Context: an optimization exercise on an open-source flow, tuned for small area. The choices shown serve that exercise and are no tape-out recipe.
Where RTL was checked, it was by simulation tests only, not by an equivalence proof against the original.
The series may have gaps, and a smaller design here may also do less where the tests do not look.
No functional check of the RTL was part of run 4.

**design/flow/run.sh**
```bash
#!/bin/bash
# synth_recipe.tcl (not shown) runs the flow's synth.tcl, then flattens the netlist and writes it again
# the make line also repeats each setting of config.mk as NAME=value (left out here)
make -C /OpenROAD-flow-scripts/flow DESIGN_CONFIG=/design/flow/config.mk WORK_HOME=/design/flow/orfs CLKGATE_MAP_FILE= SYNTH_SCRIPT=/design/flow/synth_recipe.tcl finish
```
**design/flow/config.mk**
```make
export PLATFORM = sky130hd
export DESIGN_NAME = VM
export DESIGN_NICKNAME = VM
export VERILOG_FILES = /design/flow/design.v
export SDC_FILE = /design/flow/constraint.sdc
export NUM_CORES = 4
export LEC_CHECK = 0
export CAP_MARGIN = 20
export CORE_MARGIN = 2
export CORE_UTILIZATION = 40
export SLEW_MARGIN = 20
```
**design/flow/constraint.sdc**
```tcl
create_clock -name core_clock -period 12.0 [get_ports {i_clk}]
set_input_delay 2.4000 -clock core_clock [delete_from_list [all_inputs] [get_ports {i_clk}]]
set_output_delay 2.4000 -clock core_clock [all_outputs]
set_load 0.01 [all_outputs]
```
**design/flow/design.v**
```verilog
module VM ( i_product,
            i_money,
            i_buy,
            i_clk,
            i_rst_n,
            o_product,
            o_change,
            o_busy,
            o_no_change,
            o_strobe,
            o_need_more_money,
            o_future_change,
            o_empty);
input          i_clk, i_rst_n;
input   [3:0]  i_product;
input   [15:0] i_money;
input          i_buy;
output reg  [3:0]  o_product;
output reg  [20:0] o_change;
output reg  [20:0] o_future_change;
output reg     o_busy;
output reg     o_no_change;
output reg     o_strobe;
output reg     o_need_more_money;
output reg     o_empty;
parameter LIMIT_50000 = 10;
parameter LIMIT_20000 = 10;
parameter LIMIT_10000 = 10;
parameter LIMIT_5000  = 10;
parameter LIMIT_2000  = 10;
parameter LIMIT_1000  = 10;
parameter LIMIT_500   = 10;
parameter LIMIT_200   = 10;
parameter LIMIT_100   = 10;
parameter LIMIT_50    = 10;
parameter LIMIT_25    = 10;
parameter LIMIT_10    = 10;
parameter LIMIT_5     = 10;
parameter LIMIT_2     = 10;
parameter LIMIT_1     = 10;
parameter LIMIT_TEA       = 10;
parameter LIMIT_AMERICANO = 10;
parameter LIMIT_ESPRESSO  = 10;
parameter LIMIT_LATTE     = 10;
parameter LIMIT_CACAO     = 10;
parameter LIMIT_CHOCOLATE = 10;
parameter LIMIT_MILK      = 10;
parameter LIMIT_CAPUCHINO = 10;
parameter LIMIT_JUSE      = 10;
parameter LIMIT_WATER     = 10;
localparam TEA       = 1;
localparam AMERICANO = 2;
localparam ESPRESSO  = 3;
localparam LATTE     = 4;
localparam CACAO     = 5;
localparam CHOCOLATE = 6;
localparam MILK      = 7;
localparam CAPUCHINO = 8;
localparam JUSE      = 9;
localparam WATER     = 10;  
parameter PRICE_TEA       = 100;
parameter PRICE_AMERICANO = 100;
parameter PRICE_ESPRESSO  = 100;
parameter PRICE_LATTE     = 100;
parameter PRICE_CACAO     = 100;
parameter PRICE_CHOCOLATE = 100;
parameter PRICE_MILK      = 100;
parameter PRICE_CAPUCHINO = 100;
parameter PRICE_JUSE      = 100;
parameter PRICE_WATER     = 100;  
localparam EMPTY              = 0;
localparam START              = 1;
localparam CHOOSE_PRODUCT     = 2;
localparam WAIT_MONEY         = 3;
localparam CALC_CHANGE        = 4;
localparam CALK_AMOUNT_CHANGE = 5;
localparam NO_CHANGE          = 6;
localparam EMPTY_VM           = 7;  
reg [2:0] state_VM, next_state_VM;
reg [clog2(LIMIT_TEA)-1:0]        lim_tea_r, next_lim_tea;
reg [clog2(LIMIT_AMERICANO)-1:0]  lim_americano_r, next_lim_americano;
reg [clog2(LIMIT_ESPRESSO)-1:0]   lim_espresso_r, next_lim_espresso;
reg [clog2(LIMIT_LATTE)-1:0]      lim_latte_r, next_lim_latte;
reg [clog2(LIMIT_CACAO)-1:0]      lim_cacao_r, next_lim_cacao;
reg [clog2(LIMIT_CHOCOLATE)-1:0]  lim_chocolate_r, next_lim_chocolate;
reg [clog2(LIMIT_MILK)-1:0]       lim_milk_r, next_lim_milk;
reg [clog2(LIMIT_CAPUCHINO)-1:0]  lim_capuchino_r, next_lim_capuchino;
reg [clog2(LIMIT_JUSE)-1:0]       lim_juse_r, next_lim_juse;
reg [clog2(LIMIT_WATER)-1:0]      lim_water_r, next_lim_water;
integer product_limit;
reg [clog2(LIMIT_50000):0]     limit_50000, next_limit_50000;
reg [clog2(LIMIT_20000):0]     limit_20000, next_limit_20000;
reg [clog2(LIMIT_10000):0]     limit_10000, next_limit_10000;
reg [clog2(LIMIT_5000):0]      limit_5000, next_limit_5000;
reg [clog2(LIMIT_2000):0]      limit_2000, next_limit_2000;
reg [clog2(LIMIT_1000):0]      limit_1000, next_limit_1000;
reg [clog2(LIMIT_500):0]       limit_500, next_limit_500;
reg [clog2(LIMIT_200):0]       limit_200, next_limit_200;
reg [clog2(LIMIT_100):0]       limit_100, next_limit_100;
reg [clog2(LIMIT_50):0]        limit_50, next_limit_50;
reg [clog2(LIMIT_25):0]        limit_25, next_limit_25;
reg [clog2(LIMIT_10):0]        limit_10, next_limit_10;
reg [clog2(LIMIT_5):0]         limit_5, next_limit_5;
reg [clog2(LIMIT_2):0]         limit_2, next_limit_2;
reg [clog2(LIMIT_1):0]         limit_1, next_limit_1;
integer limit_money;
reg [20:0] money, next_money, change, next_change;
reg [20:0] future_change, next_future_change;
reg [15:0] price, next_price;
reg strobe, take_other_product;
reg [3:0] code_product, next_code_product;
wire empty;
assign empty =  !(|lim_tea_r || |lim_americano_r || 
                  |lim_espresso_r || |lim_latte_r || |lim_cacao_r ||
                  |lim_chocolate_r || |lim_milk_r || |lim_capuchino_r || 
                  |lim_juse_r || |lim_water_r);
always @(posedge i_clk or negedge i_rst_n) begin
  if (!i_rst_n) begin
    state_VM <= START;
    lim_tea_r       <= LIMIT_TEA       ;
    lim_americano_r <= LIMIT_AMERICANO ;
    lim_espresso_r  <= LIMIT_ESPRESSO  ;
    lim_latte_r     <= LIMIT_LATTE     ;
    lim_cacao_r     <= LIMIT_CACAO     ;
    lim_chocolate_r <= LIMIT_CHOCOLATE ;
    lim_milk_r      <= LIMIT_MILK      ;
    lim_capuchino_r <= LIMIT_CAPUCHINO ;
    lim_juse_r      <= LIMIT_JUSE      ;
    lim_water_r     <= LIMIT_WATER     ;
    limit_50000  <= LIMIT_50000 ;
    limit_20000  <= LIMIT_20000 ;
    limit_10000  <= LIMIT_10000 ;
    limit_5000   <= LIMIT_5000  ;
    limit_2000   <= LIMIT_2000  ;
    limit_1000   <= LIMIT_1000  ;
    limit_500    <= LIMIT_500   ;
    limit_200    <= LIMIT_200   ;
    limit_100    <= LIMIT_100   ;
    limit_50     <= LIMIT_50    ;
    limit_25     <= LIMIT_25    ;
    limit_10     <= LIMIT_10    ;
    limit_5      <= LIMIT_5     ;
    limit_2      <= LIMIT_2     ;
    limit_1      <= LIMIT_1     ;
    price  <= 0;
    money  <= 0;
    change <= 0;
    code_product  <= 0; 
    future_change <= 0;  
  end 
  else begin
    state_VM        <= next_state_VM;
    lim_tea_r       <= next_lim_tea;
    lim_americano_r <= next_lim_americano;
    lim_espresso_r  <= next_lim_espresso;
    lim_latte_r     <= next_lim_latte;
    lim_cacao_r     <= next_lim_cacao;
    lim_chocolate_r <= next_lim_chocolate;
    lim_milk_r      <= next_lim_milk;
    lim_capuchino_r <= next_lim_capuchino;
    lim_juse_r      <= next_lim_juse;
    lim_water_r     <= next_lim_water;
    limit_50000  <= next_limit_50000;
    limit_20000  <= next_limit_20000;
    limit_10000  <= next_limit_10000;
    limit_5000   <= next_limit_5000;
    limit_2000   <= next_limit_2000;
    limit_1000   <= next_limit_1000;
    limit_500    <= next_limit_500;
    limit_200    <= next_limit_200;
    limit_100    <= next_limit_100;
    limit_50     <= next_limit_50;
    limit_25     <= next_limit_25;
    limit_10     <= next_limit_10;
    limit_5      <= next_limit_5;
    limit_2      <= next_limit_2;
    limit_1      <= next_limit_1;
    price  <= next_price;
    money  <= next_money;
    change <= next_change;
    future_change <= next_future_change;
    code_product  <= next_code_product;
  end
end
always @* begin
  next_state_VM = state_VM;
  next_lim_tea        = lim_tea_r       ;
  next_lim_americano  = lim_americano_r ;
  next_lim_espresso   = lim_espresso_r  ;
  next_lim_latte      = lim_latte_r     ;
  next_lim_cacao      = lim_cacao_r     ;
  next_lim_chocolate  = lim_chocolate_r ;
  next_lim_milk       = lim_milk_r      ;
  next_lim_capuchino  = lim_capuchino_r ;
  next_lim_juse       = lim_juse_r      ;
  next_lim_water      = lim_water_r     ;
  next_limit_50000 = limit_50000  ;
  next_limit_20000 = limit_20000  ;
  next_limit_10000 = limit_10000  ;
  next_limit_5000  = limit_5000   ;
  next_limit_2000  = limit_2000   ;
  next_limit_1000  = limit_1000   ;
  next_limit_500   = limit_500    ;
  next_limit_200   = limit_200    ;
  next_limit_100   = limit_100    ;
  next_limit_50    = limit_50     ;
  next_limit_25    = limit_25     ;
  next_limit_10    = limit_10     ;
  next_limit_5     = limit_5      ;
  next_limit_2     = limit_2      ;
  next_limit_1     = limit_1      ;
  next_price  = price  ;
  next_money  = money  ;
  next_change = 0 ;
  next_future_change = future_change;
  next_code_product  = code_product ;
  product_limit = 0;
  limit_money = 0;
  take_other_product = 1'b0;
  o_strobe = 1'b0;
  o_no_change = 1'b0;
  o_busy = 1'b0;
  o_empty = 1'b0;
  o_need_more_money = 1'b0;
  case(state_VM)
    START             : if(empty)       next_state_VM = EMPTY;
                        else
                        if(i_buy)       next_state_VM = CHOOSE_PRODUCT;
    CHOOSE_PRODUCT    : begin
                        next_code_product = i_product;
                        o_busy = 1'b1;
                        case(next_code_product)
                          TEA:          product_limit = lim_tea_r;
                          AMERICANO:    product_limit = lim_americano_r;
                          ESPRESSO:     product_limit = lim_espresso_r;
                          LATTE:        product_limit = lim_latte_r;
                          CACAO:        product_limit = lim_cacao_r;
                          CHOCOLATE:    product_limit = lim_chocolate_r;
                          MILK:         product_limit = lim_milk_r;
                          CAPUCHINO:    product_limit = lim_capuchino_r;
                          JUSE:         product_limit = lim_juse_r;
                          WATER:        product_limit = lim_water_r;
                          default:      product_limit = 0;
                        endcase
                        if(product_limit != 0) begin
                          product_limit = product_limit - 1'b1;
                          case(next_code_product)
                            TEA:          begin
                                            next_lim_tea        = product_limit;
                                            next_price          = PRICE_TEA; 
                                          end
                            AMERICANO:    begin
                                            next_lim_americano  = product_limit;
                                            next_price          = PRICE_AMERICANO;
                                          end
                            ESPRESSO:     begin
                                            next_lim_espresso   = product_limit;
                                            next_price          = PRICE_ESPRESSO;
                                          end
                            LATTE:        begin
                                            next_lim_latte      = product_limit;
                                            next_price          = PRICE_LATTE;
                                          end
                            CACAO:        begin
                                            next_lim_cacao      = product_limit;
                                            next_price          = PRICE_CACAO;
                                          end
                            CHOCOLATE:    begin
                                            next_lim_chocolate  = product_limit;
                                            next_price          = PRICE_CHOCOLATE; 
                                          end
                            MILK:         begin
                                            next_lim_milk       = product_limit;
                                            next_price          = PRICE_MILK; 
                                          end
                            CAPUCHINO:    begin
                                            next_lim_capuchino  = product_limit;
                                            next_price          = PRICE_CAPUCHINO; 
                                          end
                            JUSE:         begin
                                            next_lim_juse       = product_limit;
                                            next_price          = PRICE_JUSE; 
                                          end
                            WATER:        begin
                                            next_lim_water      = product_limit;
                                            next_price          = PRICE_WATER; 
                                          end
                            default:      ;
                          endcase
                          take_other_product = 1'b0;
                          next_state_VM = WAIT_MONEY;
                        end
                        else begin
                          take_other_product = 1'b1;
                        end
                      end 
    WAIT_MONEY        : begin
                        o_busy = 1'b1;
                        next_money = money + i_money;
                        case(i_money)
                          50000: limit_money = limit_50000;
                          20000: limit_money = limit_20000;
                          10000: limit_money = limit_10000;
                          5000 : limit_money = limit_5000;
                          2000 : limit_money = limit_2000;
                          1000 : limit_money = limit_1000;
                          500  : limit_money = limit_500;
                          200  : limit_money = limit_200;
                          100  : limit_money = limit_100;
                          50   : limit_money = limit_50;
                          25   : limit_money = limit_25;
                          10   : limit_money = limit_10;
                          5    : limit_money = limit_5;
                          2    : limit_money = limit_2;
                          1    : limit_money = limit_1;
                          default: limit_money = 0;
                        endcase
                        limit_money = limit_money + 1'b1;
                        case(i_money)
                          50000:   next_limit_50000 = limit_money;
                          20000:   next_limit_20000 = limit_money;
                          10000:   next_limit_10000 = limit_money;
                          5000 :   next_limit_5000  = limit_money;
                          2000 :   next_limit_2000  = limit_money;
                          1000 :   next_limit_1000  = limit_money;
                          500  :   next_limit_500   = limit_money;
                          200  :   next_limit_200   = limit_money;
                          100  :   next_limit_100   = limit_money;
                          50   :   next_limit_50    = limit_money;
                          25   :   next_limit_25    = limit_money;
                          10   :   next_limit_10    = limit_money;
                          5    :   next_limit_5     = limit_money;
                          2    :   next_limit_2     = limit_money;
                          1    :   next_limit_1     = limit_money;
                          default:   ;
                        endcase
                        if(next_money >= price) begin
                          next_state_VM = CALC_CHANGE;
                          o_need_more_money = 0;
                        end
                        else o_need_more_money = 1;
                        end
    CALC_CHANGE       : begin
                          next_future_change   = money - price;
                          next_money           = money - price;
                          next_state_VM        = CALK_AMOUNT_CHANGE;
                          o_busy = 1'b1;
                        end
    CALK_AMOUNT_CHANGE: begin
                         case(1'b1)
                          (money >= 50000)&&(limit_50000 != 0): begin
                                                                  next_change = 50000;
                                                                  next_money = money - 50000;
                                                                  next_limit_50000 = limit_50000 - 1'b1;
                                                                 end
                          (money >= 20000)&&(limit_20000 != 0): begin
                                                                  next_change = 20000;
                                                                  next_money = money - 20000;
                                                                  next_limit_20000 = limit_20000 - 1'b1;
                                                                 end
                          (money >= 10000)&&(limit_10000 != 0) :begin
                                                                  next_change = 10000;
                                                                  next_money = money - 10000;
                                                                  next_limit_10000 = limit_10000 - 1'b1;
                                                                 end
                          (money >= 5000)&&(limit_5000 != 0) :begin
                                                                  next_change = 5000;
                                                                  next_money = money - 5000;
                                                                  next_limit_5000 = limit_5000 - 1'b1;
                                                                 end
                          (money >= 2000)&&(limit_2000 != 0) :begin
                                                                  next_change = 2000;
                                                                  next_money = money - 2000;
                                                                  next_limit_2000 = limit_2000 - 1'b1;
                                                                 end
                          (money >= 1000)&&(limit_1000 != 0): begin
                                                                  next_change = 1000;
                                                                  next_money = money - 1000;
                                                                  next_limit_1000 = limit_1000 - 1'b1;
                                                                 end
                          (money >= 500)&&(limit_500 != 0) :begin
                                                                  next_change = 500;
                                                                  next_money = money - 500;
                                                                  next_limit_500 = limit_500 - 1'b1;
                                                                 end
                          (money >= 200)&&(limit_200 != 0): begin
                                                                  next_change = 200;
                                                                  next_money = money - 200;
                                                                  next_limit_200 = limit_200 - 1'b1;
                                                                 end
                          (money >= 100)&&(limit_100 != 0)     : begin
                                                                  next_change = 100;
                                                                  next_money = money - 100;
                                                                  next_limit_100 = limit_100 - 1'b1;
                                                                 end
                          (money >= 50)&&(limit_50 != 0)        : begin
                                                                  next_change = 50;
                                                                  next_money = money - 50;
                                                                  next_limit_50 = limit_50 - 1'b1;
                                                                 end
                          (money >= 25)&&(limit_25 != 0)       : begin
                                                                  next_change = 25;
                                                                  next_money = money - 25;
                                                                  next_limit_25 = limit_25 - 1'b1;
                                                                 end
                          (money >= 10)&&(limit_10 != 0)       : begin
                                                                  next_change = 10;
                                                                  next_money = money - 10;
                                                                  next_limit_10 = limit_10 - 1'b1;
                                                                 end
                          (money >= 5)&&(limit_5 != 0)         : begin
                                                                  next_change = 5;
                                                                  next_money = money - 5;
                                                                  next_limit_5 = limit_5 - 1'b1;
                                                                 end
                          (money >= 2)&&(limit_2 != 0)         : begin
                                                                  next_change = 2;
                                                                  next_money = money - 2;
                                                                  next_limit_2 = limit_2 - 1'b1;
                                                                 end
                          (money >= 1)&&(limit_1 != 0)         : begin
                                                                  next_change = 1;
                                                                  next_money = money - 1;
                                                                  next_limit_1 = limit_1 - 1'b1;
                                                                 end
                        endcase
                        o_busy = 1'b1;
                        if(next_money == 0) begin
                          next_state_VM = START;
                          o_strobe = 1'b1; 
                        end
                        else begin
                          if(limit_1 == 0) next_state_VM = NO_CHANGE;
                        end
                      end
   NO_CHANGE          : begin
                          next_state_VM = START;
                          o_no_change = 1;
                          o_strobe = 1'b1; 
                        end
   EMPTY              : o_empty = 1;
  endcase
end 
always @* begin
  o_change = change;
  o_product = code_product;
  o_future_change = future_change;
end
function integer clog2; 
   input integer value; 
   begin 
     value = value-1; 
     for (clog2=0; value>0; clog2=clog2+1) 
       value = value>>1; 
   end 
endfunction
endmodule
```
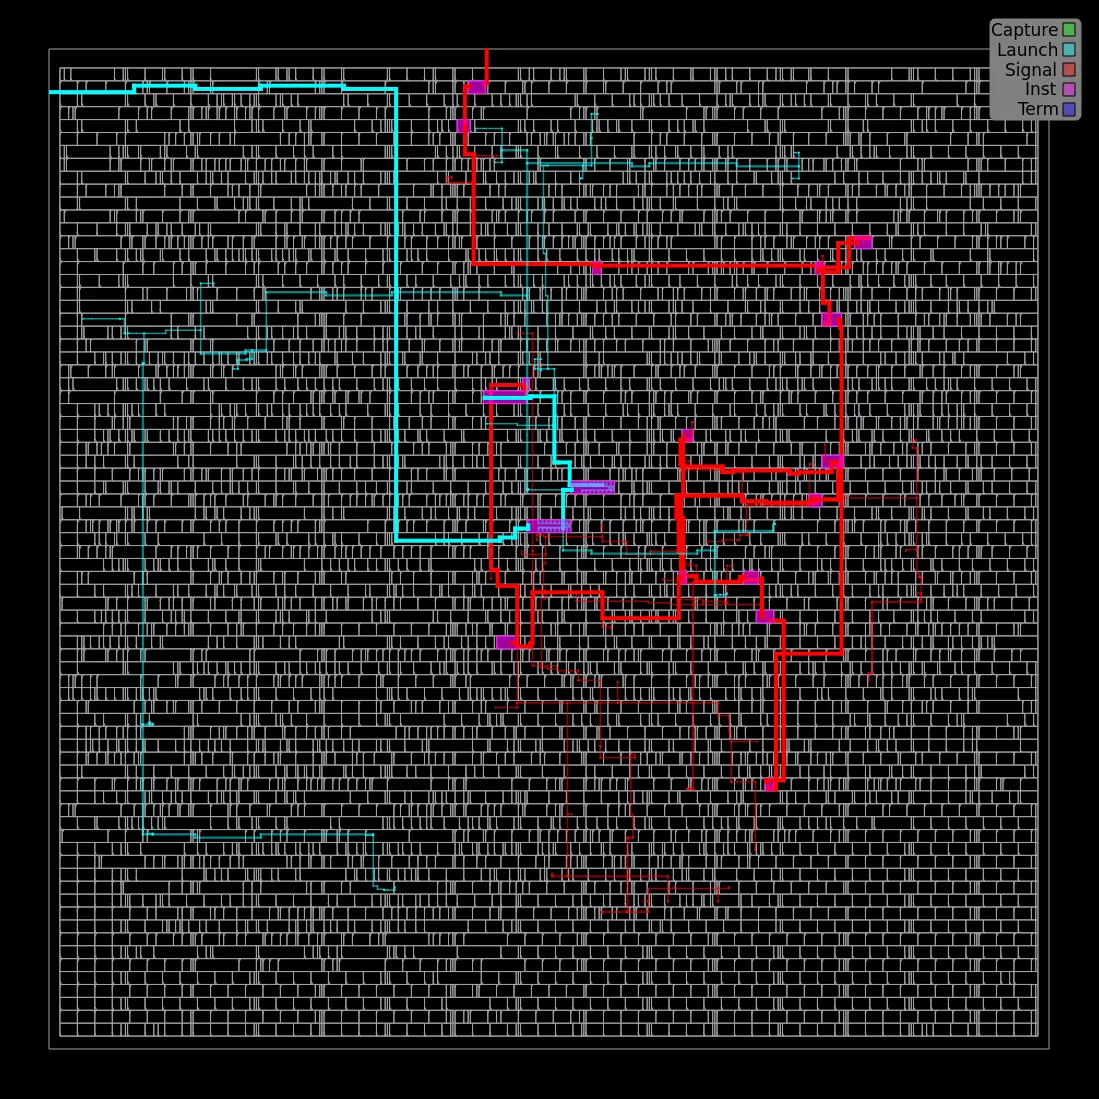
Run 1: critical path on the layout
Sum Neg Setup Slack: 0 ns
Core Util, Final: 0.451

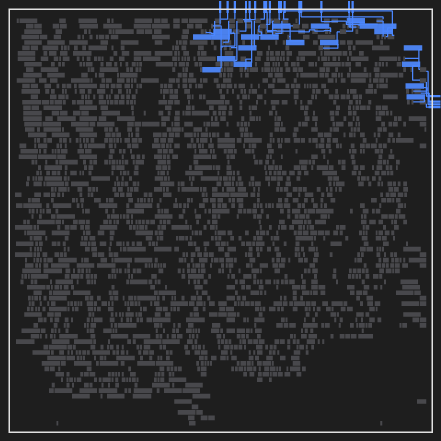
Run 1: port wiring
Drawn at 2 px/µm.
blue -> `o_future_change`  # direction output, edge 17 north, 4 east, end cells 21, buffers 21, wire 644 µm

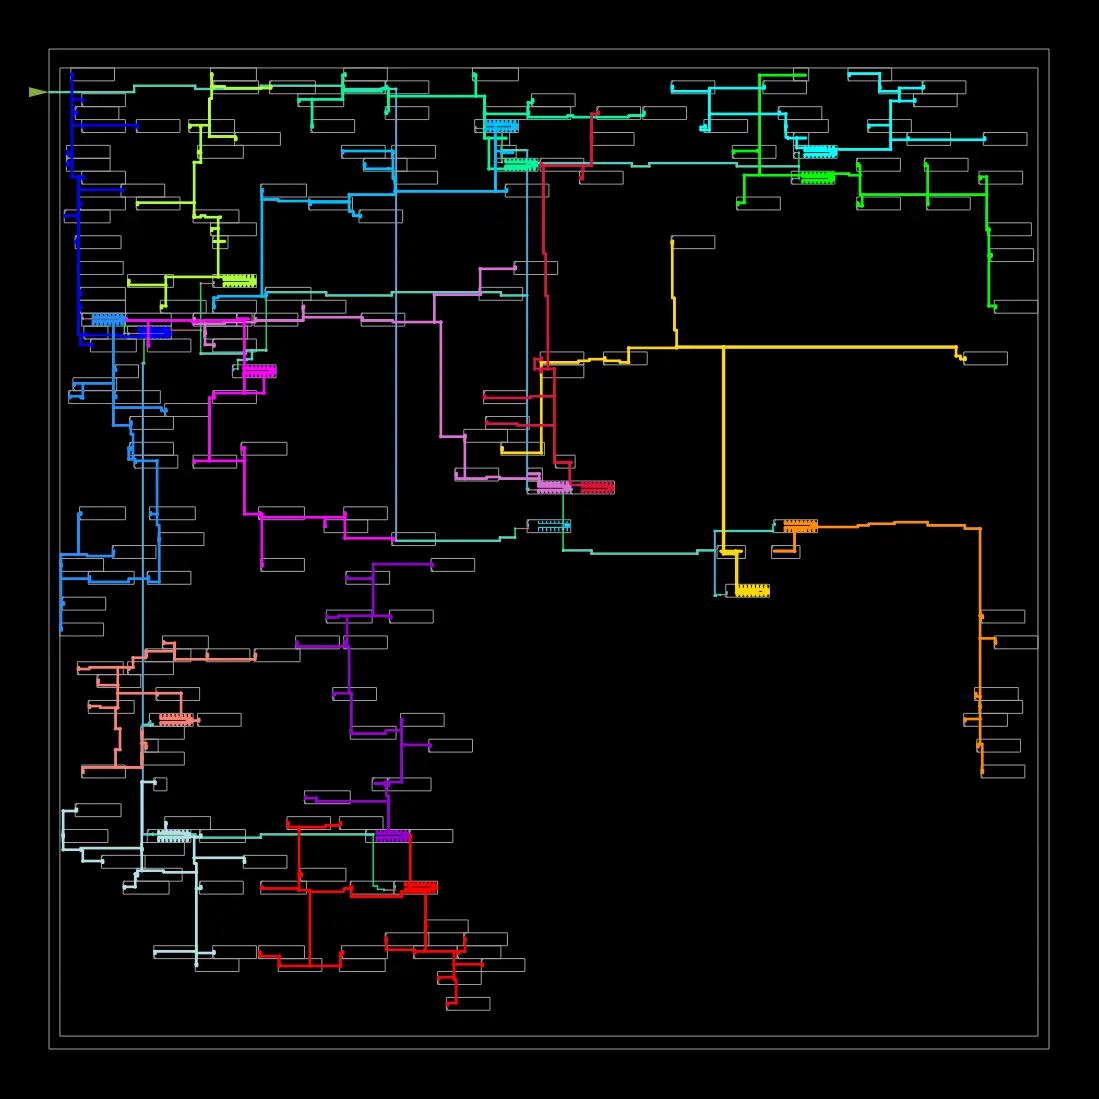
Run 1: CTS result over the die
CTS root buf: clkbuf_16
TritonCTS Buffers: 17
H-Tree Depth: 4
clk sink count: 181
flip-flop and latch count: 181

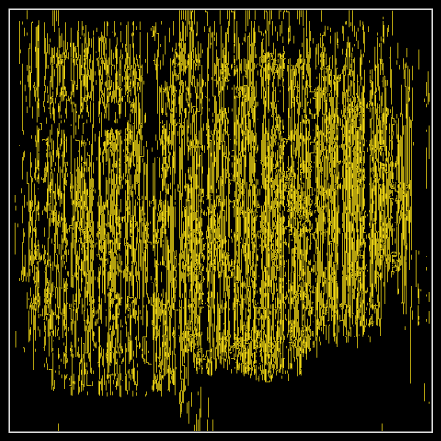
Run 1: M2 wires
Drawn at 2 px/µm.
longest straight run = 70.0 µm
share of all routed wire = 42%
wire length on this layer = 33.3 mm

==> impl_metrics.toml, run 1 <==
[outcome]
status = "no timing/DRC/antenna violations"

[worst_setup_path]
worst-path-max-fanout = 20
startpoint_type = "register"
slowest_stage = "ha_1"
worstSetupEndpointType = "primary output"
path_cells = "clkinv_1, ha_1, nand2_1, a31oi_1, a31oi_2, buf_4, a221oi_1, nor4bb_1, nand3_1, mux2_2, nor3_1, nor4bb_1, nand3_1, o21bai_1, clkdlybuf4s50_1"
critPathKind = "reg -> out"
cp.arrival_ns = 7.08
cp.required_ns = 9.60
max_stage_delay_ns = 0.81

[hold_path]
hp-class = "reg -> reg"

[yosys]
synth_edf_count = 0
synth_xor_area_frac = 0.0256
synth_compound_area_frac = 0.296
netlist_instances = 2246
synth_cell_type_count = 104
seq_area_frac_synth = 0.269
synth_ff_type = "dfrtp_1"
ys_ff_latch = 181
synth_area_mm2 = 0.0171
synth_top_family_by_area = "compound AO/OA/AOI/OAI gates"
yosys_warnings = 1
synth_area_leaders = "dfrtp_1 19%, dfstp_2 7.8%, o21ai_0 6.6%, nand2_1 5.5%, nor2_1 4.9%"
synth_top_area_frac = 0.190
yosysMostFrequentCell = "nand2_1"
synthAdderAreaFrac = 0.0486
synth_top_cell_by_area = "dfrtp_1"
synthSimpleGateAreaFrac = 0.271
synth-async-reset-ratio = 1.00
synth.avg_cell_area_um2 = 7.61
netlist_top_cells_count = "251 x nand2_1, 225 x o21ai_0, 221 x nor2_1"
synthMuxAreaShare = 0.0384

[route]
met2_length_um = 33300
drt-met1-wl_um = 31500
wl_met3_um = 8440
routed_wl_um = 78400
viasPerCell = 6.98
drc_errors = 0
dr.pass1.iters = 10
first_iter_violations = 3373
ant_nets = 0
wire_per_inst_um = 27.9
via_count = 19600
routed.top_layer = "met4"

[cells_and_area]
final_nets = 2347
antennaDiodeCount = 0
fillers = 4284
drive_gt1_frac = 0.110
register_area_mm2 = 0.00459
multi_input_area_mm2 = 0.0117
reg.largest.list = "future_change: 21 flops, money: 21 flops, change: 16 flops"
area_growth_pct = 10.8
stdcell_area_mm2 = 0.0189
stdcell_count = 2811

[placement]
dp_slack_ns = 2.80
dpl.hpwl_um = 58100
placed_cell_area_mm2 = 0.0184
gp_congestion = 1.07
port_buffers = 68
placedCellCount = 2779

[floorplanning]
core_mm2 = 0.0420
die_x_um = 211
dieArea_mm2 = 0.0444
die_height_um = 211
pin_count = 74
initial_core_util = 0.407
row_count = 75

[timing]
min_period_ns = 9.48
fin_worst_skew_ns = 0.0233
setup_viol = 0
holdWs_ns = 0.477
slew_viol_final = 0
relSlewSlack = 0.207
fmax_ghz = 0.105
rsz0062_at_grt = "no"
worst_pin_slew_ns = 1.18
fin_ws_ns = 2.52
hold_viol = 0
post-route-period-util = 0.790

[grt]
antenna_found_initial = 1
grt_usage = 0.348
grt_pass1_wl_um = 117000
grt_pass1_vias = 18200
grt_max_degree = 86
overflow = 0

[clock_tree]
holdBufCountCts = 0
tritoncts = "done"
clock_latency_ns = 0.48
post_cts_buffers = 0
clkSlewWorstSetupHoldPaths_ns = 0.08
cts_buffer_depth = 2
cts_resized = 0

[job]
drv_cap = 0
run 1: per-layer routing:
| metal | up-vias | track usage |
|---|---|---|
| met1 | 9465 | 0.466 |
| met4 | 0 | 0.200 |
| met2 | 1314 | 0.519 |
| li1 | 8515 | - |
| met5 | - | 0 |
| met3 | 330 | 0.0737 |
run 1: path summary, 6_finish.rpt:
path                                               startpoint  depth (start not counted)                       endpoint  slack (ns)
worst max-delay path                     money[3]$_DFFE_PN0P_                         15                       o_strobe        2.52
worst min-delay path            future_change[15]$_DFFE_PN0P_                          2  future_change[15]$_DFFE_PN0P_        0.48
worst max register to register           money[3]$_DFFE_PN0P_                         14        state_VM[1]$_DFFE_PN0P_        5.63
worst min register to register  future_change[15]$_DFFE_PN0P_                          2  future_change[15]$_DFFE_PN0P_        0.48
max in group asynchronous                             i_rst_n                          3      lim_juse_r[0]$_DFFE_PN0P_        8.02
min in group asynchronous                             i_rst_n                          1           change[15]$_DFF_PN0_        1.92
run 1: layout by cell type, fill, tap and decap left out, types with 20 or more instances in the layout:
cell type and count:
or3_1 25, o31ai_1 27, xnor2_1 30, ha_1 64, nand2_1 250, dfrtp_1 130, buf_4 60, nor4_1 36
nand3_1 65, a31oi_1 41, nor2_1 219, a21o_1 23, a21oi_1 135, nor2b_1 26, clkdlybuf4s50_1 67, o21ai_0 225
nand4_1 38, a211oi_1 35, nand2b_1 25, o211ai_1 44, a22oi_1 22, dfstp_2 51, inv_1 72, xor2_1 20
mux2_2 44, nor3_1 94
run 1: cell type report:
class | instances | share of cell area
Inverter | 75 | 0.0149
Clock inverter | 13 | 0.00680
Tap cell | 539 | 0.0356
Clock buffer | 19 | 0.0239
Sequential cell | 181 | 0.242
Timing Repair Buffer | 128 | 0.0599
Multi-Input combinational cell | 1856 | 0.616
run 1: worst max-delay path, delay by kind of cell, from the launching register on:
| family | cells | cell delay, ns |
|---|---|---|
| simple gates | 6 | 2.33 |
| compound gates | 4 | 1.52 |
| buf+inv | 3 | 1.17 |
| fa+ha+maj | 1 | 0.81 |
| flops | 1 | 0.38 |
| mux | 1 | 0.38 |
--- run 2 (changed files replaced; the others as in run 1) ---
==> design/flow/design.v <==
module VM ( i_product,
            i_money,
            i_buy,
            i_clk,
            i_rst_n,
            o_product,
            o_change,
            o_busy,
            o_no_change,
            o_strobe,
            o_need_more_money,
            o_future_change,
            o_empty);
input          i_clk, i_rst_n;
input   [3:0]  i_product;
input   [15:0] i_money;
input          i_buy;
output     [3:0]  o_product;
output reg [20:0] o_change;
output     [20:0] o_future_change;
output            o_busy;
output            o_no_change;
output            o_strobe;
output            o_need_more_money;
output            o_empty;
localparam PRICE = 100;
localparam S_START  = 3'b000;
localparam S_NOCH   = 3'b001;
localparam S_EMPTY  = 3'b010;
localparam S_CHOOSE = 3'b100;
localparam S_WAIT   = 3'b101;
localparam S_CALC   = 3'b110;
localparam S_PAY    = 3'b111;
reg [2:0] state, next_state;
reg [3:0] sold [1:10];
reg [4:0] cnt [0:14];
reg [20:0] money;
reg [20:0] future_change;
reg [3:0]  code_product;
reg [3:0]  chg;                
function [15:0] denom;
  input integer k;
  case (k)
    0:  denom = 16'd50000;
    1:  denom = 16'd20000;
    2:  denom = 16'd10000;
    3:  denom = 16'd5000;
    4:  denom = 16'd2000;
    5:  denom = 16'd1000;
    6:  denom = 16'd500;
    7:  denom = 16'd200;
    8:  denom = 16'd100;
    9:  denom = 16'd50;
    10: denom = 16'd25;
    11: denom = 16'd10;
    12: denom = 16'd5;
    13: denom = 16'd2;
    default: denom = 16'd1;
  endcase
endfunction
wire st_choose = (state == S_CHOOSE);
wire st_wait   = (state == S_WAIT);
wire st_calc   = (state == S_CALC);
wire st_pay    = (state == S_PAY);
wire st_start  = (state == S_START);
reg [10:1] soldout;
reg        empty;
integer i;
always @* begin
  empty = 1'b1;
  for (i = 1; i <= 10; i = i + 1) begin
    soldout[i] = sold[i][3] & sold[i][1];    
    empty = empty & soldout[i];
  end
end
reg [10:1] sel_prod;
reg        prod_ok;
always @* begin
  prod_ok = 1'b0;
  for (i = 1; i <= 10; i = i + 1) begin
    sel_prod[i] = (i_product == i);
    prod_ok = prod_ok | (sel_prod[i] & ~soldout[i]);
  end
end
reg [14:0] avail, grant;
reg [15:0] dsel;
reg [3:0]  gidx;
reg        seen;
always @* begin
  seen = 1'b0;
  dsel = 16'd0;
  gidx = 4'd0;
  for (i = 0; i < 15; i = i + 1) begin
    avail[i] = (money >= denom(i)) && (cnt[i] != 5'd22);
    grant[i] = avail[i] & ~seen;
    seen = seen | avail[i];
    if (grant[i]) begin
      dsel = dsel | denom(i);
      gidx = gidx | (i + 1);
    end
  end
end
wire [15:0] d_eff = st_pay ? dsel : st_calc ? PRICE[15:0] : 16'd0;
wire [20:0] op    = st_wait ? {5'd0, i_money} : ~{5'd0, d_eff};
wire [20:0] next_money = money + op + {20'd0, ~st_wait};
wire enough    = (next_money >= PRICE);
wire paid_off  = (next_money == 21'd0);
wire one_empty = (cnt[14] == 5'd22);
assign o_busy            = state[2];
assign o_need_more_money = st_wait & ~enough;
assign o_strobe          = (st_pay & paid_off) | (state == S_NOCH);
assign o_no_change       = (state == S_NOCH);
assign o_empty           = (state == S_EMPTY);
assign o_product         = code_product;
assign o_future_change   = future_change;
always @* begin
  o_change = 21'd0;
  for (i = 0; i < 15; i = i + 1)
    if (chg == i + 1) o_change = {5'd0, denom(i)};
end
always @* begin
  next_state = state;
  case (state)
    S_START:  if (empty) next_state = S_EMPTY;
              else if (i_buy) next_state = S_CHOOSE;
    S_CHOOSE: if (prod_ok) next_state = S_WAIT;
    S_WAIT:   if (enough) next_state = S_CALC;
    S_CALC:   next_state = S_PAY;
    S_PAY:    if (paid_off) next_state = S_START;
              else if (one_empty) next_state = S_NOCH;
    S_NOCH:   next_state = S_START;
    default:  ;
  endcase
end
always @(posedge i_clk or negedge i_rst_n) begin
  if (!i_rst_n) begin
    state         <= S_START;
    money         <= 21'd0;
    future_change <= 21'd0;
    code_product  <= 4'd0;
    chg           <= 4'd0;
  end else begin
    state <= next_state;
    money <= next_money;
    if (st_calc) future_change <= next_money;
    if (st_choose) code_product <= i_product;
    chg <= st_pay ? gidx : 4'd0;
  end
end
genvar g;
generate
  for (g = 1; g <= 10; g = g + 1) begin : g_prod
    wire [3:0] tp = {4{st_choose & sel_prod[g] & ~soldout[g]}};
    always @(posedge i_clk or negedge i_rst_n)
      if (!i_rst_n) sold[g] <= 4'd0;
      else sold[g] <= sold[g] ^ (tp & {&sold[g][2:0], &sold[g][1:0], sold[g][0], 1'b1});
  end
  for (g = 0; g < 15; g = g + 1) begin : g_cnt
    wire inc = st_wait & (i_money == denom(g));
    wire dec = st_pay & grant[g];
    wire [4:0] c = cnt[g];
    wire [4:0] t = {5{inc}} & {&c[3:0], &c[2:0], &c[1:0], c[0], 1'b1}
                 | {5{dec}} & {~|c[3:0], ~|c[2:0], ~|c[1:0], ~c[0], 1'b1};
    always @(posedge i_clk or negedge i_rst_n)
      if (!i_rst_n) cnt[g] <= 5'd0;
      else cnt[g] <= cnt[g] ^ t;
  end
endgenerate
endmodule
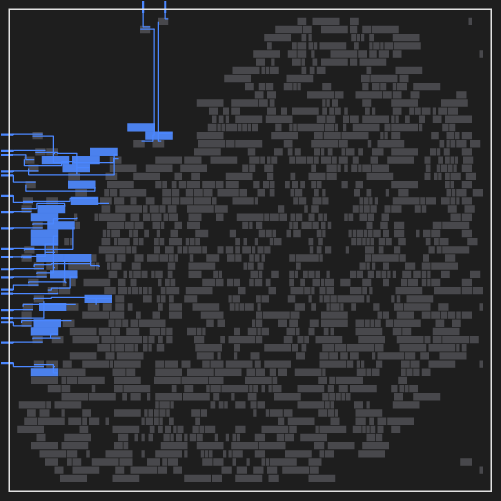
Run 2: port wiring
Drawn at 3 px/µm.
blue -> `o_future_change`  # direction output, edge 19 west, 2 north, end cells 21, buffers 21, wire 720 µm

==> run 2 against run 1 <==
Compared with the run above:
- still clean on timing, DRC and antenna
- setup slack got worse by 0.12 ns
- die area fell by 42%
- hold slack got worse by 0.016 ns
- area after synthesis fell by 43%
- first-iteration DRC count fell by 80%
==> impl_metrics.toml, run 2 <==
[timing]
worst_pin_slew_ns = 0.910
rsz0062_at_grt = "no"
min_period_ns = 9.60
setup_viol = 0
fin_worst_skew_ns = 0.0139
post-route-period-util = 0.800
fmax_ghz = 0.104
relSlewSlack = 0.393
setup_tns_ns = 0
hold_viol = 0

[yosys]
synth_cell_type_count = 77
synth-async-reset-ratio = 1.00
synth_top_cell_by_area = "dfrtp_1"
synthSimpleGateAreaFrac = 0.239
synthAdderAreaFrac = 0.0413
synth_ff_type = "dfrtp_1"
ys_ff_latch = 168
synth_top_area_frac = 0.431
synth_area_leaders = "dfrtp_1 43%, xnor2_1 5.6%, xor2_1 4.6%, nor2_1 3.8%, ha_1 3.7%"
synth_compound_area_frac = 0.133
yosysMostFrequentCell = "dfrtp_1"
netlist_top_cells_count = "168 x dfrtp_1, 98 x nor2_1, 79 x nand2_1"
synth.avg_cell_area_um2 = 9.56

[placement]
dpl.hpwl_um = 17500

[worst_setup_path]
worstSetupEndpointType = "primary output"
critPathKind = "reg -> out"
worst-path-max-fanout = 7
cp.required_ns = 9.60
cp_top_family = "simple AND/OR/NAND/NOR gates"

[cells_and_area]
area_growth_pct = 16.2
drive_gt1_frac = 0.0669
final_common_cell = "dfrtp_1"
antennaDiodeCount = 0
reg.largest.list = "cnt: 75 flops, sold: 40 flops"
stdcell_area_mm2 = 0.0113

[floorplanning]
die_height_um = 160
core_mm2 = 0.0241
row_count = 57
die_x_um = 160

[route]
via_count = 7887
first_iter_violations = 675
wire_per_inst_um = 17.1
dr.pass1.iters = 5
ant_nets = 0
drc_errors = 0
viasPerCell = 5.57

[clock_tree]
tritoncts = "done"
cts_made_buffers = 17
cts_buffer_depth = 2
holdBufCountCts = 0
cts_root_buf = "clkbuf_16"
cts_resized = 0
clock_latency_ns = 0.44

[grt]
overflow = 0

[hold_path]
hp-class = "reg -> reg"

[outcome]
status = "no timing/DRC/antenna violations"
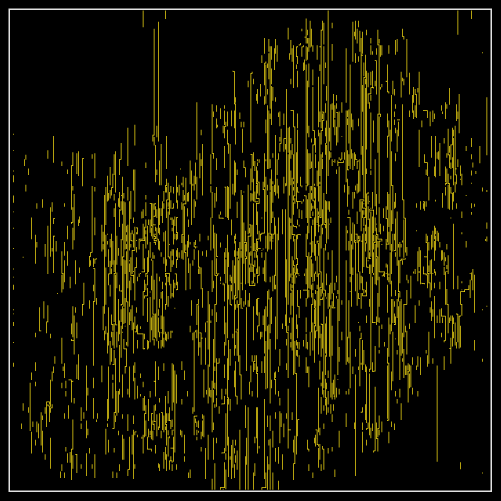
Run 2: M2 wires
Drawn at 3 px/µm.
nets with wire on the layer = 944
wire length on this layer = 10300 µm
share of all routed wire = 43%
main direction = vertical

## run 2: cell count changes in the layout (fill, tap and decap cells not counted), sizes merged, moves of 38 or more
cell,delta
a21oi,-85
buf,-54
dfrtp,+38
dfstp,-51
inv,-59
nand2,-173
nor2,-123
nor3,-56
o211ai,-39
o21ai,-192
## run 2: per-stage QoR
step,util,instances,hold WS (ns),setup slack (ns)
6_report,0.471,1415,0.461,2.40
4_1_cts,0.470,1414,0.462,2.40
3_3_place_gp,0.444,1382,0.443,2.53
2_1_floorplan,-,1025,0.428,4.04
5_1_grt,0.471,1415,0.485,2.04
3_5_place_dp,0.444,1382,0.452,2.51
## run 2: worst paths after layout
path,start,to,slack (ns),cells past startpoint
setup / recovery,money[19]$_DFF_PN0_,o_strobe,2.40,19
min in group asynchronous,i_rst_n,cnt[5][2]$_DFF_PN0_,2.04,1
hold reg to reg,cnt[13][4]$_DFF_PN0_,cnt[13][4]$_DFF_PN0_,0.46,1
setup reg to reg,money[19]$_DFF_PN0_,state[2]$_DFFE_PN0P_,5.26,20
max in group asynchronous,i_rst_n,future_change[5]$_DFFE_PN0P_,8.52,2
hold / removal,cnt[13][4]$_DFF_PN0_,cnt[13][4]$_DFF_PN0_,0.46,1
## run 2: area by class of cell
type                            count  area [µm²]
Multi-Input combinational cell    802        5330
Tap cell                          324         405
Clock inverter                     15         199
Fill cell                        2310       12800
Timing Repair Buffer               73         723
Sequential cell                   168        4200
Inverter                           16        60.1
Clock buffer                       17         425
## run 2: metal layers
layer | vias up | wire [µm] | share of wire | global-route usage
met5 | - | 0 | 0 | 0
met4 | 0 | 330 | 0.014 | 0.0438
met3 | 24 | 1300 | 0.054 | 0.0387
met2 | 236 | 10300 | 0.43 | 0.285
met1 | 3786 | 12200 | 0.51 | 0.295
li1 | 3841 | - | - | -
## run 2: kinds of logic after synthesis
| family | Yosys count |
|---|---|
| other | 1 |
| adders and majority gates | 31 |
| xor gates and xnor gates | 113 |
| and+or+nand+nor | 434 |
| AOI/OAI and AO/OA | 193 |
| DFF | 168 |
| muxes | 26 |
| buffers and inverters | 55 |
==> run 2 -> run 3 <==
--- a/design/flow/design.v
+++ b/design/flow/design.v
@@ -59,12 +59,23 @@
   endcase
 endfunction
+function ge_c;
+  input [20:0] x;
+  input [20:0] k;
+  integer j;
+  reg r;
+  begin
+    r = 1'b1;
+    for (j = 0; j < 21; j = j + 1)
+      r = k[j] ? (x[j] & r) : (x[j] | r);
+    ge_c = r;
+  end
+endfunction
 wire st_choose = (state == S_CHOOSE);
 wire st_wait   = (state == S_WAIT);
 wire st_calc   = (state == S_CALC);
 wire st_pay    = (state == S_PAY);
-wire st_start  = (state == S_START);
+integer i;
 reg [10:1] soldout;
 reg        empty;
-integer i;
 always @* begin
   empty = 1'b1;
@@ -83,5 +94,5 @@
   end
 end
-reg [14:0] avail, grant;
+reg [14:0] avail, grant, nz, hit, upd;
 reg [15:0] dsel;
 reg [3:0]  gidx;
@@ -92,5 +103,7 @@
   gidx = 4'd0;
   for (i = 0; i < 15; i = i + 1) begin
-    avail[i] = (money >= denom(i)) && (cnt[i] != 5'd22);
+    nz[i]    = (cnt[i] != 5'd22);
+    hit[i]   = (i_money == denom(i));
+    avail[i] = ge_c(money, {5'd0, denom(i)}) & nz[i];
     grant[i] = avail[i] & ~seen;
     seen = seen | avail[i];
@@ -99,12 +112,22 @@
       gidx = gidx | (i + 1);
     end
+    upd[i] = st_wait ? hit[i] : (st_pay & grant[i]);
   end
 end
 wire [15:0] d_eff = st_pay ? dsel : st_calc ? PRICE[15:0] : 16'd0;
 wire [20:0] op    = st_wait ? {5'd0, i_money} : ~{5'd0, d_eff};
-wire [20:0] next_money = money + op + {20'd0, ~st_wait};
-wire enough    = (next_money >= PRICE);
-wire paid_off  = (next_money == 21'd0);
-wire one_empty = (cnt[14] == 5'd22);
+wire [21:0] cy;
+wire [20:0] next_money;
+assign cy[0] = ~st_wait;
+genvar g;
+generate
+  for (g = 0; g < 21; g = g + 1) begin : g_add
+    assign next_money[g] = money[g] ^ op[g] ^ cy[g];
+    assign cy[g+1] = (money[g] & op[g]) | (cy[g] & (money[g] ^ op[g]));
+  end
+endgenerate
+wire enough    = ge_c(next_money, PRICE);
+wire paid_off  = ~|next_money;
+wire one_empty = ~nz[14];
 assign o_busy            = state[2];
 assign o_need_more_money = st_wait & ~enough;
@@ -148,21 +171,16 @@
   end
 end
-genvar g;
 generate
   for (g = 1; g <= 10; g = g + 1) begin : g_prod
-    wire [3:0] tp = {4{st_choose & sel_prod[g] & ~soldout[g]}};
+    wire tp = st_choose & sel_prod[g] & ~soldout[g];
     always @(posedge i_clk or negedge i_rst_n)
       if (!i_rst_n) sold[g] <= 4'd0;
-      else sold[g] <= sold[g] ^ (tp & {&sold[g][2:0], &sold[g][1:0], sold[g][0], 1'b1});
+      else sold[g] <= sold[g] ^ ({4{tp}} & {&sold[g][2:0], &sold[g][1:0], sold[g][0], 1'b1});
   end
   for (g = 0; g < 15; g = g + 1) begin : g_cnt
-    wire inc = st_wait & (i_money == denom(g));
-    wire dec = st_pay & grant[g];
-    wire [4:0] c = cnt[g];
-    wire [4:0] t = {5{inc}} & {&c[3:0], &c[2:0], &c[1:0], c[0], 1'b1}
-                 | {5{dec}} & {~|c[3:0], ~|c[2:0], ~|c[1:0], ~c[0], 1'b1};
+    wire [4:0] px = cnt[g] ^ {5{~st_wait}};
     always @(posedge i_clk or negedge i_rst_n)
       if (!i_rst_n) cnt[g] <= 5'd0;
-      else cnt[g] <= cnt[g] ^ t;
+      else cnt[g] <= cnt[g] ^ ({5{upd[g]}} & {&px[3:0], &px[2:0], &px[1:0], px[0], 1'b1});
   end
 endgenerate
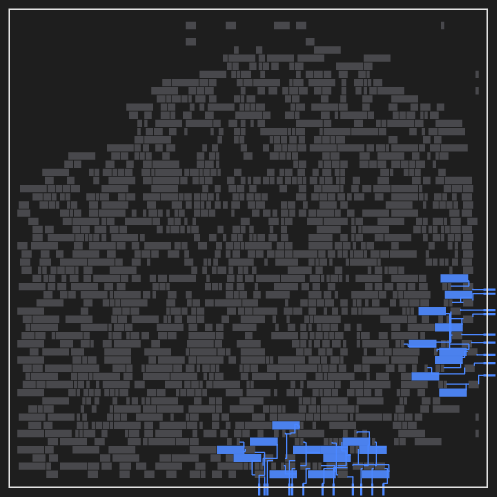
Run 3: port wiring
Drawn at 3 px/µm.
blue -> `o_future_change`  # direction output, edge 12 south, 9 east, end cells 21, buffers 21, wire 415 µm

==> run 3 against run 2 <==
Compared with the run above:
- non-clock buffer count grew 190
- now fails the layout checks on setup timing
- utilization grew 6.9 points
- critical path type is now in -> out
- first-iteration DRC count shrank 2.4%
- wire length grew 7.1%
- synthesized cell count shrank 2.3%
==> impl_metrics.toml, run 3 <==
[yosys]
yosysMostFrequentCell = "dfrtp_1"
synthMuxAreaShare = 0.0163
synth_top_cell_by_area = "dfrtp_1"
synth_top_area_frac = 0.438
netlist_top_cells_count = "168 x dfrtp_1, 93 x nor2_1, 68 x xor2_1"
synthSimpleGateAreaFrac = 0.228
synth_area_leaders = "dfrtp_1 44%, xor2_1 6.2%, fa_1 4.2%, xnor2_1 3.8%, nor2_1 3.6%"
synth-async-reset-ratio = 1.00
synth_area_mm2 = 0.00959
synth_compound_area_frac = 0.120
ys_ff_latch = 168
yosys_warnings = 3
synth_top_family_by_area = "simple AND/OR/NAND/NOR gates"
synth.avg_cell_area_um2 = 9.61
synth_edf_count = 0
netlist_instances = 998
synthAdderAreaFrac = 0.0548
synth_xor_area_frac = 0.100
synth_ff_type = "dfrtp_1"
synth_cell_type_count = 65

[timing]
rsz0062_at_grt = "yes"
hold_viol = 0
post-route-period-util = 1.11
fin_ws_ns = -1.34
fmax_ghz = 0.0750
slew_viol_final = 0
fin_worst_skew_ns = 0.0118
worst_pin_slew_ns = 0.985
setup_viol = 2
holdWs_ns = 0.465
min_period_ns = 13.34

[worst_setup_path]
reg2reg_slack_ns = 0.58
path_buf_inv = 2
crit_cells = 26
cp.required_ns = 9.60
worst-path-max-fanout = 2
reg2reg_depth = 38
slowest_stage = "fa_2"
crit_path_start = "i_money[0]"
max_stage_delay_ns = 0.55
r2r_start = "money[7]$_DFF_PN0_"
startpoint_type = "input port"
cp.arrival_ns = 10.94
worstSetupEndpointType = "primary output"
crit_path_end = "o_need_more_money"
cp_top_family = "adder cells"

[outcome]
status = "failed layout checks"
violations = "setup timing"

[cells_and_area]
multi_input_area_mm2 = 0.00513
final_common_cell = "buf_4"
fillers = 2100
stdcell_count = 1564
post-route-util = 0.539
register_area_mm2 = 0.00420
layout_common_cells = "195 x buf_4, 168 x dfrtp_1, 93 x nor2_1"
drive_gt1_frac = 0.223
final_nets = 1285
antennaDiodeCount = 0
area_growth_pct = 32.0
reg.largest.list = "cnt: 75 flops, sold: 40 flops"

[job]
drv_cap = 0

[clock_tree]
cts.sinks = 168
clkSlewWorstSetupHoldPaths_ns = 0.07
tritoncts = "done"
cts_made_buffers = 17
cts_buffer_depth = 2
htree_num_levels = 4
clock_latency_ns = 0.44
cts_root_buf = "clkbuf_16"

[route]
wire_per_inst_um = 16.5
ant_nets = 0
routed_wl_um = 25900
wl_met3_um = 1310
via_count = 8317
drc_errors = 0
routed.top_layer = "met4"
first_iter_violations = 659
met2_length_um = 12100
drt-met1-wl_um = 12000
dr.pass1.iters = 5

[floorplanning]
core_mm2 = 0.0235
initial_core_util = 0.409
dieArea_mm2 = 0.0252
die_height_um = 159
row_count = 56
pin_count = 74
die_x_um = 159

[hold_path]
hp-class = "reg -> reg"
whs_path_depth = 1

[grt]
antenna_found_initial = 0
grt_pass1_vias = 7944
grt_max_degree = 94
grt_usage = 0.211
overflow = 0

[placement]
gp_congestion = 0.930
dpl.hpwl_um = 19700
port_buffers = 68
dp_slack_ns = -2.35
placedCellCount = 1529
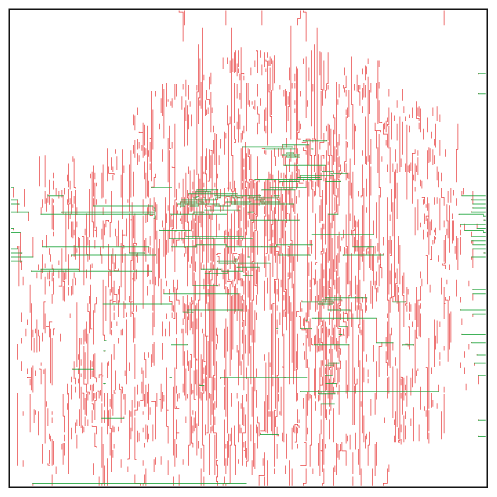
Run 3: routed metal, one colour a layer
Drawn at 3 px/µm. Only two layers are drawn.
green -> met3  # wire length 1310 µm
red -> met2  # wire length 12100 µm

run 3: cell types whose count changed after synthesis, moves of 10 or more:
| cell | previous run | this run |
|---|---|---|
| a21oi_1 | 51 | 36 |
| a31oi_1 | 17 | 7 |
| and4_1 | 3 | 13 |
| clkbuf_1 | 29 | 43 |
| fa_1 | 2 | 20 |
| ha_1 | 29 | 10 |
| inv_1 | 16 | 46 |
| mux2_2 | 18 | 5 |
| nand2_1 | 79 | 59 |
| nor3_1 | 39 | 21 |
| o21ai_0 | 36 | 53 |
| or3_1 | 10 | 20 |
| xnor2_1 | 62 | 42 |
| xor2_1 | 51 | 68 |
run 3: repair_timing:
action                                  in CTS  in global routing
pin swaps                                    2                  1
endpoints found under the setup margin       3                  5
hold buffers                                 0                  0
buffers inserted                             3                  1
hold endpoints to repair                     0                  0
resized for setup                           15                  6
run 3: routing by layer:
layer / vias to the layer above / track usage
li1: 4037 / -
met1: 4006 / 0.298
met2: 238 / 0.332
met3: 36 / 0.0329
met4: 0 / 0.0705
met5: - / 0
run 3: worst min path at each step:
stage | startpoint | to | slack, ns
floorplan | sold[6][3]$_DFF_PN0_ | sold[6][3]$_DFF_PN0_ | 0.43
global placement | sold[9][3]$_DFF_PN0_ | sold[9][3]$_DFF_PN0_ | 0.45
detailed placement | sold[9][3]$_DFF_PN0_ | sold[9][3]$_DFF_PN0_ | 0.45
CTS | sold[9][3]$_DFF_PN0_ | sold[9][3]$_DFF_PN0_ | 0.47
global route | sold[3][3]$_DFF_PN0_ | sold[3][3]$_DFF_PN0_ | 0.49
finish | sold[9][3]$_DFF_PN0_ | sold[9][3]$_DFF_PN0_ | 0.46
run 3: through the flow:
| stage | area [µm²] | setup TNS, ns |
|---|---|---|
| floorplan | 9700 | -1.98 |
| global placement | 12000 | -5.67 |
| detailed placement | 12000 | -5.81 |
| CTS | 12600 | -3.24 |
| global route | 12700 | -3.20 |
| finish | 12700 | -2.67 |
run 3: layout make-up:
class,instances,area share
Sequential cell,168,0.332
Tap cell,319,0.0315
Multi-Input combinational cell,736,0.405
Timing Repair Buffer,263,0.169
Inverter,46,0.0136
Clock buffer,17,0.0336
Clock inverter,15,0.0151
==> run 3 -> run 4 <==
--- a/design/flow/design.v
+++ b/design/flow/design.v
@@ -100,10 +100,10 @@
 always @* begin
   seen = 1'b0;
-  dsel = 16'd0;
+  dsel = st_calc ? PRICE[15:0] : 16'd0;
   gidx = 4'd0;
   for (i = 0; i < 15; i = i + 1) begin
     nz[i]    = (cnt[i] != 5'd22);
     hit[i]   = (i_money == denom(i));
-    avail[i] = ge_c(money, {5'd0, denom(i)}) & nz[i];
+    avail[i] = st_pay & ge_c(money, {5'd0, denom(i)}) & nz[i];
     grant[i] = avail[i] & ~seen;
     seen = seen | avail[i];
@@ -112,9 +112,8 @@
       gidx = gidx | (i + 1);
     end
-    upd[i] = st_wait ? hit[i] : (st_pay & grant[i]);
+    upd[i] = (st_wait & hit[i]) | grant[i];
   end
 end
-wire [15:0] d_eff = st_pay ? dsel : st_calc ? PRICE[15:0] : 16'd0;
-wire [20:0] op    = st_wait ? {5'd0, i_money} : ~{5'd0, d_eff};
+wire [20:0] op    = st_wait ? {5'd0, i_money} : ~{5'd0, dsel};
 wire [21:0] cy;
 wire [20:0] next_money;
@@ -168,5 +167,5 @@
     if (st_calc) future_change <= next_money;
     if (st_choose) code_product <= i_product;
-    chg <= st_pay ? gidx : 4'd0;
+    chg <= gidx;
   end
 end
==> design/flow/flow/run.sh (new file) <==
#!/bin/bash
# Own layout flow: the standard layout (standard.sh), with
#  - an area-oriented ABC script for the combinational logic (registers are mapped as in the
#    standard synthesis, before ABC runs, so they keep their names and cells),
#  - the smallest buffer on each input and output port,
#  - a clock tree without dummy loads.
# Each tool's full output is in orfs/logs/; make's output is in flow.log here.
set -euo pipefail
W=$PWD
F=$W/flow
cat > "$W/own_synth.tcl" <<EOT
proc abc {args} {
  set i [lsearch -exact \$args -script]
  if {\$i >= 0} { lset args [expr {\$i + 1}] $F/abc_area.script }
  yosys abc {*}\$args
}
source $W/synth_recipe.tcl
EOT
CTS="-sink_clustering_enable -repair_clock_nets -dont_use_dummy_load"
[[ -f $F/cts_args ]] && CTS=$(cat "$F/cts_args")
bash "$W/standard.sh" "SYNTH_SCRIPT=$W/own_synth.tcl" \
  "BUFFER_PORTS_ARGS=-buffer_cell sky130_fd_sc_hd__buf_1" \
  "CTS_ARGS=$CTS" finish > "$W/flow.log" 2>&1
==> design/flow/flow/abc_area.script (new file) <==
strash
&get -n
&st
&synch2
&if -K 6 -a
&mfs
&st
&synch2
&if -K 6 -a
&mfs
&st
&dch -f
&nf -R 1000
&put
topo
dnsize -c
==> design/flow/standard.sh (new file) <==
#!/bin/bash
# synth_recipe.tcl (not shown) runs the flow's synth.tcl, then flattens the netlist and writes it again
# the make line also repeats each setting of config.mk as NAME=value (left out here)
make -C /OpenROAD-flow-scripts/flow DESIGN_CONFIG=/design/flow/config.mk WORK_HOME=/design/flow/orfs CLKGATE_MAP_FILE= SYNTH_SCRIPT=/design/flow/synth_recipe.tcl "${@:-finish}"
removed: design/flow/run.sh
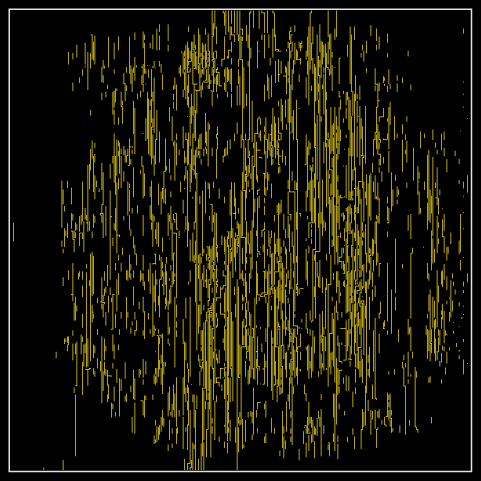
Run 4: M2 wires
Drawn at 3 px/µm.
share of all routed wire = 45%
wire length on this layer = 10500 µm
main direction = vertical

==> run 4 against run 3 <==
Compared with the run above:
- the layout still fails its checks (setup timing)
- cell count shrank 4.5%
- via count shrank 7.3%
- critical path depth is the same
- first-iteration DRC count shrank 24%
- critical endpoint unchanged
- largest cell class unchanged
- highest routed layer is now met5
==> impl_metrics.toml, run 4 <==
[cells_and_area]
drive_gt1_frac = 0.221
reg.largest.list = "cnt: 75 flops, sold: 40 flops"
stdcell_area_mm2 = 0.0117
fillers = 1947

[timing]
fin_ws_ns = -1.83
hold_viol = 0
relSlewSlack = 0.473
post-route-period-util = 1.15
fmax_ghz = 0.0723
fin_worst_skew_ns = 0.0223
setup_viol = 2

[grt]
grt_usage = 0.204
antenna_found_initial = 5

[outcome]
status = "failed layout checks"
violations = "setup timing"

[worst_setup_path]
worstSetupEndpointType = "primary output"
reg2reg_slack_ns = 0.46
worstReg2RegEnd = "state[1]$_DFFE_PN0P_"
crit_path_end = "o_need_more_money"
cp.arrival_ns = 11.43

[yosys]
synth_top_area_frac = 0.470
ys_ff_latch = 168
yosys_warnings = 3
synth-async-reset-ratio = 1.00
yosysMostFrequentCell = "dfrtp_1"
synth_ff_type = "dfrtp_1"
synth_area_mm2 = 0.00895
synth_edf_count = 0

[floorplanning]
dieArea_mm2 = 0.0236
initial_core_util = 0.409
row_count = 54

[placement]
placed_cell_area_mm2 = 0.0111
dpl.hpwl_um = 17500

[job]
drv_cap = 0

[clock_tree]
clkSlewWorstSetupHoldPaths_ns = 0.06

[hold_path]
hp-class = "reg -> reg"

[route]
drc_errors = 0
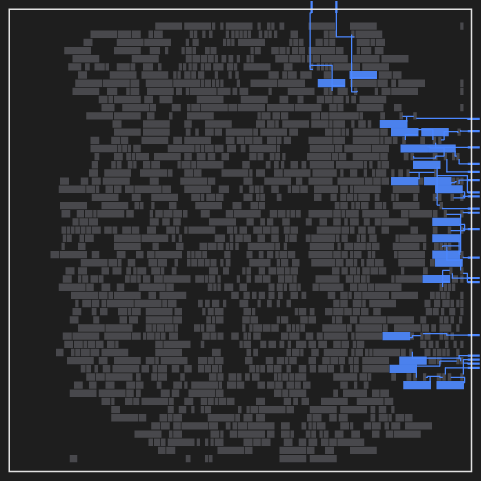
Run 4: port wiring
Drawn at 3 px/µm.
blue -> `o_future_change`  # direction output, edge 19 east, 2 north, end cells 21, buffers 21, wire 429 µm

==> run 4: worst max-delay path, cell delays in order <==
cell and delay, ns:
buf_2 0.15, a21oi_4 0.07, fa_2 0.37, fa_2 0.38
fa_2 0.37, fa_2 0.37, fa_2 0.38, fa_2 0.37
fa_2 0.37, fa_2 0.37, fa_2 0.37, fa_2 0.37
fa_2 0.37, fa_2 0.37, fa_2 0.38, fa_2 0.38
fa_2 0.37, fa_2 0.37, fa_2 0.37, fa_2 0.37
fa_2 0.37, fa_2 0.58, nand2_1 0.06, or4_4 0.54
a2111oi_4 0.33, buf_2 0.20
==> run 4: layout make-up <==
| cell class | instances | area share |
|---|---|---|
| Sequential cell | 168 | 0.359 |
| Clock buffer | 17 | 0.0363 |
| Tap cell | 280 | 0.0299 |
| Multi-Input combinational cell | 698 | 0.402 |
| Antenna cell | 3 | 0.000640 |
| Inverter | 53 | 0.0171 |
| Timing Repair Buffer | 274 | 0.156 |
==> run 4: cell families (layout without fill, tap and decap cells) <==
family / count (synthesis) / in the layout / share of synthesized area
simple gates: 371 / 371 / 0.203
flops: 168 / 168 / 0.470
compound gates: 167 / 167 / 0.119
xor+xnor: 123 / 123 / 0.120
buf+inv: 58 / 344 / 0.0264
fa+ha+maj: 30 / 30 / 0.0587
mux: 2 / 2 / 0.00238
other cells: 1 / 8 / 0.000419
==> run 4: repair_timing <==
action / in CTS / in global routing
endpoints found under the setup margin: 2 / 5
pin swaps: 10 / 10
hold endpoints to repair: 0 / 0
hold buffers: 0 / 0
gates resized for setup: 12 / 13
buffers inserted: 10 / 5
==> run 4: metal layers <==
layer  vias up  global-route usage  wire (µm)
met1      3668               0.288      11300
li1       3819                   -          -
met5         -                   0         25
met3        38              0.0366       1020
met4         4              0.0734        524
met2       177               0.316      10500
==> run 4: stage by stage <==
stage,std cells,setup WS [ns],util
after floorplan,924,-1.39,-
after global placement,1458,-1.99,0.506
after global routing,1493,-2.14,0.535
final,1493,-1.83,0.535
after CTS,1485,-1.81,0.531
after detailed placement,1458,-2.00,0.506
Run 4, CTS result over the die:
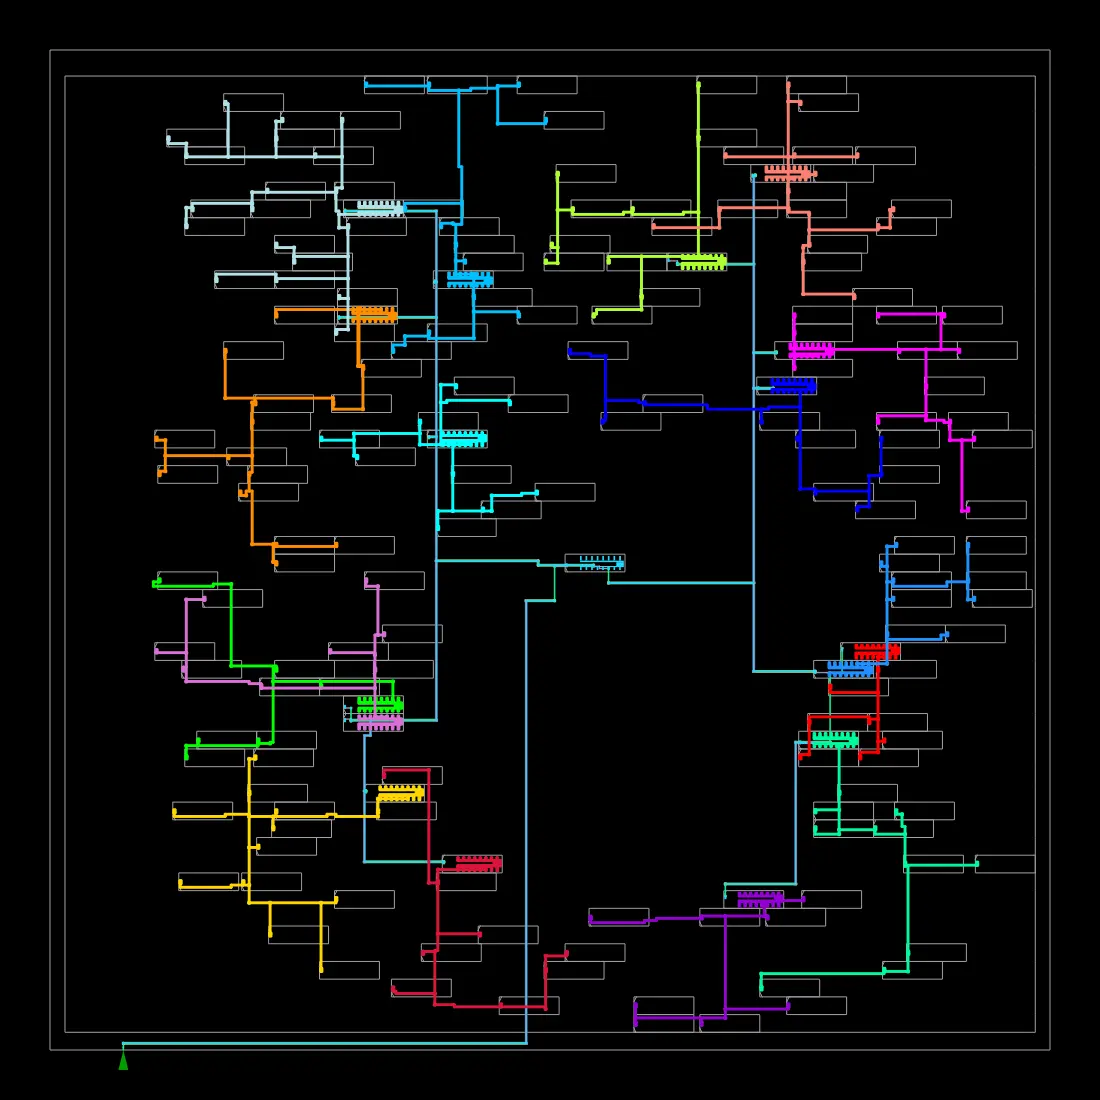

==> run 4 -> run 5 <==
--- a/design/flow/design.v
+++ b/design/flow/design.v
@@ -115,15 +115,32 @@
   end
 end
-wire [20:0] op    = st_wait ? {5'd0, i_money} : ~{5'd0, dsel};
-wire [21:0] cy;
+wire        sub = ~st_wait;
+wire [20:0] op  = st_wait ? {5'd0, i_money} : ~{5'd0, dsel};
 wire [20:0] next_money;
-assign cy[0] = ~st_wait;
+wire [11:0] cl;
+wire [5:0]  c0, c1;
+wire [15:11] s0, s1;
+assign cl[0] = sub;
+assign c0[0] = 1'b0;
+assign c1[0] = 1'b1;
 genvar g;
 generate
-  for (g = 0; g < 21; g = g + 1) begin : g_add
-    assign next_money[g] = money[g] ^ op[g] ^ cy[g];
-    assign cy[g+1] = (money[g] & op[g]) | (cy[g] & (money[g] ^ op[g]));
+  for (g = 0; g < 11; g = g + 1) begin : g_lo
+    assign next_money[g] = money[g] ^ op[g] ^ cl[g];
+    assign cl[g+1] = (money[g] & op[g]) | (cl[g] & (money[g] ^ op[g]));
+  end
+  for (g = 11; g < 16; g = g + 1) begin : g_mid
+    assign s0[g] = money[g] ^ op[g] ^ c0[g-11];
+    assign c0[g-10] = (money[g] & op[g]) | (c0[g-11] & (money[g] ^ op[g]));
+    assign s1[g] = money[g] ^ op[g] ^ c1[g-11];
+    assign c1[g-10] = (money[g] & op[g]) | (c1[g-11] & (money[g] ^ op[g]));
   end
 endgenerate
+assign next_money[15:11] = cl[11] ? s1 : s0;
+wire c16 = cl[11] ? c1[5] : c0[5];
+wire [4:0] hi = money[20:16];
+wire [4:0] hx = hi ^ {5{sub}};
+wire [4:0] hpm = hi ^ {&hx[3:0], &hx[2:0], &hx[1:0], hx[0], 1'b1};    
+assign next_money[20:16] = (c16 ^ sub) ? hpm : hi;
 wire enough    = ge_c(next_money, PRICE);
 wire paid_off  = ~|next_money;
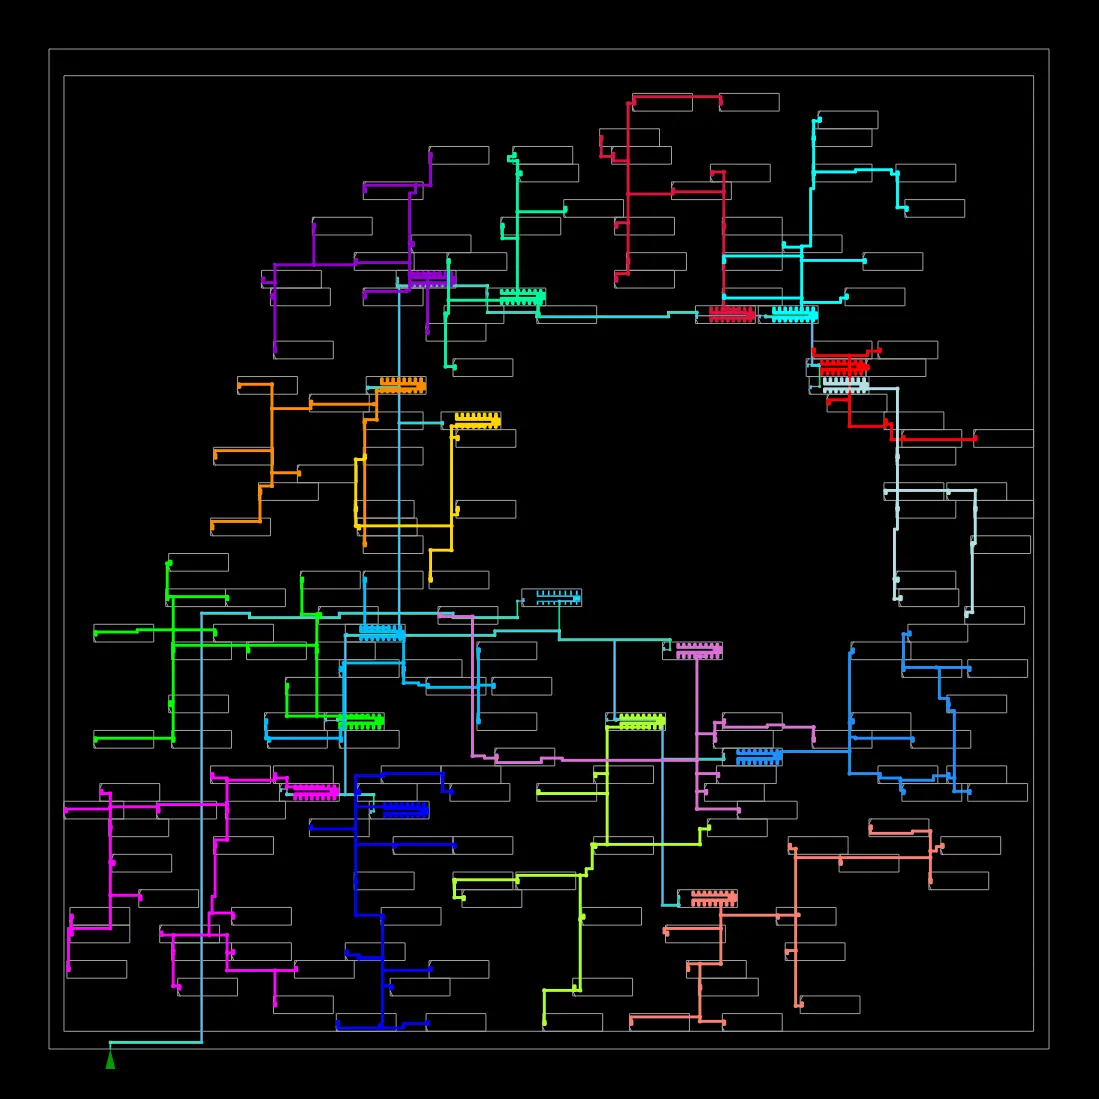
Run 5: CTS result over the die
flip-flop and latch count: 168
clk sink count: 168

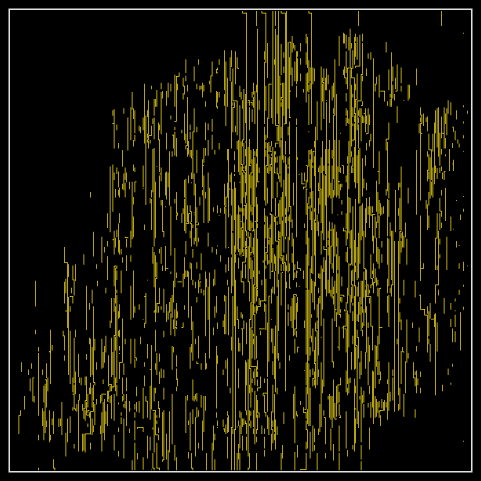
Run 5: M2 wires
Drawn at 3 px/µm.
longest straight run = 63.6 µm
main direction = vertical

==> run 5 against run 4 <==
Compared with the run above:
- still fails the layout checks on setup timing
- utilization fell by 4.3 points
- design area decreased by 8.0%
- synthesized cell count fell by 0.33%
- hold slack worse by 0.0028 ns
- register-to-register slack better by 0.54 ns
- largest cell class unchanged
==> impl_metrics.toml, run 5 <==
[outcome]
status = "failed layout checks"
violations = "setup timing"

[yosys]
synthAdderAreaFrac = 0.0502
yosys_warnings = 3
synth-async-reset-ratio = 1.00
synth_area_leaders = "dfrtp_1 47%, xor2_1 6.2%, xnor2_1 5.9%, nor2_1 4.3%, nand2_1 3.5%"
synth_cell_type_count = 51
synth_compound_area_frac = 0.112
ys_ff_latch = 168
synth_top_area_frac = 0.469
netlist_instances = 917
netlist_top_cells_count = "168 x dfrtp_1, 102 x nor2_1, 84 x nand2_1"
synth_top_family_by_area = "simple AND/OR/NAND/NOR gates"
seq_area_frac_synth = 0.469
synthMuxAreaShare = 0.0145
synth_edf_count = 0
synth.avg_cell_area_um2 = 9.78
synth_ff_type = "dfrtp_1"
synth_top_cell_by_area = "dfrtp_1"
synthSimpleGateAreaFrac = 0.210
synth_xor_area_frac = 0.120
yosysMostFrequentCell = "dfrtp_1"
synth_area_mm2 = 0.00896

[placement]
gp_congestion = 0.924
dpl.hpwl_um = 16200
placedCellCount = 1336
port_buffers = 68

[worst_setup_path]
worstSetupEndpointType = "primary output"
path_buf_inv = 3
max_stage_delay_ns = 0.54
cp_top_family = "adder cells"
startpoint_type = "register"
cp.required_ns = 9.60
worst-path-max-fanout = 4
crit_top_cell = "fa_2"
critPathKind = "reg -> out"
cp.arrival_ns = 10.39

[route]
wl_met3_um = 932
dr.pass1.iters = 6
ant_nets = 0
wire_per_inst_um = 15.8
routed_wl_um = 21600
first_iter_violations = 378
routed.top_layer = "met5"
via_count = 7188
viasPerCell = 5.25
drt-met1-wl_um = 9950
met2_length_um = 10400
drc_errors = 0

[cells_and_area]
largest_reg_flops = 75
drive_gt1_frac = 0.129
register_area_mm2 = 0.00420
area_growth_pct = 20.3
final_common_cell = "dfrtp_1"
stdcell_count = 1368
final_nets = 1138
fillers = 2110
reg.largest.list = "cnt: 75 flops, sold: 40 flops"
layout_common_cells = "168 x dfrtp_1, 98 x nor2_1, 85 x buf_4"
multi_input_area_mm2 = 0.00472

[floorplanning]
core_mm2 = 0.0219
die_x_um = 154
die_height_um = 154
pin_count = 74
row_count = 54
initial_core_util = 0.410
dieArea_mm2 = 0.0236

[clock_tree]
cts_buffer_depth = 2
clkSlewWorstSetupHoldPaths_ns = 0.08
cts_root_buf = "clkbuf_16"
htree_num_levels = 4
cts_made_buffers = 17
clock_latency_ns = 0.43
tritoncts = "done"
holdBufCountCts = 0

[timing]
hold_viol = 0
fin_ws_ns = -0.787
holdWs_ns = 0.465
worst_pin_slew_ns = 0.935
slew_viol_final = 0
fmax_ghz = 0.0782
rsz0062_at_grt = "yes"
relSlewSlack = 0.361
setup_viol = 2
fin_worst_skew_ns = 0.0231
post-route-period-util = 1.07

[grt]
antenna_found_initial = 3
grt_pass1_wl_um = 35600
grt_max_degree = 74
overflow = 0
grt_usage = 0.187
grt_pass1_vias = 7031

[job]
drv_cap = 0

[hold_path]
hp-class = "reg -> reg"
[run 5: layout make-up]
type / count / area share
Inverter: 47 / 0.0166
Clock buffer: 17 / 0.0395
Antenna cell: 2 / 0.000464
Tap cell: 280 / 0.0325
Multi-Input combinational cell: 701 / 0.438
Timing Repair Buffer: 153 / 0.0834
Sequential cell: 168 / 0.390
[run 5: routing by layer]
metal  vias up  global-route usage
met5         -                   0
met4         2              0.0546
met3        30              0.0380
met2       137               0.306
met1      3458               0.251
li1       3561                   -
[run 5: path summary, 6_finish.rpt]
kind / from / endpoint / slack, ns / depth (start not counted)
max in group asynchronous: i_rst_n / chg[0]$_DFF_PN0_ / 8.71 / 2
hold / removal: sold[3][3]$_DFF_PN0_ / sold[3][3]$_DFF_PN0_ / 0.46 / 1
hold reg to reg: sold[3][3]$_DFF_PN0_ / sold[3][3]$_DFF_PN0_ / 0.46 / 1
setup / recovery: money[16]$_DFF_PN0_ / o_need_more_money / -0.79 / 35
setup reg to reg: money[16]$_DFF_PN0_ / state[1]$_DFFE_PN0P_ / 1.00 / 39
min in group asynchronous: i_rst_n / sold[7][3]$_DFF_PN0_ / 1.95 / 1
[run 5: timing repair]
action,4_1_cts,5_1_grt
gates resized for setup,5,16
endpoints found under the setup margin,2,2
pin swaps,3,7
buffers inserted,7,6
gates cloned,0,0
[run 5: metrics by stage]
step / setup slack [ns] / utilization / setup TNS [ns] / instance area, µm²
after detailed placement: -0.600 / 0.464 / -1.19 / 10200
after floorplan: -0.0643 / - / -0.104 / 9050
after CTS: -0.710 / 0.487 / -1.41 / 10700
final: -0.787 / 0.493 / -1.57 / 10800
after global routing: -1.09 / 0.492 / -2.17 / 10800
after global placement: -0.580 / 0.464 / -1.10 / 10200
[run 5: cells by family after synthesis]
kind of cell / after synthesis
AO/OA/AOI/OAI: 158
XOR/XNOR: 123
adder cells (fa/ha/maj): 27
buffers and inverters: 52
flip-flops: 168
multiplexers: 12
other: 1
AND/OR/NAND/NOR: 376
==> run 5 -> run 6 <==
--- a/design/flow/design.v
+++ b/design/flow/design.v
@@ -115,4 +115,12 @@
   end
 end
+reg [4:0] csel;
+always @* begin
+  csel = 5'd0;
+  for (i = 0; i < 15; i = i + 1)
+    csel = csel | ({5{upd[i]}} & cnt[i]);
+end
+wire [4:0] cx = csel ^ {5{~st_wait}};
+wire [4:0] cnew = csel ^ {&cx[3:0], &cx[2:0], &cx[1:0], cx[0], 1'b1};
 wire        sub = ~st_wait;
 wire [20:0] op  = st_wait ? {5'd0, i_money} : ~{5'd0, dsel};
@@ -137,6 +145,6 @@
   end
 endgenerate
-assign next_money[15:11] = cl[11] ? s1 : s0;
-wire c16 = cl[11] ? c1[5] : c0[5];
+assign next_money[15:11] = ({5{cl[11]}} & s1) | ({5{~cl[11]}} & s0);
+wire c16 = (cl[11] & c1[5]) | (~cl[11] & c0[5]);
 wire [4:0] hi = money[20:16];
 wire [4:0] hx = hi ^ {5{sub}};
@@ -195,8 +203,7 @@
   end
   for (g = 0; g < 15; g = g + 1) begin : g_cnt
-    wire [4:0] px = cnt[g] ^ {5{~st_wait}};
     always @(posedge i_clk or negedge i_rst_n)
       if (!i_rst_n) cnt[g] <= 5'd0;
-      else cnt[g] <= cnt[g] ^ ({5{upd[g]}} & {&px[3:0], &px[2:0], &px[1:0], px[0], 1'b1});
+      else if (upd[g]) cnt[g] <= cnew;
   end
 endgenerate
==> run 6 against run 5 <==
Compared with the run above:
- the run now finishes clean
- first-iteration DRC count increased by 70%
- sequential share of layout area increased by 1.6 points
- clock skew rose by 0.0027 ns
- non-clock buffer count is 46 lower
- utilization down 1.7 points
- critical path type unchanged
==> impl_metrics.toml, run 6 <==
[outcome]
status = "no timing/DRC/antenna violations"

[yosys]
synth.avg_cell_area_um2 = 10.3
synth_top_area_frac = 0.476
yosys_warnings = 3
yosysMostFrequentCell = "dfrtp_1"
synth_area_mm2 = 0.00884
synth_cell_type_count = 52
synth_top_cell_by_area = "dfrtp_1"
netlist_instances = 856
synth_ff_type = "dfrtp_1"
synth_area_leaders = "dfrtp_1 48%, mux2_1 7.6%, nand2_1 4.8%, fa_1 4.3%, nor2_1 3.2%"
netlist_top_cells_count = "168 x dfrtp_1, 113 x nand2_1, 75 x nor2_1"
ys_ff_latch = 168
seq_area_frac_synth = 0.476

[grt]
antenna_found_initial = 3
grt_pass1_vias = 6942
grt_pass1_wl_um = 37300
overflow = 0
grt_usage = 0.199
grt_max_degree = 62

[cells_and_area]
final_common_cell = "dfrtp_1"
largest_reg_flops = 75
stdcell_area_mm2 = 0.0103
area_growth_pct = 17.1
final_nets = 1035
drive_gt1_frac = 0.0970
fillers = 2036
layout_common_cells = "167 x dfrtp_1, 112 x nand2_1, 75 x nor2_1"
reg.largest.list = "cnt: 75 flops, sold: 40 flops"

[timing]
relSlewSlack = 0.315
setup_tns_ns = 0
post-route-period-util = 0.971
hold_viol = 0
fin_worst_skew_ns = 0.0258
worst_pin_slew_ns = 1.02
rsz0062_at_grt = "yes"
holdWs_ns = 0.461
setup_viol = 0

[floorplanning]
die_height_um = 153
initial_core_util = 0.406
dieArea_mm2 = 0.0233
die_x_um = 153
pin_count = 74
row_count = 54
core_mm2 = 0.0218

[worst_setup_path]
critPathKind = "reg -> out"
path_buf_inv = 5
worstReg2RegEnd = "state[1]$_DFFE_PN0P_"
reg2reg_slack_ns = 2.42
crit_path_start = "money[17]$_DFF_PN0_"
cp.required_ns = 9.60
worst-path-max-fanout = 6
cp_top_family = "simple AND/OR/NAND/NOR gates"
startpoint_type = "register"
crit_top_cell = "fa_2"
worstSetupEndpointType = "primary output"
crit_path_end = "o_need_more_money"
r2r_start = "money[17]$_DFF_PN0_"
slowest_stage = "or4_4"

[route]
via_count = 7061
drc_errors = 0
routed_wl_um = 22700
ant_nets = 0
dr.pass1.iters = 5
first_iter_violations = 643

[job]
drv_cap = 0

[placement]
dp_slack_ns = 0.0237
gp_congestion = 0.955
port_buffers = 68

[hold_path]
hp-class = "reg -> reg"

[clock_tree]
cts.sinks = 168
holdBufCountCts = 0
tritoncts = "done"
clock_latency_ns = 0.43
htree_num_levels = 4
cts_buffer_depth = 2
clkSlewWorstSetupHoldPaths_ns = 0.06
## run 6: cell types whose count changed in the layout (fill, tap and decap cells not counted), moves of 11 or more
| cell | before | now |
|---|---|---|
| buf_4 | 85 | 39 |
| fa_1 | 1 | 12 |
| mux2_1 | 8 | 60 |
| nand2_1 | 82 | 112 |
| nor2_1 | 98 | 75 |
| o21ai_0 | 58 | 39 |
| xnor2_1 | 60 | 19 |
| xor2_1 | 63 | 26 |
## run 6: cells by family after synthesis
family                     count (synthesis)  share of synthesized area
and+or+nand+nor                          346                      0.192
DFF                                      168                      0.476
AOI/OAI and AO/OA                        155                      0.122
muxes                                     65                     0.0821
xor gates and xnor gates                  49                     0.0486
buffers and inverters                     41                     0.0195
adders and majority gates                 31                     0.0600
other                                      1                   0.000424
## run 6: worst min path at each step
stage | from | endpoint | slack (ns) | cells after the start
after floorplan | sold[7][3]$_DFF_PN0_ | sold[7][3]$_DFF_PN0_ | 0.43 | 1
after global placement | sold[7][3]$_DFF_PN0_ | sold[7][3]$_DFF_PN0_ | 0.45 | 1
after detailed placement | sold[8][3]$_DFF_PN0_ | sold[8][3]$_DFF_PN0_ | 0.45 | 1
after CTS | sold[9][3]$_DFF_PN0_ | sold[9][3]$_DFF_PN0_ | 0.47 | 1
after global routing | sold[7][2]$_DFF_PN0_ | sold[7][2]$_DFF_PN0_ | 0.49 | 1
final | sold[9][3]$_DFF_PN0_ | sold[9][3]$_DFF_PN0_ | 0.46 | 1
## run 6: timing repair
item / 4_1_cts / 5_1_grt
pin swaps: 2 / 8
endpoints found under the hold margin: 0 / 0
setup endpoints to repair: 2 / 2
cloned: 0 / 0
setup buffers: 1 / 9
gates resized for setup: 16 / 26
## run 6: cell type report
cell class              instances  area (µm²)  share of cell area
multi-input cells             651        4670               0.452
well taps                     280         350              0.0339
clock buffers                  17         425              0.0411
diodes                          2        5.00            0.000484
repair buffers                107         553              0.0534
inverters                      36         135              0.0131
flip-flops and latches        168        4210               0.406
## run 6: routing by layer
metal	vias to the layer above	part of all wire	track usage
li1	3356	-	-
met4	2	0.0081	0.0428
met2	168	0.46	0.307
met5	-	0.00070	0
met1	3515	0.49	0.289
met3	20	0.047	0.0461
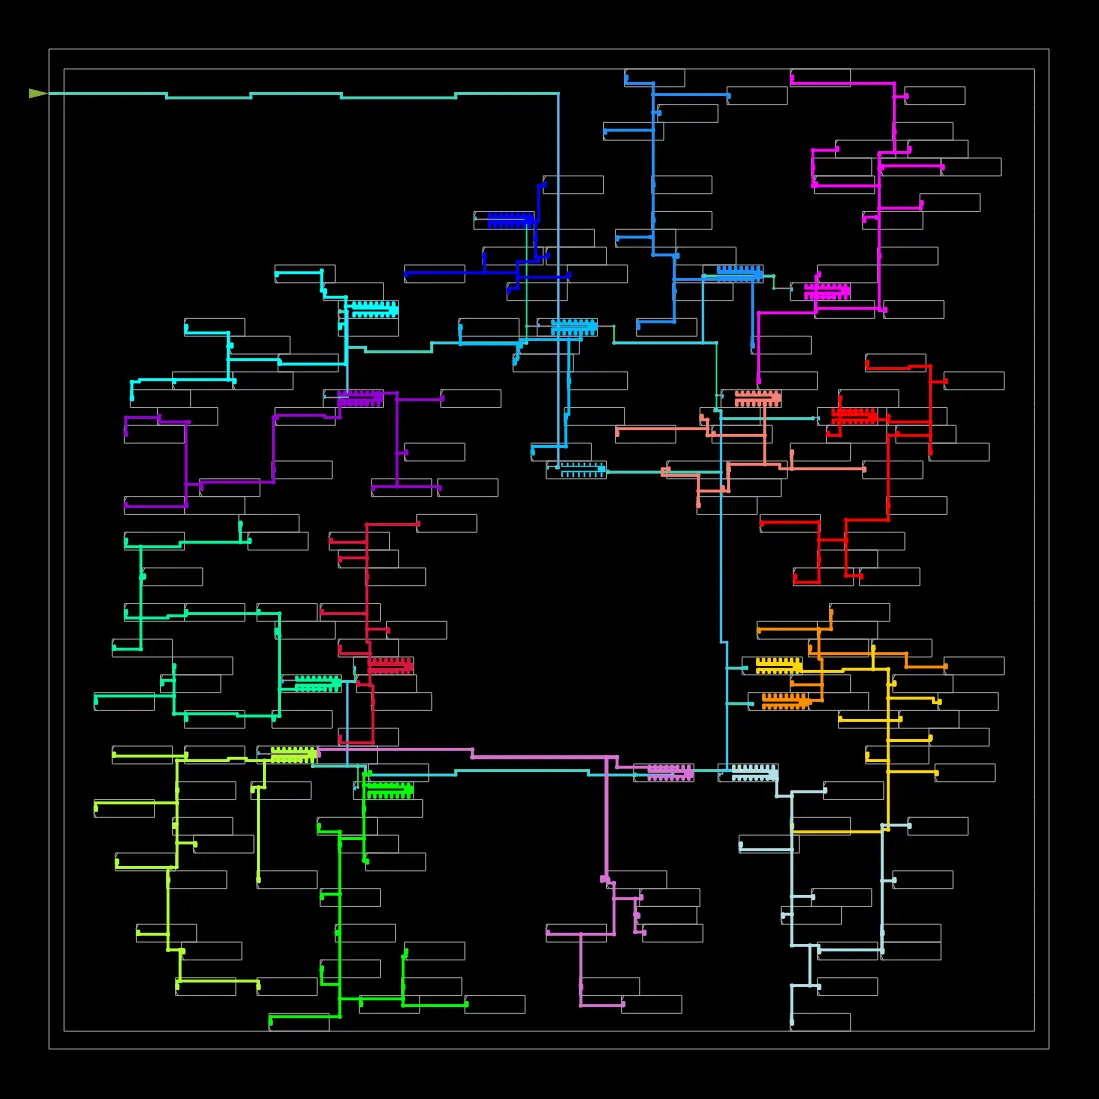
Run 6: CTS result over the die

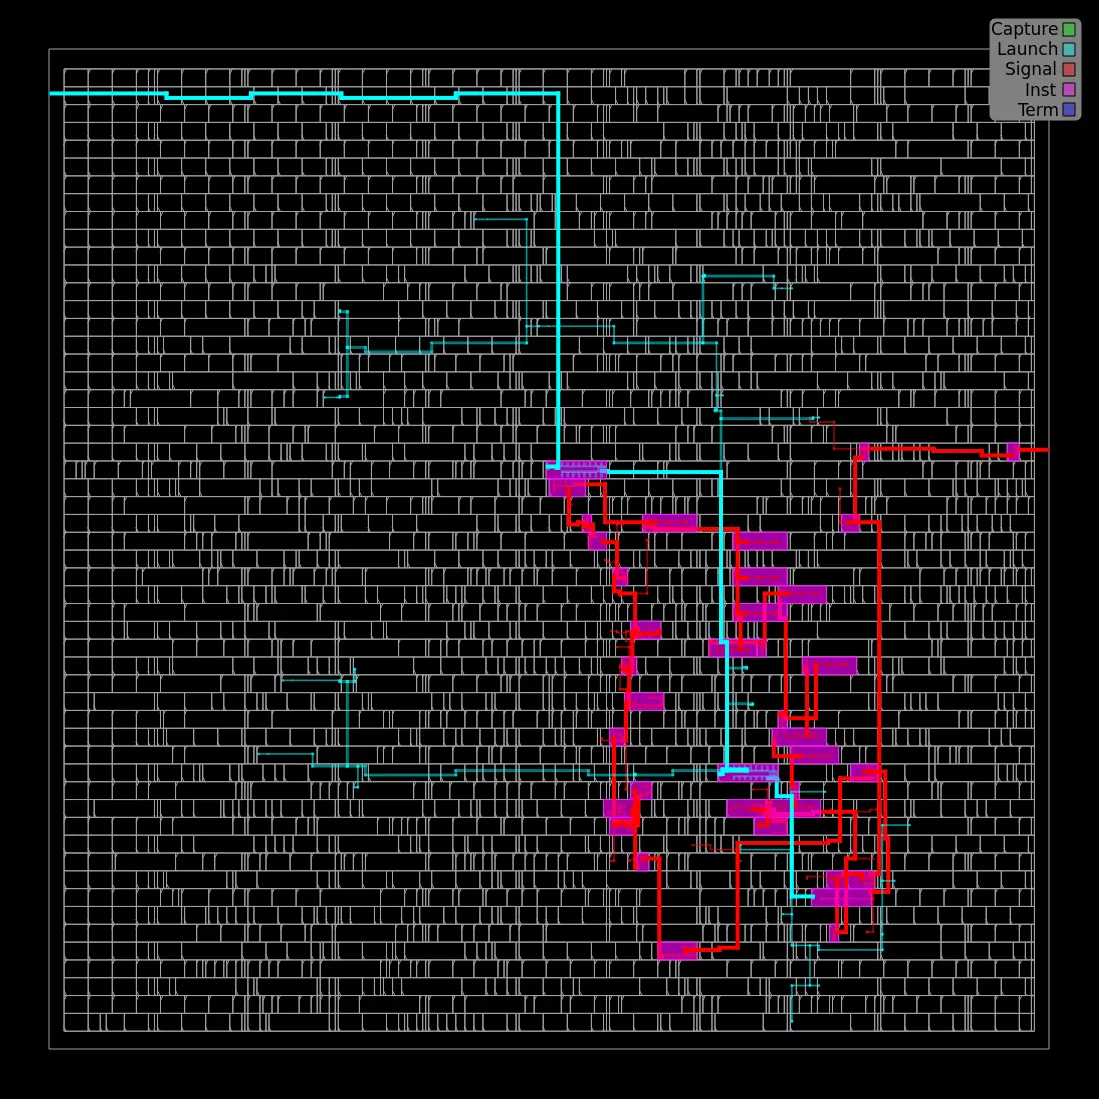
Run 6: critical path on the layout
Final Instance Count excl. Fillers: 1261
post-route setup slack: 0.349 ns
Core Util, Final: 0.476

==> run 6 -> run 7 <==
==> design/flow/flow/cts_args (new file) <==
-sink_clustering_enable -repair_clock_nets -dont_use_dummy_load -buf_list sky130_fd_sc_hd__clkbuf_8 -sink_clustering_size 24 -sink_clustering_max_diameter 120
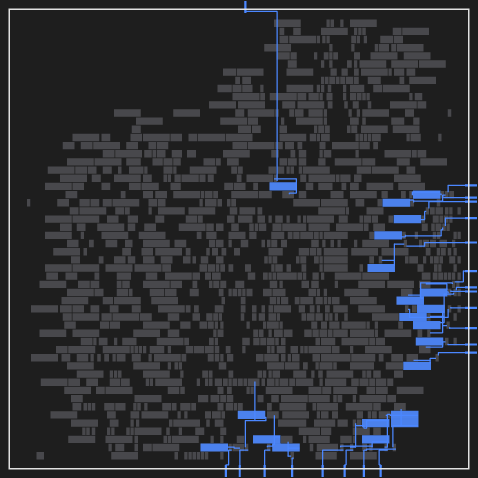
Run 7: port wiring
Drawn at 3 px/µm.
blue -> `o_future_change`  # direction output, edge 12 east, 8 south, 1 north, end cells 21, buffers 21, wire 569 µm

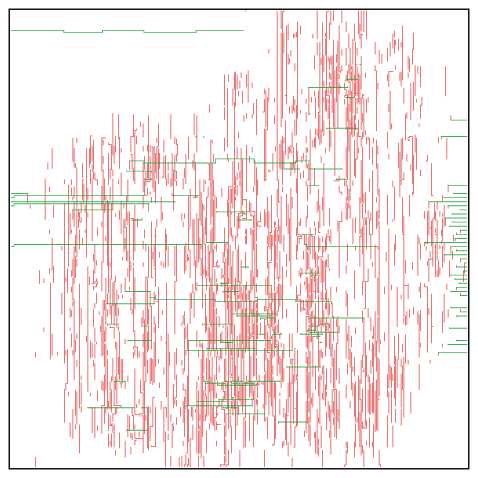
Run 7: routed metal, one colour a layer
Drawn at 3 px/µm. Only two layers are drawn.
green -> met3  # wire length 1160 µm
red -> met2  # wire length 10400 µm

==> run 7 against run 6 <==
Compared with the run above:
- via count hardly changed
- synthesized cell count stayed put
- register-to-register slack got worse by 0.20 ns
- count of clock-buffer cells in the layout is the same
- sequential share of layout area is 0.36 points higher
- critical path depth unchanged
- maximum frequency shrank 0.82%
- cell count barely moved
- area after synthesis unchanged
- die area unchanged
- utilization decreased by 0.43 points
==> impl_metrics.toml, run 7 <==
[placement]
port_buffers = 68
placedCellCount = 1232
placed_cell_area_mm2 = 0.00966
gp_congestion = 0.955
dp_slack_ns = 0.0237
dpl.hpwl_um = 16800

[clock_tree]
clkSlewWorstSetupHoldPaths_ns = 0.08
htree_num_levels = 4
cts_made_buffers = 17
cts_buffer_depth = 2
cts.sinks = 168
tritoncts = "done"
clock_latency_ns = 0.47
cts_root_buf = "clkbuf_8"

[yosys]
synth-async-reset-ratio = 1.00
synth_ff_type = "dfrtp_1"
synth_compound_area_frac = 0.122
synth_top_cell_by_area = "dfrtp_1"
synth_top_family_by_area = "simple AND/OR/NAND/NOR gates"
synth_cell_type_count = 52
synth_xor_area_frac = 0.0486
synthAdderAreaFrac = 0.0600
synth_area_leaders = "dfrtp_1 48%, mux2_1 7.6%, nand2_1 4.8%, fa_1 4.3%, nor2_1 3.2%"
synthSimpleGateAreaFrac = 0.192
netlist_instances = 856
synth_edf_count = 0
synth.avg_cell_area_um2 = 10.3
seq_area_frac_synth = 0.476
yosys_warnings = 3
synth_top_area_frac = 0.476
yosysMostFrequentCell = "dfrtp_1"
synth_area_mm2 = 0.00884
ys_ff_latch = 168

[grt]
grt_usage = 0.197
antenna_found_initial = 3
overflow = 0
grt_pass1_vias = 6918
grt_max_degree = 62
grt_pass1_wl_um = 36800

[worst_setup_path]
critPathKind = "reg -> out"
cp.arrival_ns = 9.35
cp.required_ns = 9.60
startpoint_type = "register"
slowest_stage = "or4_4"
crit_top_cell = "fa_2"
reg2reg_slack_ns = 2.22
max_stage_delay_ns = 0.62
worst-path-max-fanout = 6

[job]
drv_cap = 0

[cells_and_area]
layout_common_cells = "168 x dfrtp_1, 111 x nand2_1, 75 x nor2_1"
final_nets = 1036
area_growth_pct = 16.0
stdcell_area_mm2 = 0.0103
stdcell_count = 1262
drive_gt1_frac = 0.109
post-route-util = 0.471
final_common_cell = "dfrtp_1"
largest_reg_flops = 75
reg.largest.list = "cnt: 75 flops, sold: 40 flops"

[floorplanning]
pin_count = 74
die_x_um = 153
die_height_um = 153
dieArea_mm2 = 0.0233
row_count = 54
initial_core_util = 0.406
core_mm2 = 0.0218

[route]
first_iter_violations = 593
drc_errors = 0
dr.pass1.iters = 5
viasPerCell = 5.60
routed_wl_um = 22800
wire_per_inst_um = 18.1
via_count = 7068
ant_nets = 0

[timing]
fmax_ghz = 0.0851
worst_pin_slew_ns = 1.03
post-route-period-util = 0.979
min_period_ns = 11.75
fin_ws_ns = 0.253
relSlewSlack = 0.306
holdWs_ns = 0.465
setup_viol = 0
fin_worst_skew_ns = 0.0444
slew_viol_final = 0
setup_tns_ns = 0

[outcome]
status = "no timing/DRC/antenna violations"

[hold_path]
hp-class = "reg -> reg"
[run 7: cell counts after synthesis]
Identical to the previous run, type by type.
[run 7: routing by layer]
layer | part of all wire | vias up | track usage
li1 | - | 3356 | -
met1 | 0.48 | 3499 | 0.283
met2 | 0.46 | 181 | 0.298
met3 | 0.051 | 30 | 0.0461
met4 | 0.014 | 2 | 0.0578
met5 | 0.00070 | - | 0
[run 7: cell families after synthesis]
| kind of cell | after synthesis |
|---|---|
| AND/OR/NAND/NOR | 346 |
| flip-flops | 168 |
| AO/OA/AOI/OAI | 155 |
| multiplexers | 65 |
| buffers and inverters | 41 |
| adder cells (fa/ha/maj) | 31 |
| XOR/XNOR | 49 |
| other | 1 |
[run 7: timing repair]
| item | in CTS | in global routing |
|---|---|---|
| gates resized for setup | 17 | 44 |
| setup endpoints to repair | 2 | 2 |
| setup buffers | 1 | 10 |
| pin swaps | 1 | 25 |
| cloned | 0 | 0 |
[run 7: final cells by class]
| class | count | area, µm² |
|---|---|---|
| diodes | 2 | 5.00 |
| clock buffers | 17 | 234 |
| fillers | 2060 | 11500 |
| inverters | 36 | 138 |
| multi-input cells | 651 | 4760 |
| flip-flops and latches | 168 | 4200 |
| well taps | 280 | 350 |
| repair buffers | 108 | 562 |
[run 7: final timing paths]
path                                            from                    end  cells past startpoint
worst max-delay path             money[17]$_DFF_PN0_      o_need_more_money                     35
worst min-delay path            sold[9][3]$_DFF_PN0_   sold[9][3]$_DFF_PN0_                      1
worst max register to register   money[17]$_DFF_PN0_   state[1]$_DFFE_PN0P_                     37
worst min register to register  sold[9][3]$_DFF_PN0_   sold[9][3]$_DFF_PN0_                      1
max in group asynchronous                    i_rst_n   state[2]$_DFFE_PN0P_                      2
min in group asynchronous                    i_rst_n  cnt[1][1]$_DFFE_PN0N_                      1
[run 7: critical path, delay by kind of cell (launching register included)]
| family | cells | cell delay [ns] |
|---|---|---|
| AOI/OAI and AO/OA | 1 | 0.14 |
| xor gates and xnor gates | 2 | 0.37 |
| adders and majority gates | 10 | 3.56 |
| buffers and inverters | 5 | 0.38 |
| DFF | 1 | 0.42 |
| muxes | 1 | 0.30 |
| and+or+nand+nor | 16 | 3.70 |
Run 7, critical path on the layout:
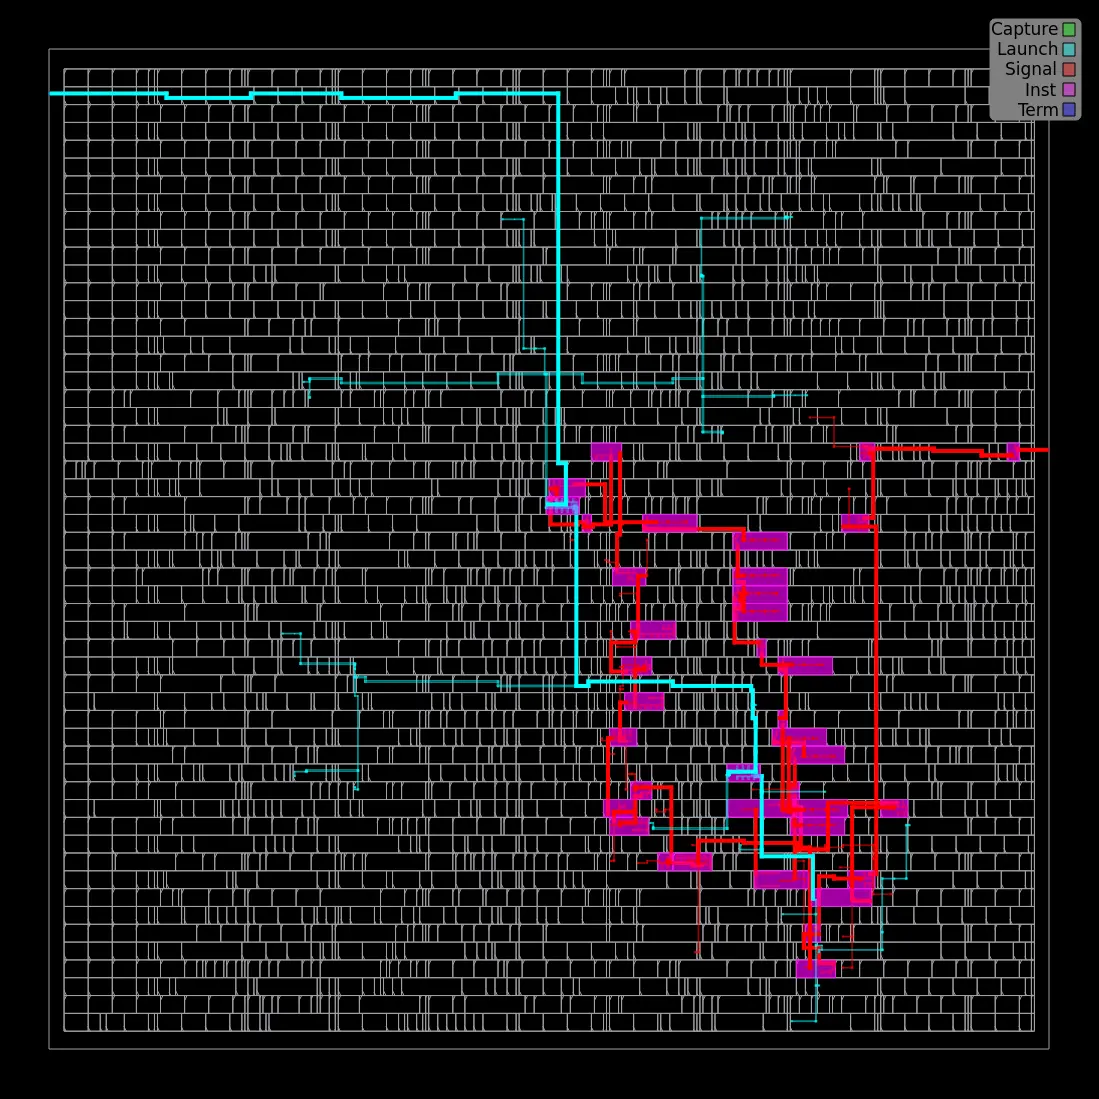

==> run 7 -> run 8 <==
--- a/design/flow/design.v
+++ b/design/flow/design.v
@@ -151,6 +151,13 @@
 wire [4:0] hpm = hi ^ {&hx[3:0], &hx[2:0], &hx[1:0], hx[0], 1'b1};    
 assign next_money[20:16] = (c16 ^ sub) ? hpm : hi;
-wire enough    = ge_c(next_money, PRICE);
-wire paid_off  = ~|next_money;
+wire up_sel0 = c0[5] ^ sub;
+wire up_sel1 = c1[5] ^ sub;
+wire up_z0   = up_sel0 ? ~|hpm : ~|hi;
+wire up_z1   = up_sel1 ? ~|hpm : ~|hi;
+wire hi_z0   = ~|s0 & up_z0;                        
+wire hi_z1   = ~|s1 & up_z1;                        
+wire hi_z    = (cl[11] & hi_z1) | (~cl[11] & hi_z0);
+wire paid_off = hi_z & ~|next_money[10:0];
+wire enough   = ~hi_z | (|next_money[10:7]) | ge_c({14'd0, next_money[6:0]}, PRICE);
 wire one_empty = ~nz[14];
 assign o_busy            = state[2];
--- a/design/flow/config.mk
+++ b/design/flow/config.mk
@@ -9,3 +9,4 @@
 export CORE_MARGIN = 2
 export CORE_UTILIZATION = 40
+export GPL_TIMING_DRIVEN = 0
 export SLEW_MARGIN = 20
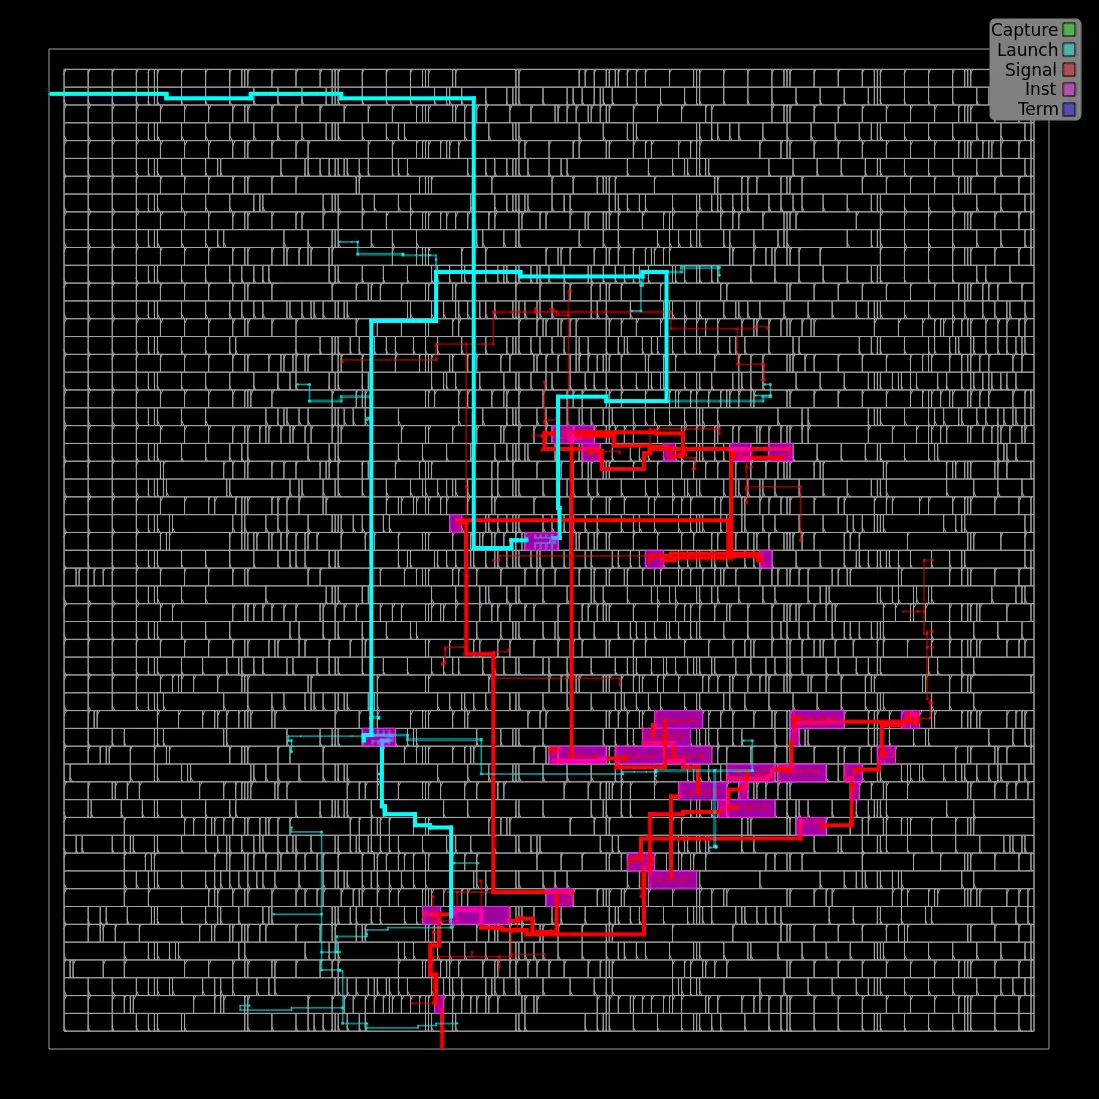
Run 8: critical path on the layout
post-route setup slack: 0.494 ns
Final Instance Count excl. Fillers: 1301
crit path time final: 11.51 ns

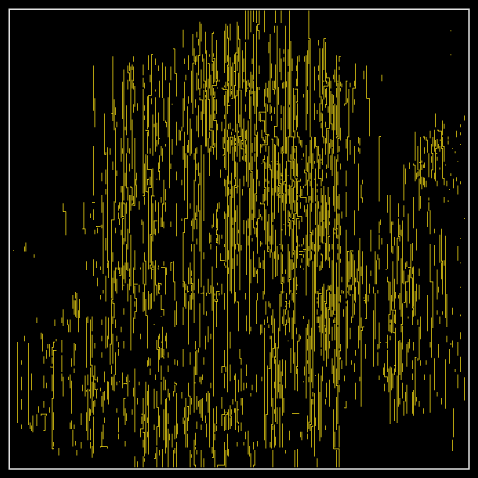
Run 8: M2 wires
Drawn at 3 px/µm.
wire length on this layer = 10100 µm
share of all routed wire = 44%
main direction = vertical

==> run 8 against run 7 <==
Compared with the run above:
- still clean on timing, DRC and antenna
- synthesized cell count grew 6.8%
- first-iteration DRC count grew 8.1%
- utilization shrank 0.94 points
- critical endpoint is now o_strobe
- largest cell class unchanged
- highest routed layer unchanged
==> impl_metrics.toml, run 8 <==
[route]
via_count = 7379
routed_wl_um = 22900
dr.pass1.iters = 6
first_iter_violations = 641
viasPerCell = 5.67
ant_nets = 0
wire_per_inst_um = 17.6

[worst_setup_path]
startpoint_type = "register"
max_stage_delay_ns = 0.53
path_buf_inv = 5
worstSetupEndpointType = "primary output"
cp_top_family = "adder cells"
cp.arrival_ns = 9.11
worst-path-max-fanout = 16
cp.required_ns = 9.60

[placement]
dpl.hpwl_um = 17600
gp_congestion = 0.964
dp_slack_ns = -0.0959

[clock_tree]
tritoncts = "done"
cts.sinks = 168
holdBufCountCts = 0
clock_latency_ns = 0.47
htree_num_levels = 4
cts_buffer_depth = 2
cts_root_buf = "clkbuf_8"
cts_made_buffers = 17
clkSlewWorstSetupHoldPaths_ns = 0.11

[job]
drv_cap = 0

[yosys]
seq_area_frac_synth = 0.475
yosysMostFrequentCell = "dfrtp_1"
netlist_instances = 914
yosys_warnings = 3
synth_cell_type_count = 53
netlist_top_cells_count = "168 x dfrtp_1, 114 x nor2_1, 97 x nand2_1"
synth_edf_count = 0
synth.avg_cell_area_um2 = 9.68
synth_area_leaders = "dfrtp_1 48%, nor2_1 4.8%, fa_1 4.3%, nand2_1 4.1%, a21oi_1 4.0%"
synth_top_cell_by_area = "dfrtp_1"

[timing]
relSlewSlack = 0.254
fmax_ghz = 0.0869
slew_viol_final = 0
fin_worst_skew_ns = 0.0481
setup_tns_ns = 0
post-route-period-util = 0.959

[grt]
antenna_found_initial = 1
overflow = 0
grt_use_met3 = 0.0384
grt_pass1_wl_um = 37300
grt_usage = 0.200
grt_max_degree = 33
grt_pass1_vias = 6985

[hold_path]
hp-class = "reg -> reg"

[cells_and_area]
antennaDiodeCount = 0
reg.largest.list = "cnt: 75 flops, sold: 40 flops"
largest_reg_flops = 75
layout_common_cells = "167 x dfrtp_1, 113 x nor2_1, 95 x nand2_1"
final_nets = 1077
area_growth_pct = 13.6
drive_gt1_frac = 0.0666

[floorplanning]
die_x_um = 153
core_mm2 = 0.0218
pin_count = 74

[outcome]
status = "no timing/DRC/antenna violations"
==> run 8: worst paths after layout <==
check | start | end | slack [ns] | depth (start not counted)
min in group asynchronous | i_rst_n | future_change[18]$_DFFE_PN0P_ | 1.91 | 1
max reg2reg | state[2]$_DFFE_PN0P_ | state[1]$_DFFE_PN0P_ | 2.49 | 37
max in group asynchronous | i_rst_n | cnt[10][3]$_DFFE_PN0N_ | 9.22 | 3
min | sold[6][3]$_DFF_PN0_ | sold[6][3]$_DFF_PN0_ | 0.47 | 1
max | state[2]$_DFFE_PN0P_ | o_strobe | 0.49 | 34
min reg2reg | sold[6][3]$_DFF_PN0_ | sold[6][3]$_DFF_PN0_ | 0.47 | 1
==> run 8: logic make-up after synthesis <==
kind of cell | Yosys count | synth area share
other | 1 | 0.000424
XOR/XNOR | 49 | 0.0485
AND/OR/NAND/NOR | 383 | 0.209
AO/OA/AOI/OAI | 203 | 0.149
adder cells (fa/ha/maj) | 31 | 0.0600
buffers and inverters | 51 | 0.0238
multiplexers | 28 | 0.0338
flip-flops | 168 | 0.475
==> run 8: layer usage <==
metal  part of all wire  vias to the layer above
met5            0.00070                        -
met1               0.46                     3576
met4              0.035                        2
met3              0.058                       59
li1                   -                     3507
met2               0.44                      235
==> run 8: layout make-up <==
cell class,count,area (µm²)
flip-flops and latches,168,4210
well taps,280,350
plain buffers,5,37.5
repair buffers,86,463
inverters,46,173
clock buffers,17,234
multi-input cells,699,4590
fillers,2095,11700
==> run 8: through the flow <==
step / hold slack, ns / instance area, µm² / util / std cells
after floorplan: 0.436 / 8860 / - / 918
after global placement: 0.449 / 9470 / 0.435 / 1266
after detailed placement: 0.455 / 9660 / 0.444 / 1276
after CTS: 0.480 / 9920 / 0.456 / 1293
after global routing: 0.495 / 10100 / 0.462 / 1301
final: 0.475 / 10100 / 0.462 / 1301
==> run 8: repair_timing <==
action,CTS,global route
pin swaps,0,5
setup buffers,0,7
resized for setup,8,15
setup endpoints to repair,2,2
hold endpoints to repair,0,0
==> run 8 -> run 9 <==
--- a/design/flow/config.mk
+++ b/design/flow/config.mk
@@ -8,5 +8,6 @@
 export CAP_MARGIN = 20
 export CORE_MARGIN = 2
-export CORE_UTILIZATION = 40
+export CORE_UTILIZATION = 60
 export GPL_TIMING_DRIVEN = 0
+export PLACE_DENSITY = 0.75
 export SLEW_MARGIN = 20
==> run 9 against run 8 <==
Compared with the run above:
- synthesized cell count unchanged
- area after synthesis unchanged
- count of clock-buffer cells in the layout stayed put
- hold slack gained 0.00097 ns
- critical path depth increased by 4
- utilization is 22 points higher
- setup slack improved by 0.0054 ns
- sequential share of layout area up 0.84 points
- global-route usage up 8.3 points
==> impl_metrics.toml, run 9 <==
[yosys]
synth-async-reset-ratio = 1.00
synth_compound_area_frac = 0.149
synthMuxAreaShare = 0.0338
ys_ff_latch = 168
synth_top_area_frac = 0.475
synth_area_leaders = "dfrtp_1 48%, nor2_1 4.8%, fa_1 4.3%, nand2_1 4.1%, a21oi_1 4.0%"
synth_cell_type_count = 53
netlist_instances = 914
synth_top_cell_by_area = "dfrtp_1"
synthAdderAreaFrac = 0.0600
synth_top_family_by_area = "simple AND/OR/NAND/NOR gates"
netlist_top_cells_count = "168 x dfrtp_1, 114 x nor2_1, 97 x nand2_1"
synthSimpleGateAreaFrac = 0.209
seq_area_frac_synth = 0.475
yosys_warnings = 3
synth.avg_cell_area_um2 = 9.68
synth_ff_type = "dfrtp_1"
yosysMostFrequentCell = "dfrtp_1"

[route]
via_count = 7384
viasPerCell = 6.16
drc_errors = 0
ant_nets = 0
dr.pass1.iters = 8
first_iter_violations = 691
wire_per_inst_um = 17.8
routed.top_layer = "met4"
routed_wl_um = 21400
drt-met1-wl_um = 9620
wl_met3_um = 1290

[timing]
setup_tns_ns = 0
fin_ws_ns = 0.499
slew_viol_final = 0
post-route-period-util = 0.958
fmax_ghz = 0.0869
setup_viol = 0
worst_pin_slew_ns = 1.14
fin_worst_skew_ns = 0.0270

[clock_tree]
clkSlewWorstSetupHoldPaths_ns = 0.09
cts_buffer_depth = 2
htree_num_levels = 4
clock_latency_ns = 0.46
tritoncts = "done"

[hold_path]
whs_path_depth = 1
hp-class = "reg -> reg"

[worst_setup_path]
worstSetupEndpointType = "primary output"
worst-path-max-fanout = 7
crit_cells = 38
slowest_stage = "fa_1"
path_buf_inv = 6
cp_top_family = "adder cells"
startpoint_type = "register"
cp.required_ns = 9.60
crit_top_cell = "fa_1"
reg2reg_depth = 41
reg2reg_slack_ns = 2.50
critPathKind = "reg -> out"

[grt]
grt_pass1_wl_um = 35600
antenna_found_initial = 1
overflow = 0
grt_usage = 0.283
grt_pass1_vias = 7062

[cells_and_area]
drive_gt1_frac = 0.0533
layout_common_cells = "167 x dfrtp_1, 113 x nor2_1, 96 x nand2_1"
fillers = 1210
final_common_cell = "dfrtp_1"
reg.largest.list = "cnt: 75 flops, sold: 40 flops"
post-route-util = 0.680
final_nets = 1070

[floorplanning]
initial_core_util = 0.611
die_x_um = 125
dieArea_mm2 = 0.0157
row_count = 44

[placement]
port_buffers = 68
dpl.hpwl_um = 16200

[outcome]
status = "no timing/DRC/antenna violations"

[job]
drv_cap = 0
run 9: cell counts after synthesis:
No cell type changed its count.
run 9: logic make-up after synthesis:
group / count (synthesis)
muxes: 28
xor gates and xnor gates: 49
DFF: 168
adders and majority gates: 31
and+or+nand+nor: 383
AOI/OAI and AO/OA: 203
other: 1
buffers and inverters: 51
run 9: what timing repair did:
item                                    in CTS  in global routing
endpoints found under the setup margin       2                  2
hold endpoints to repair                     0                  0
gates resized for setup                      2                 10
pin swaps                                    0                  2
hold buffers                                 0                  0
setup buffers                                0                  3
run 9: through the flow:
stage          cells  cell area, µm²  hold slack (ns)
2_1_floorplan    918            8860            0.436
3_3_place_gp    1170            9350            0.452
3_5_place_dp    1178            9550            0.456
4_1_cts         1195            9790            0.479
5_1_grt         1198            9850            0.501
6_report        1199            9850            0.476
run 9: worst register-to-register path, delay by kind of cell (launching register included):
| family | cells | cell delay (ns) |
|---|---|---|
| AOI/OAI and AO/OA | 5 | 0.79 |
| adders and majority gates | 11 | 4.06 |
| buffers and inverters | 5 | 0.48 |
| DFF | 1 | 0.41 |
| and+or+nand+nor | 20 | 3.72 |
run 9: layout make-up:
class,count,area (µm²),area share
clock buffers,17,234,0.0237
multi-input cells,699,4540,0.461
repair buffers,79,430,0.0437
flip-flops and latches,168,4210,0.427
plain buffers,5,37.5,0.00381
diodes,1,2.50,0.000254
well taps,184,230,0.0234
inverters,46,173,0.0175
run 9: final timing paths:
path,from,endpoint
worst max-delay path,money[4]$_DFF_PN0_,o_strobe
worst min-delay path,sold[3][3]$_DFF_PN0_,sold[3][3]$_DFF_PN0_
worst max register to register,money[4]$_DFF_PN0_,state[1]$_DFFE_PN0P_
worst min register to register,sold[3][3]$_DFF_PN0_,sold[3][3]$_DFF_PN0_
max in group asynchronous,i_rst_n,cnt[2][2]$_DFFE_PN0N_
min in group asynchronous,i_rst_n,cnt[2][3]$_DFFE_PN0N_
run 9: routing by layer:
layer,track usage,vias up
met3,0.0526,39
li1,-,3493
met1,0.404,3573
met5,0,-
met2,0.442,279
met4,0.0974,0
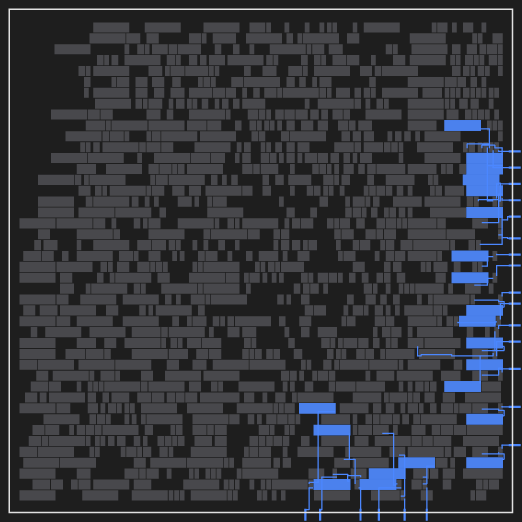
Run 9: port wiring
Drawn at 4 px/µm.
blue -> `o_future_change`  # direction output, edge 15 east, 6 south, end cells 21, buffers 21, wire 362 µm

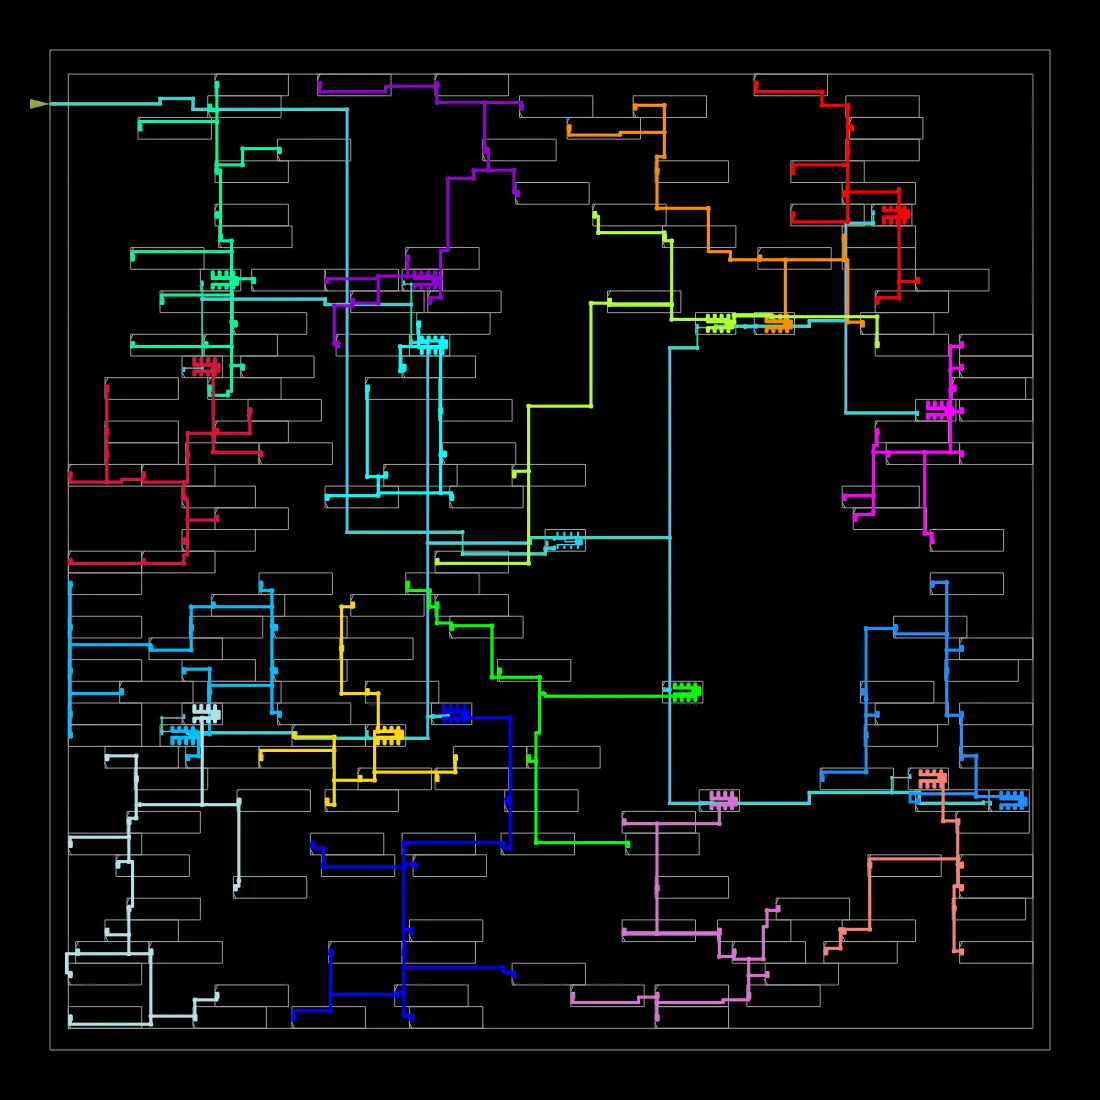
Run 9: CTS result over the die
CTS root buf: clkbuf_8


==> screenshots <==
CTS result over the die.
Plate I
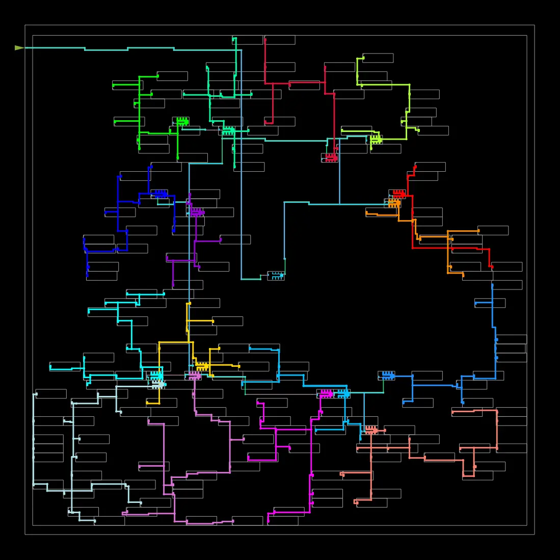
Plate II
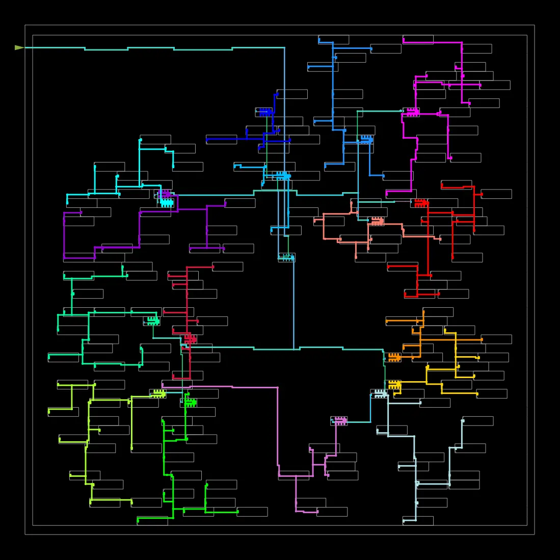
Plate III
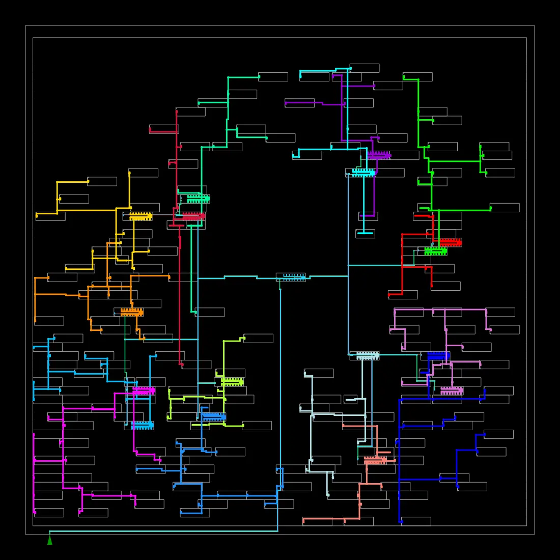
Plate IV
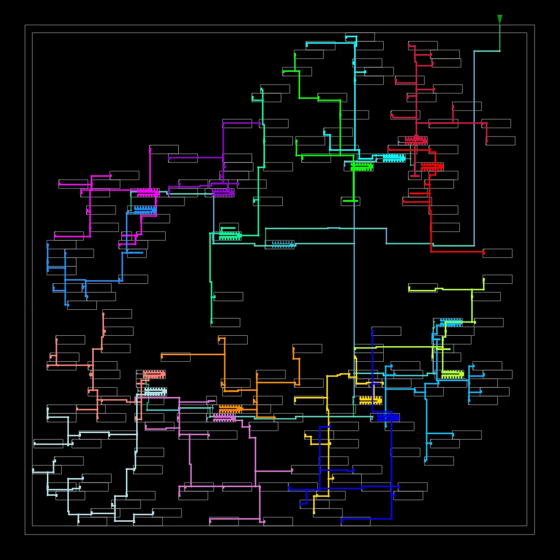
Plate IV comes from run 2.
Plate I comes from run 8.
Plate III comes from run 3.
Plate II comes from run 7.


==> notes/layouts.md <==
Pictures saved along the way, in no particular order.

Port wiring.
Drawn at 3 px/µm.
(a)
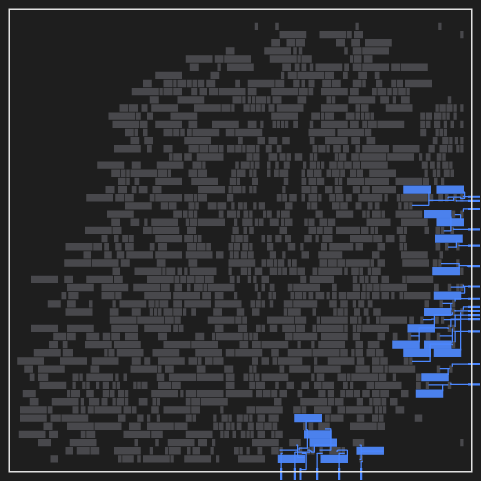
(b)
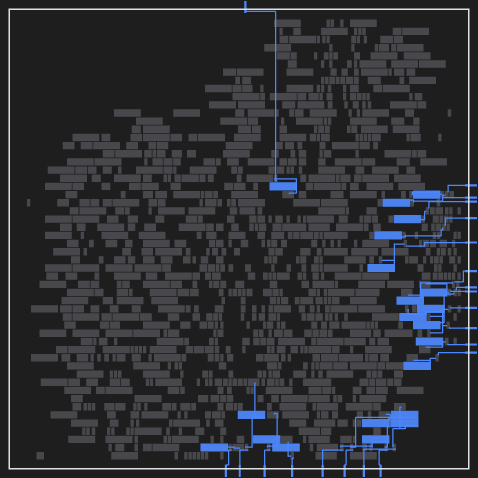
(c)
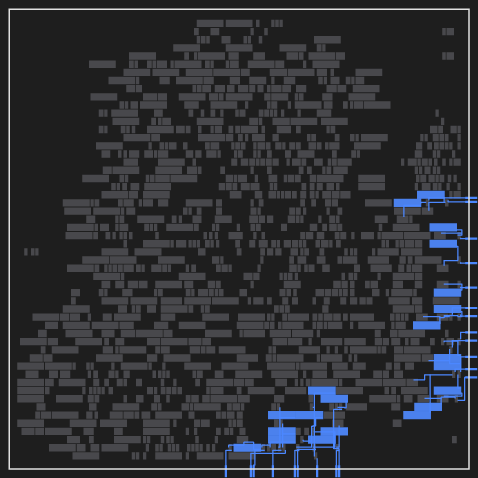
(c) -> run 8
(b) -> run 6
(a) -> run 5

Key to (b):
blue -> `o_future_change`  # direction output, edge 12 east, 8 south, 1 north, end cells 21, buffers 21, wire 570 µm

==> what the ideal ports hide <==
In the flow no input, the clock included, has a driving cell. The finished layouts below were timed again as built, in two steps.
Step 1, drivers: a clkbuf_16 drives i_clk and a buf_2 each remaining input, both assumed.
Step 2 adds t to the input delays and takes it off the output delays; t is the mean of the earliest and latest rising clock arrival at the registers after step 1. Input paths then give back, and output paths get back, about the clock's delay inside the block.
a / b / c = no drivers / after step 1 / after step 2; a / b = the first two.
run | shift t [ns] | slack for setup (ns) | worst setup path at the end | slew at the worst register clock pin (ns) | worst data-port slew with drivers (ns)
run 1 | 0.528 | 2.518 / 2.460 / 2.662 | input to output | 0.09 / 0.09 | 0.06
run 2 | 0.485 | 2.398 / 2.349 / 2.410 | input to output | 0.08 / 0.08 | 0.06
run 3 | 0.484 | -1.342 / -1.393 / -1.393 | input to output | 0.08 / 0.08 | 0.05
run 4 | 0.475 | -1.834 / -1.855 / -1.855 | input to output | 0.08 / 0.08 | 0.08
run 5 | 0.459 | -0.787 / -0.831 / -0.638 | input to output | 0.08 / 0.08 | 0.07
run 6 | 0.460 | 0.349 / 0.307 / 0.767 | register to output | 0.07 / 0.07 | 0.08
run 7 | 0.487 | 0.253 / 0.215 / 0.702 | register to output | 0.10 / 0.10 | 0.08
run 8 | 0.488 | 0.494 / 0.452 / 0.940 | register to output | 0.11 / 0.11 | 0.06
run 9 | 0.490 | 0.499 / 0.458 / 0.867 | input to output | 0.09 / 0.09 | 0.06
For run 3, which loses most, drivers alone change the setup slack by -0.051 ns; drivers and shift together by -0.051 ns.
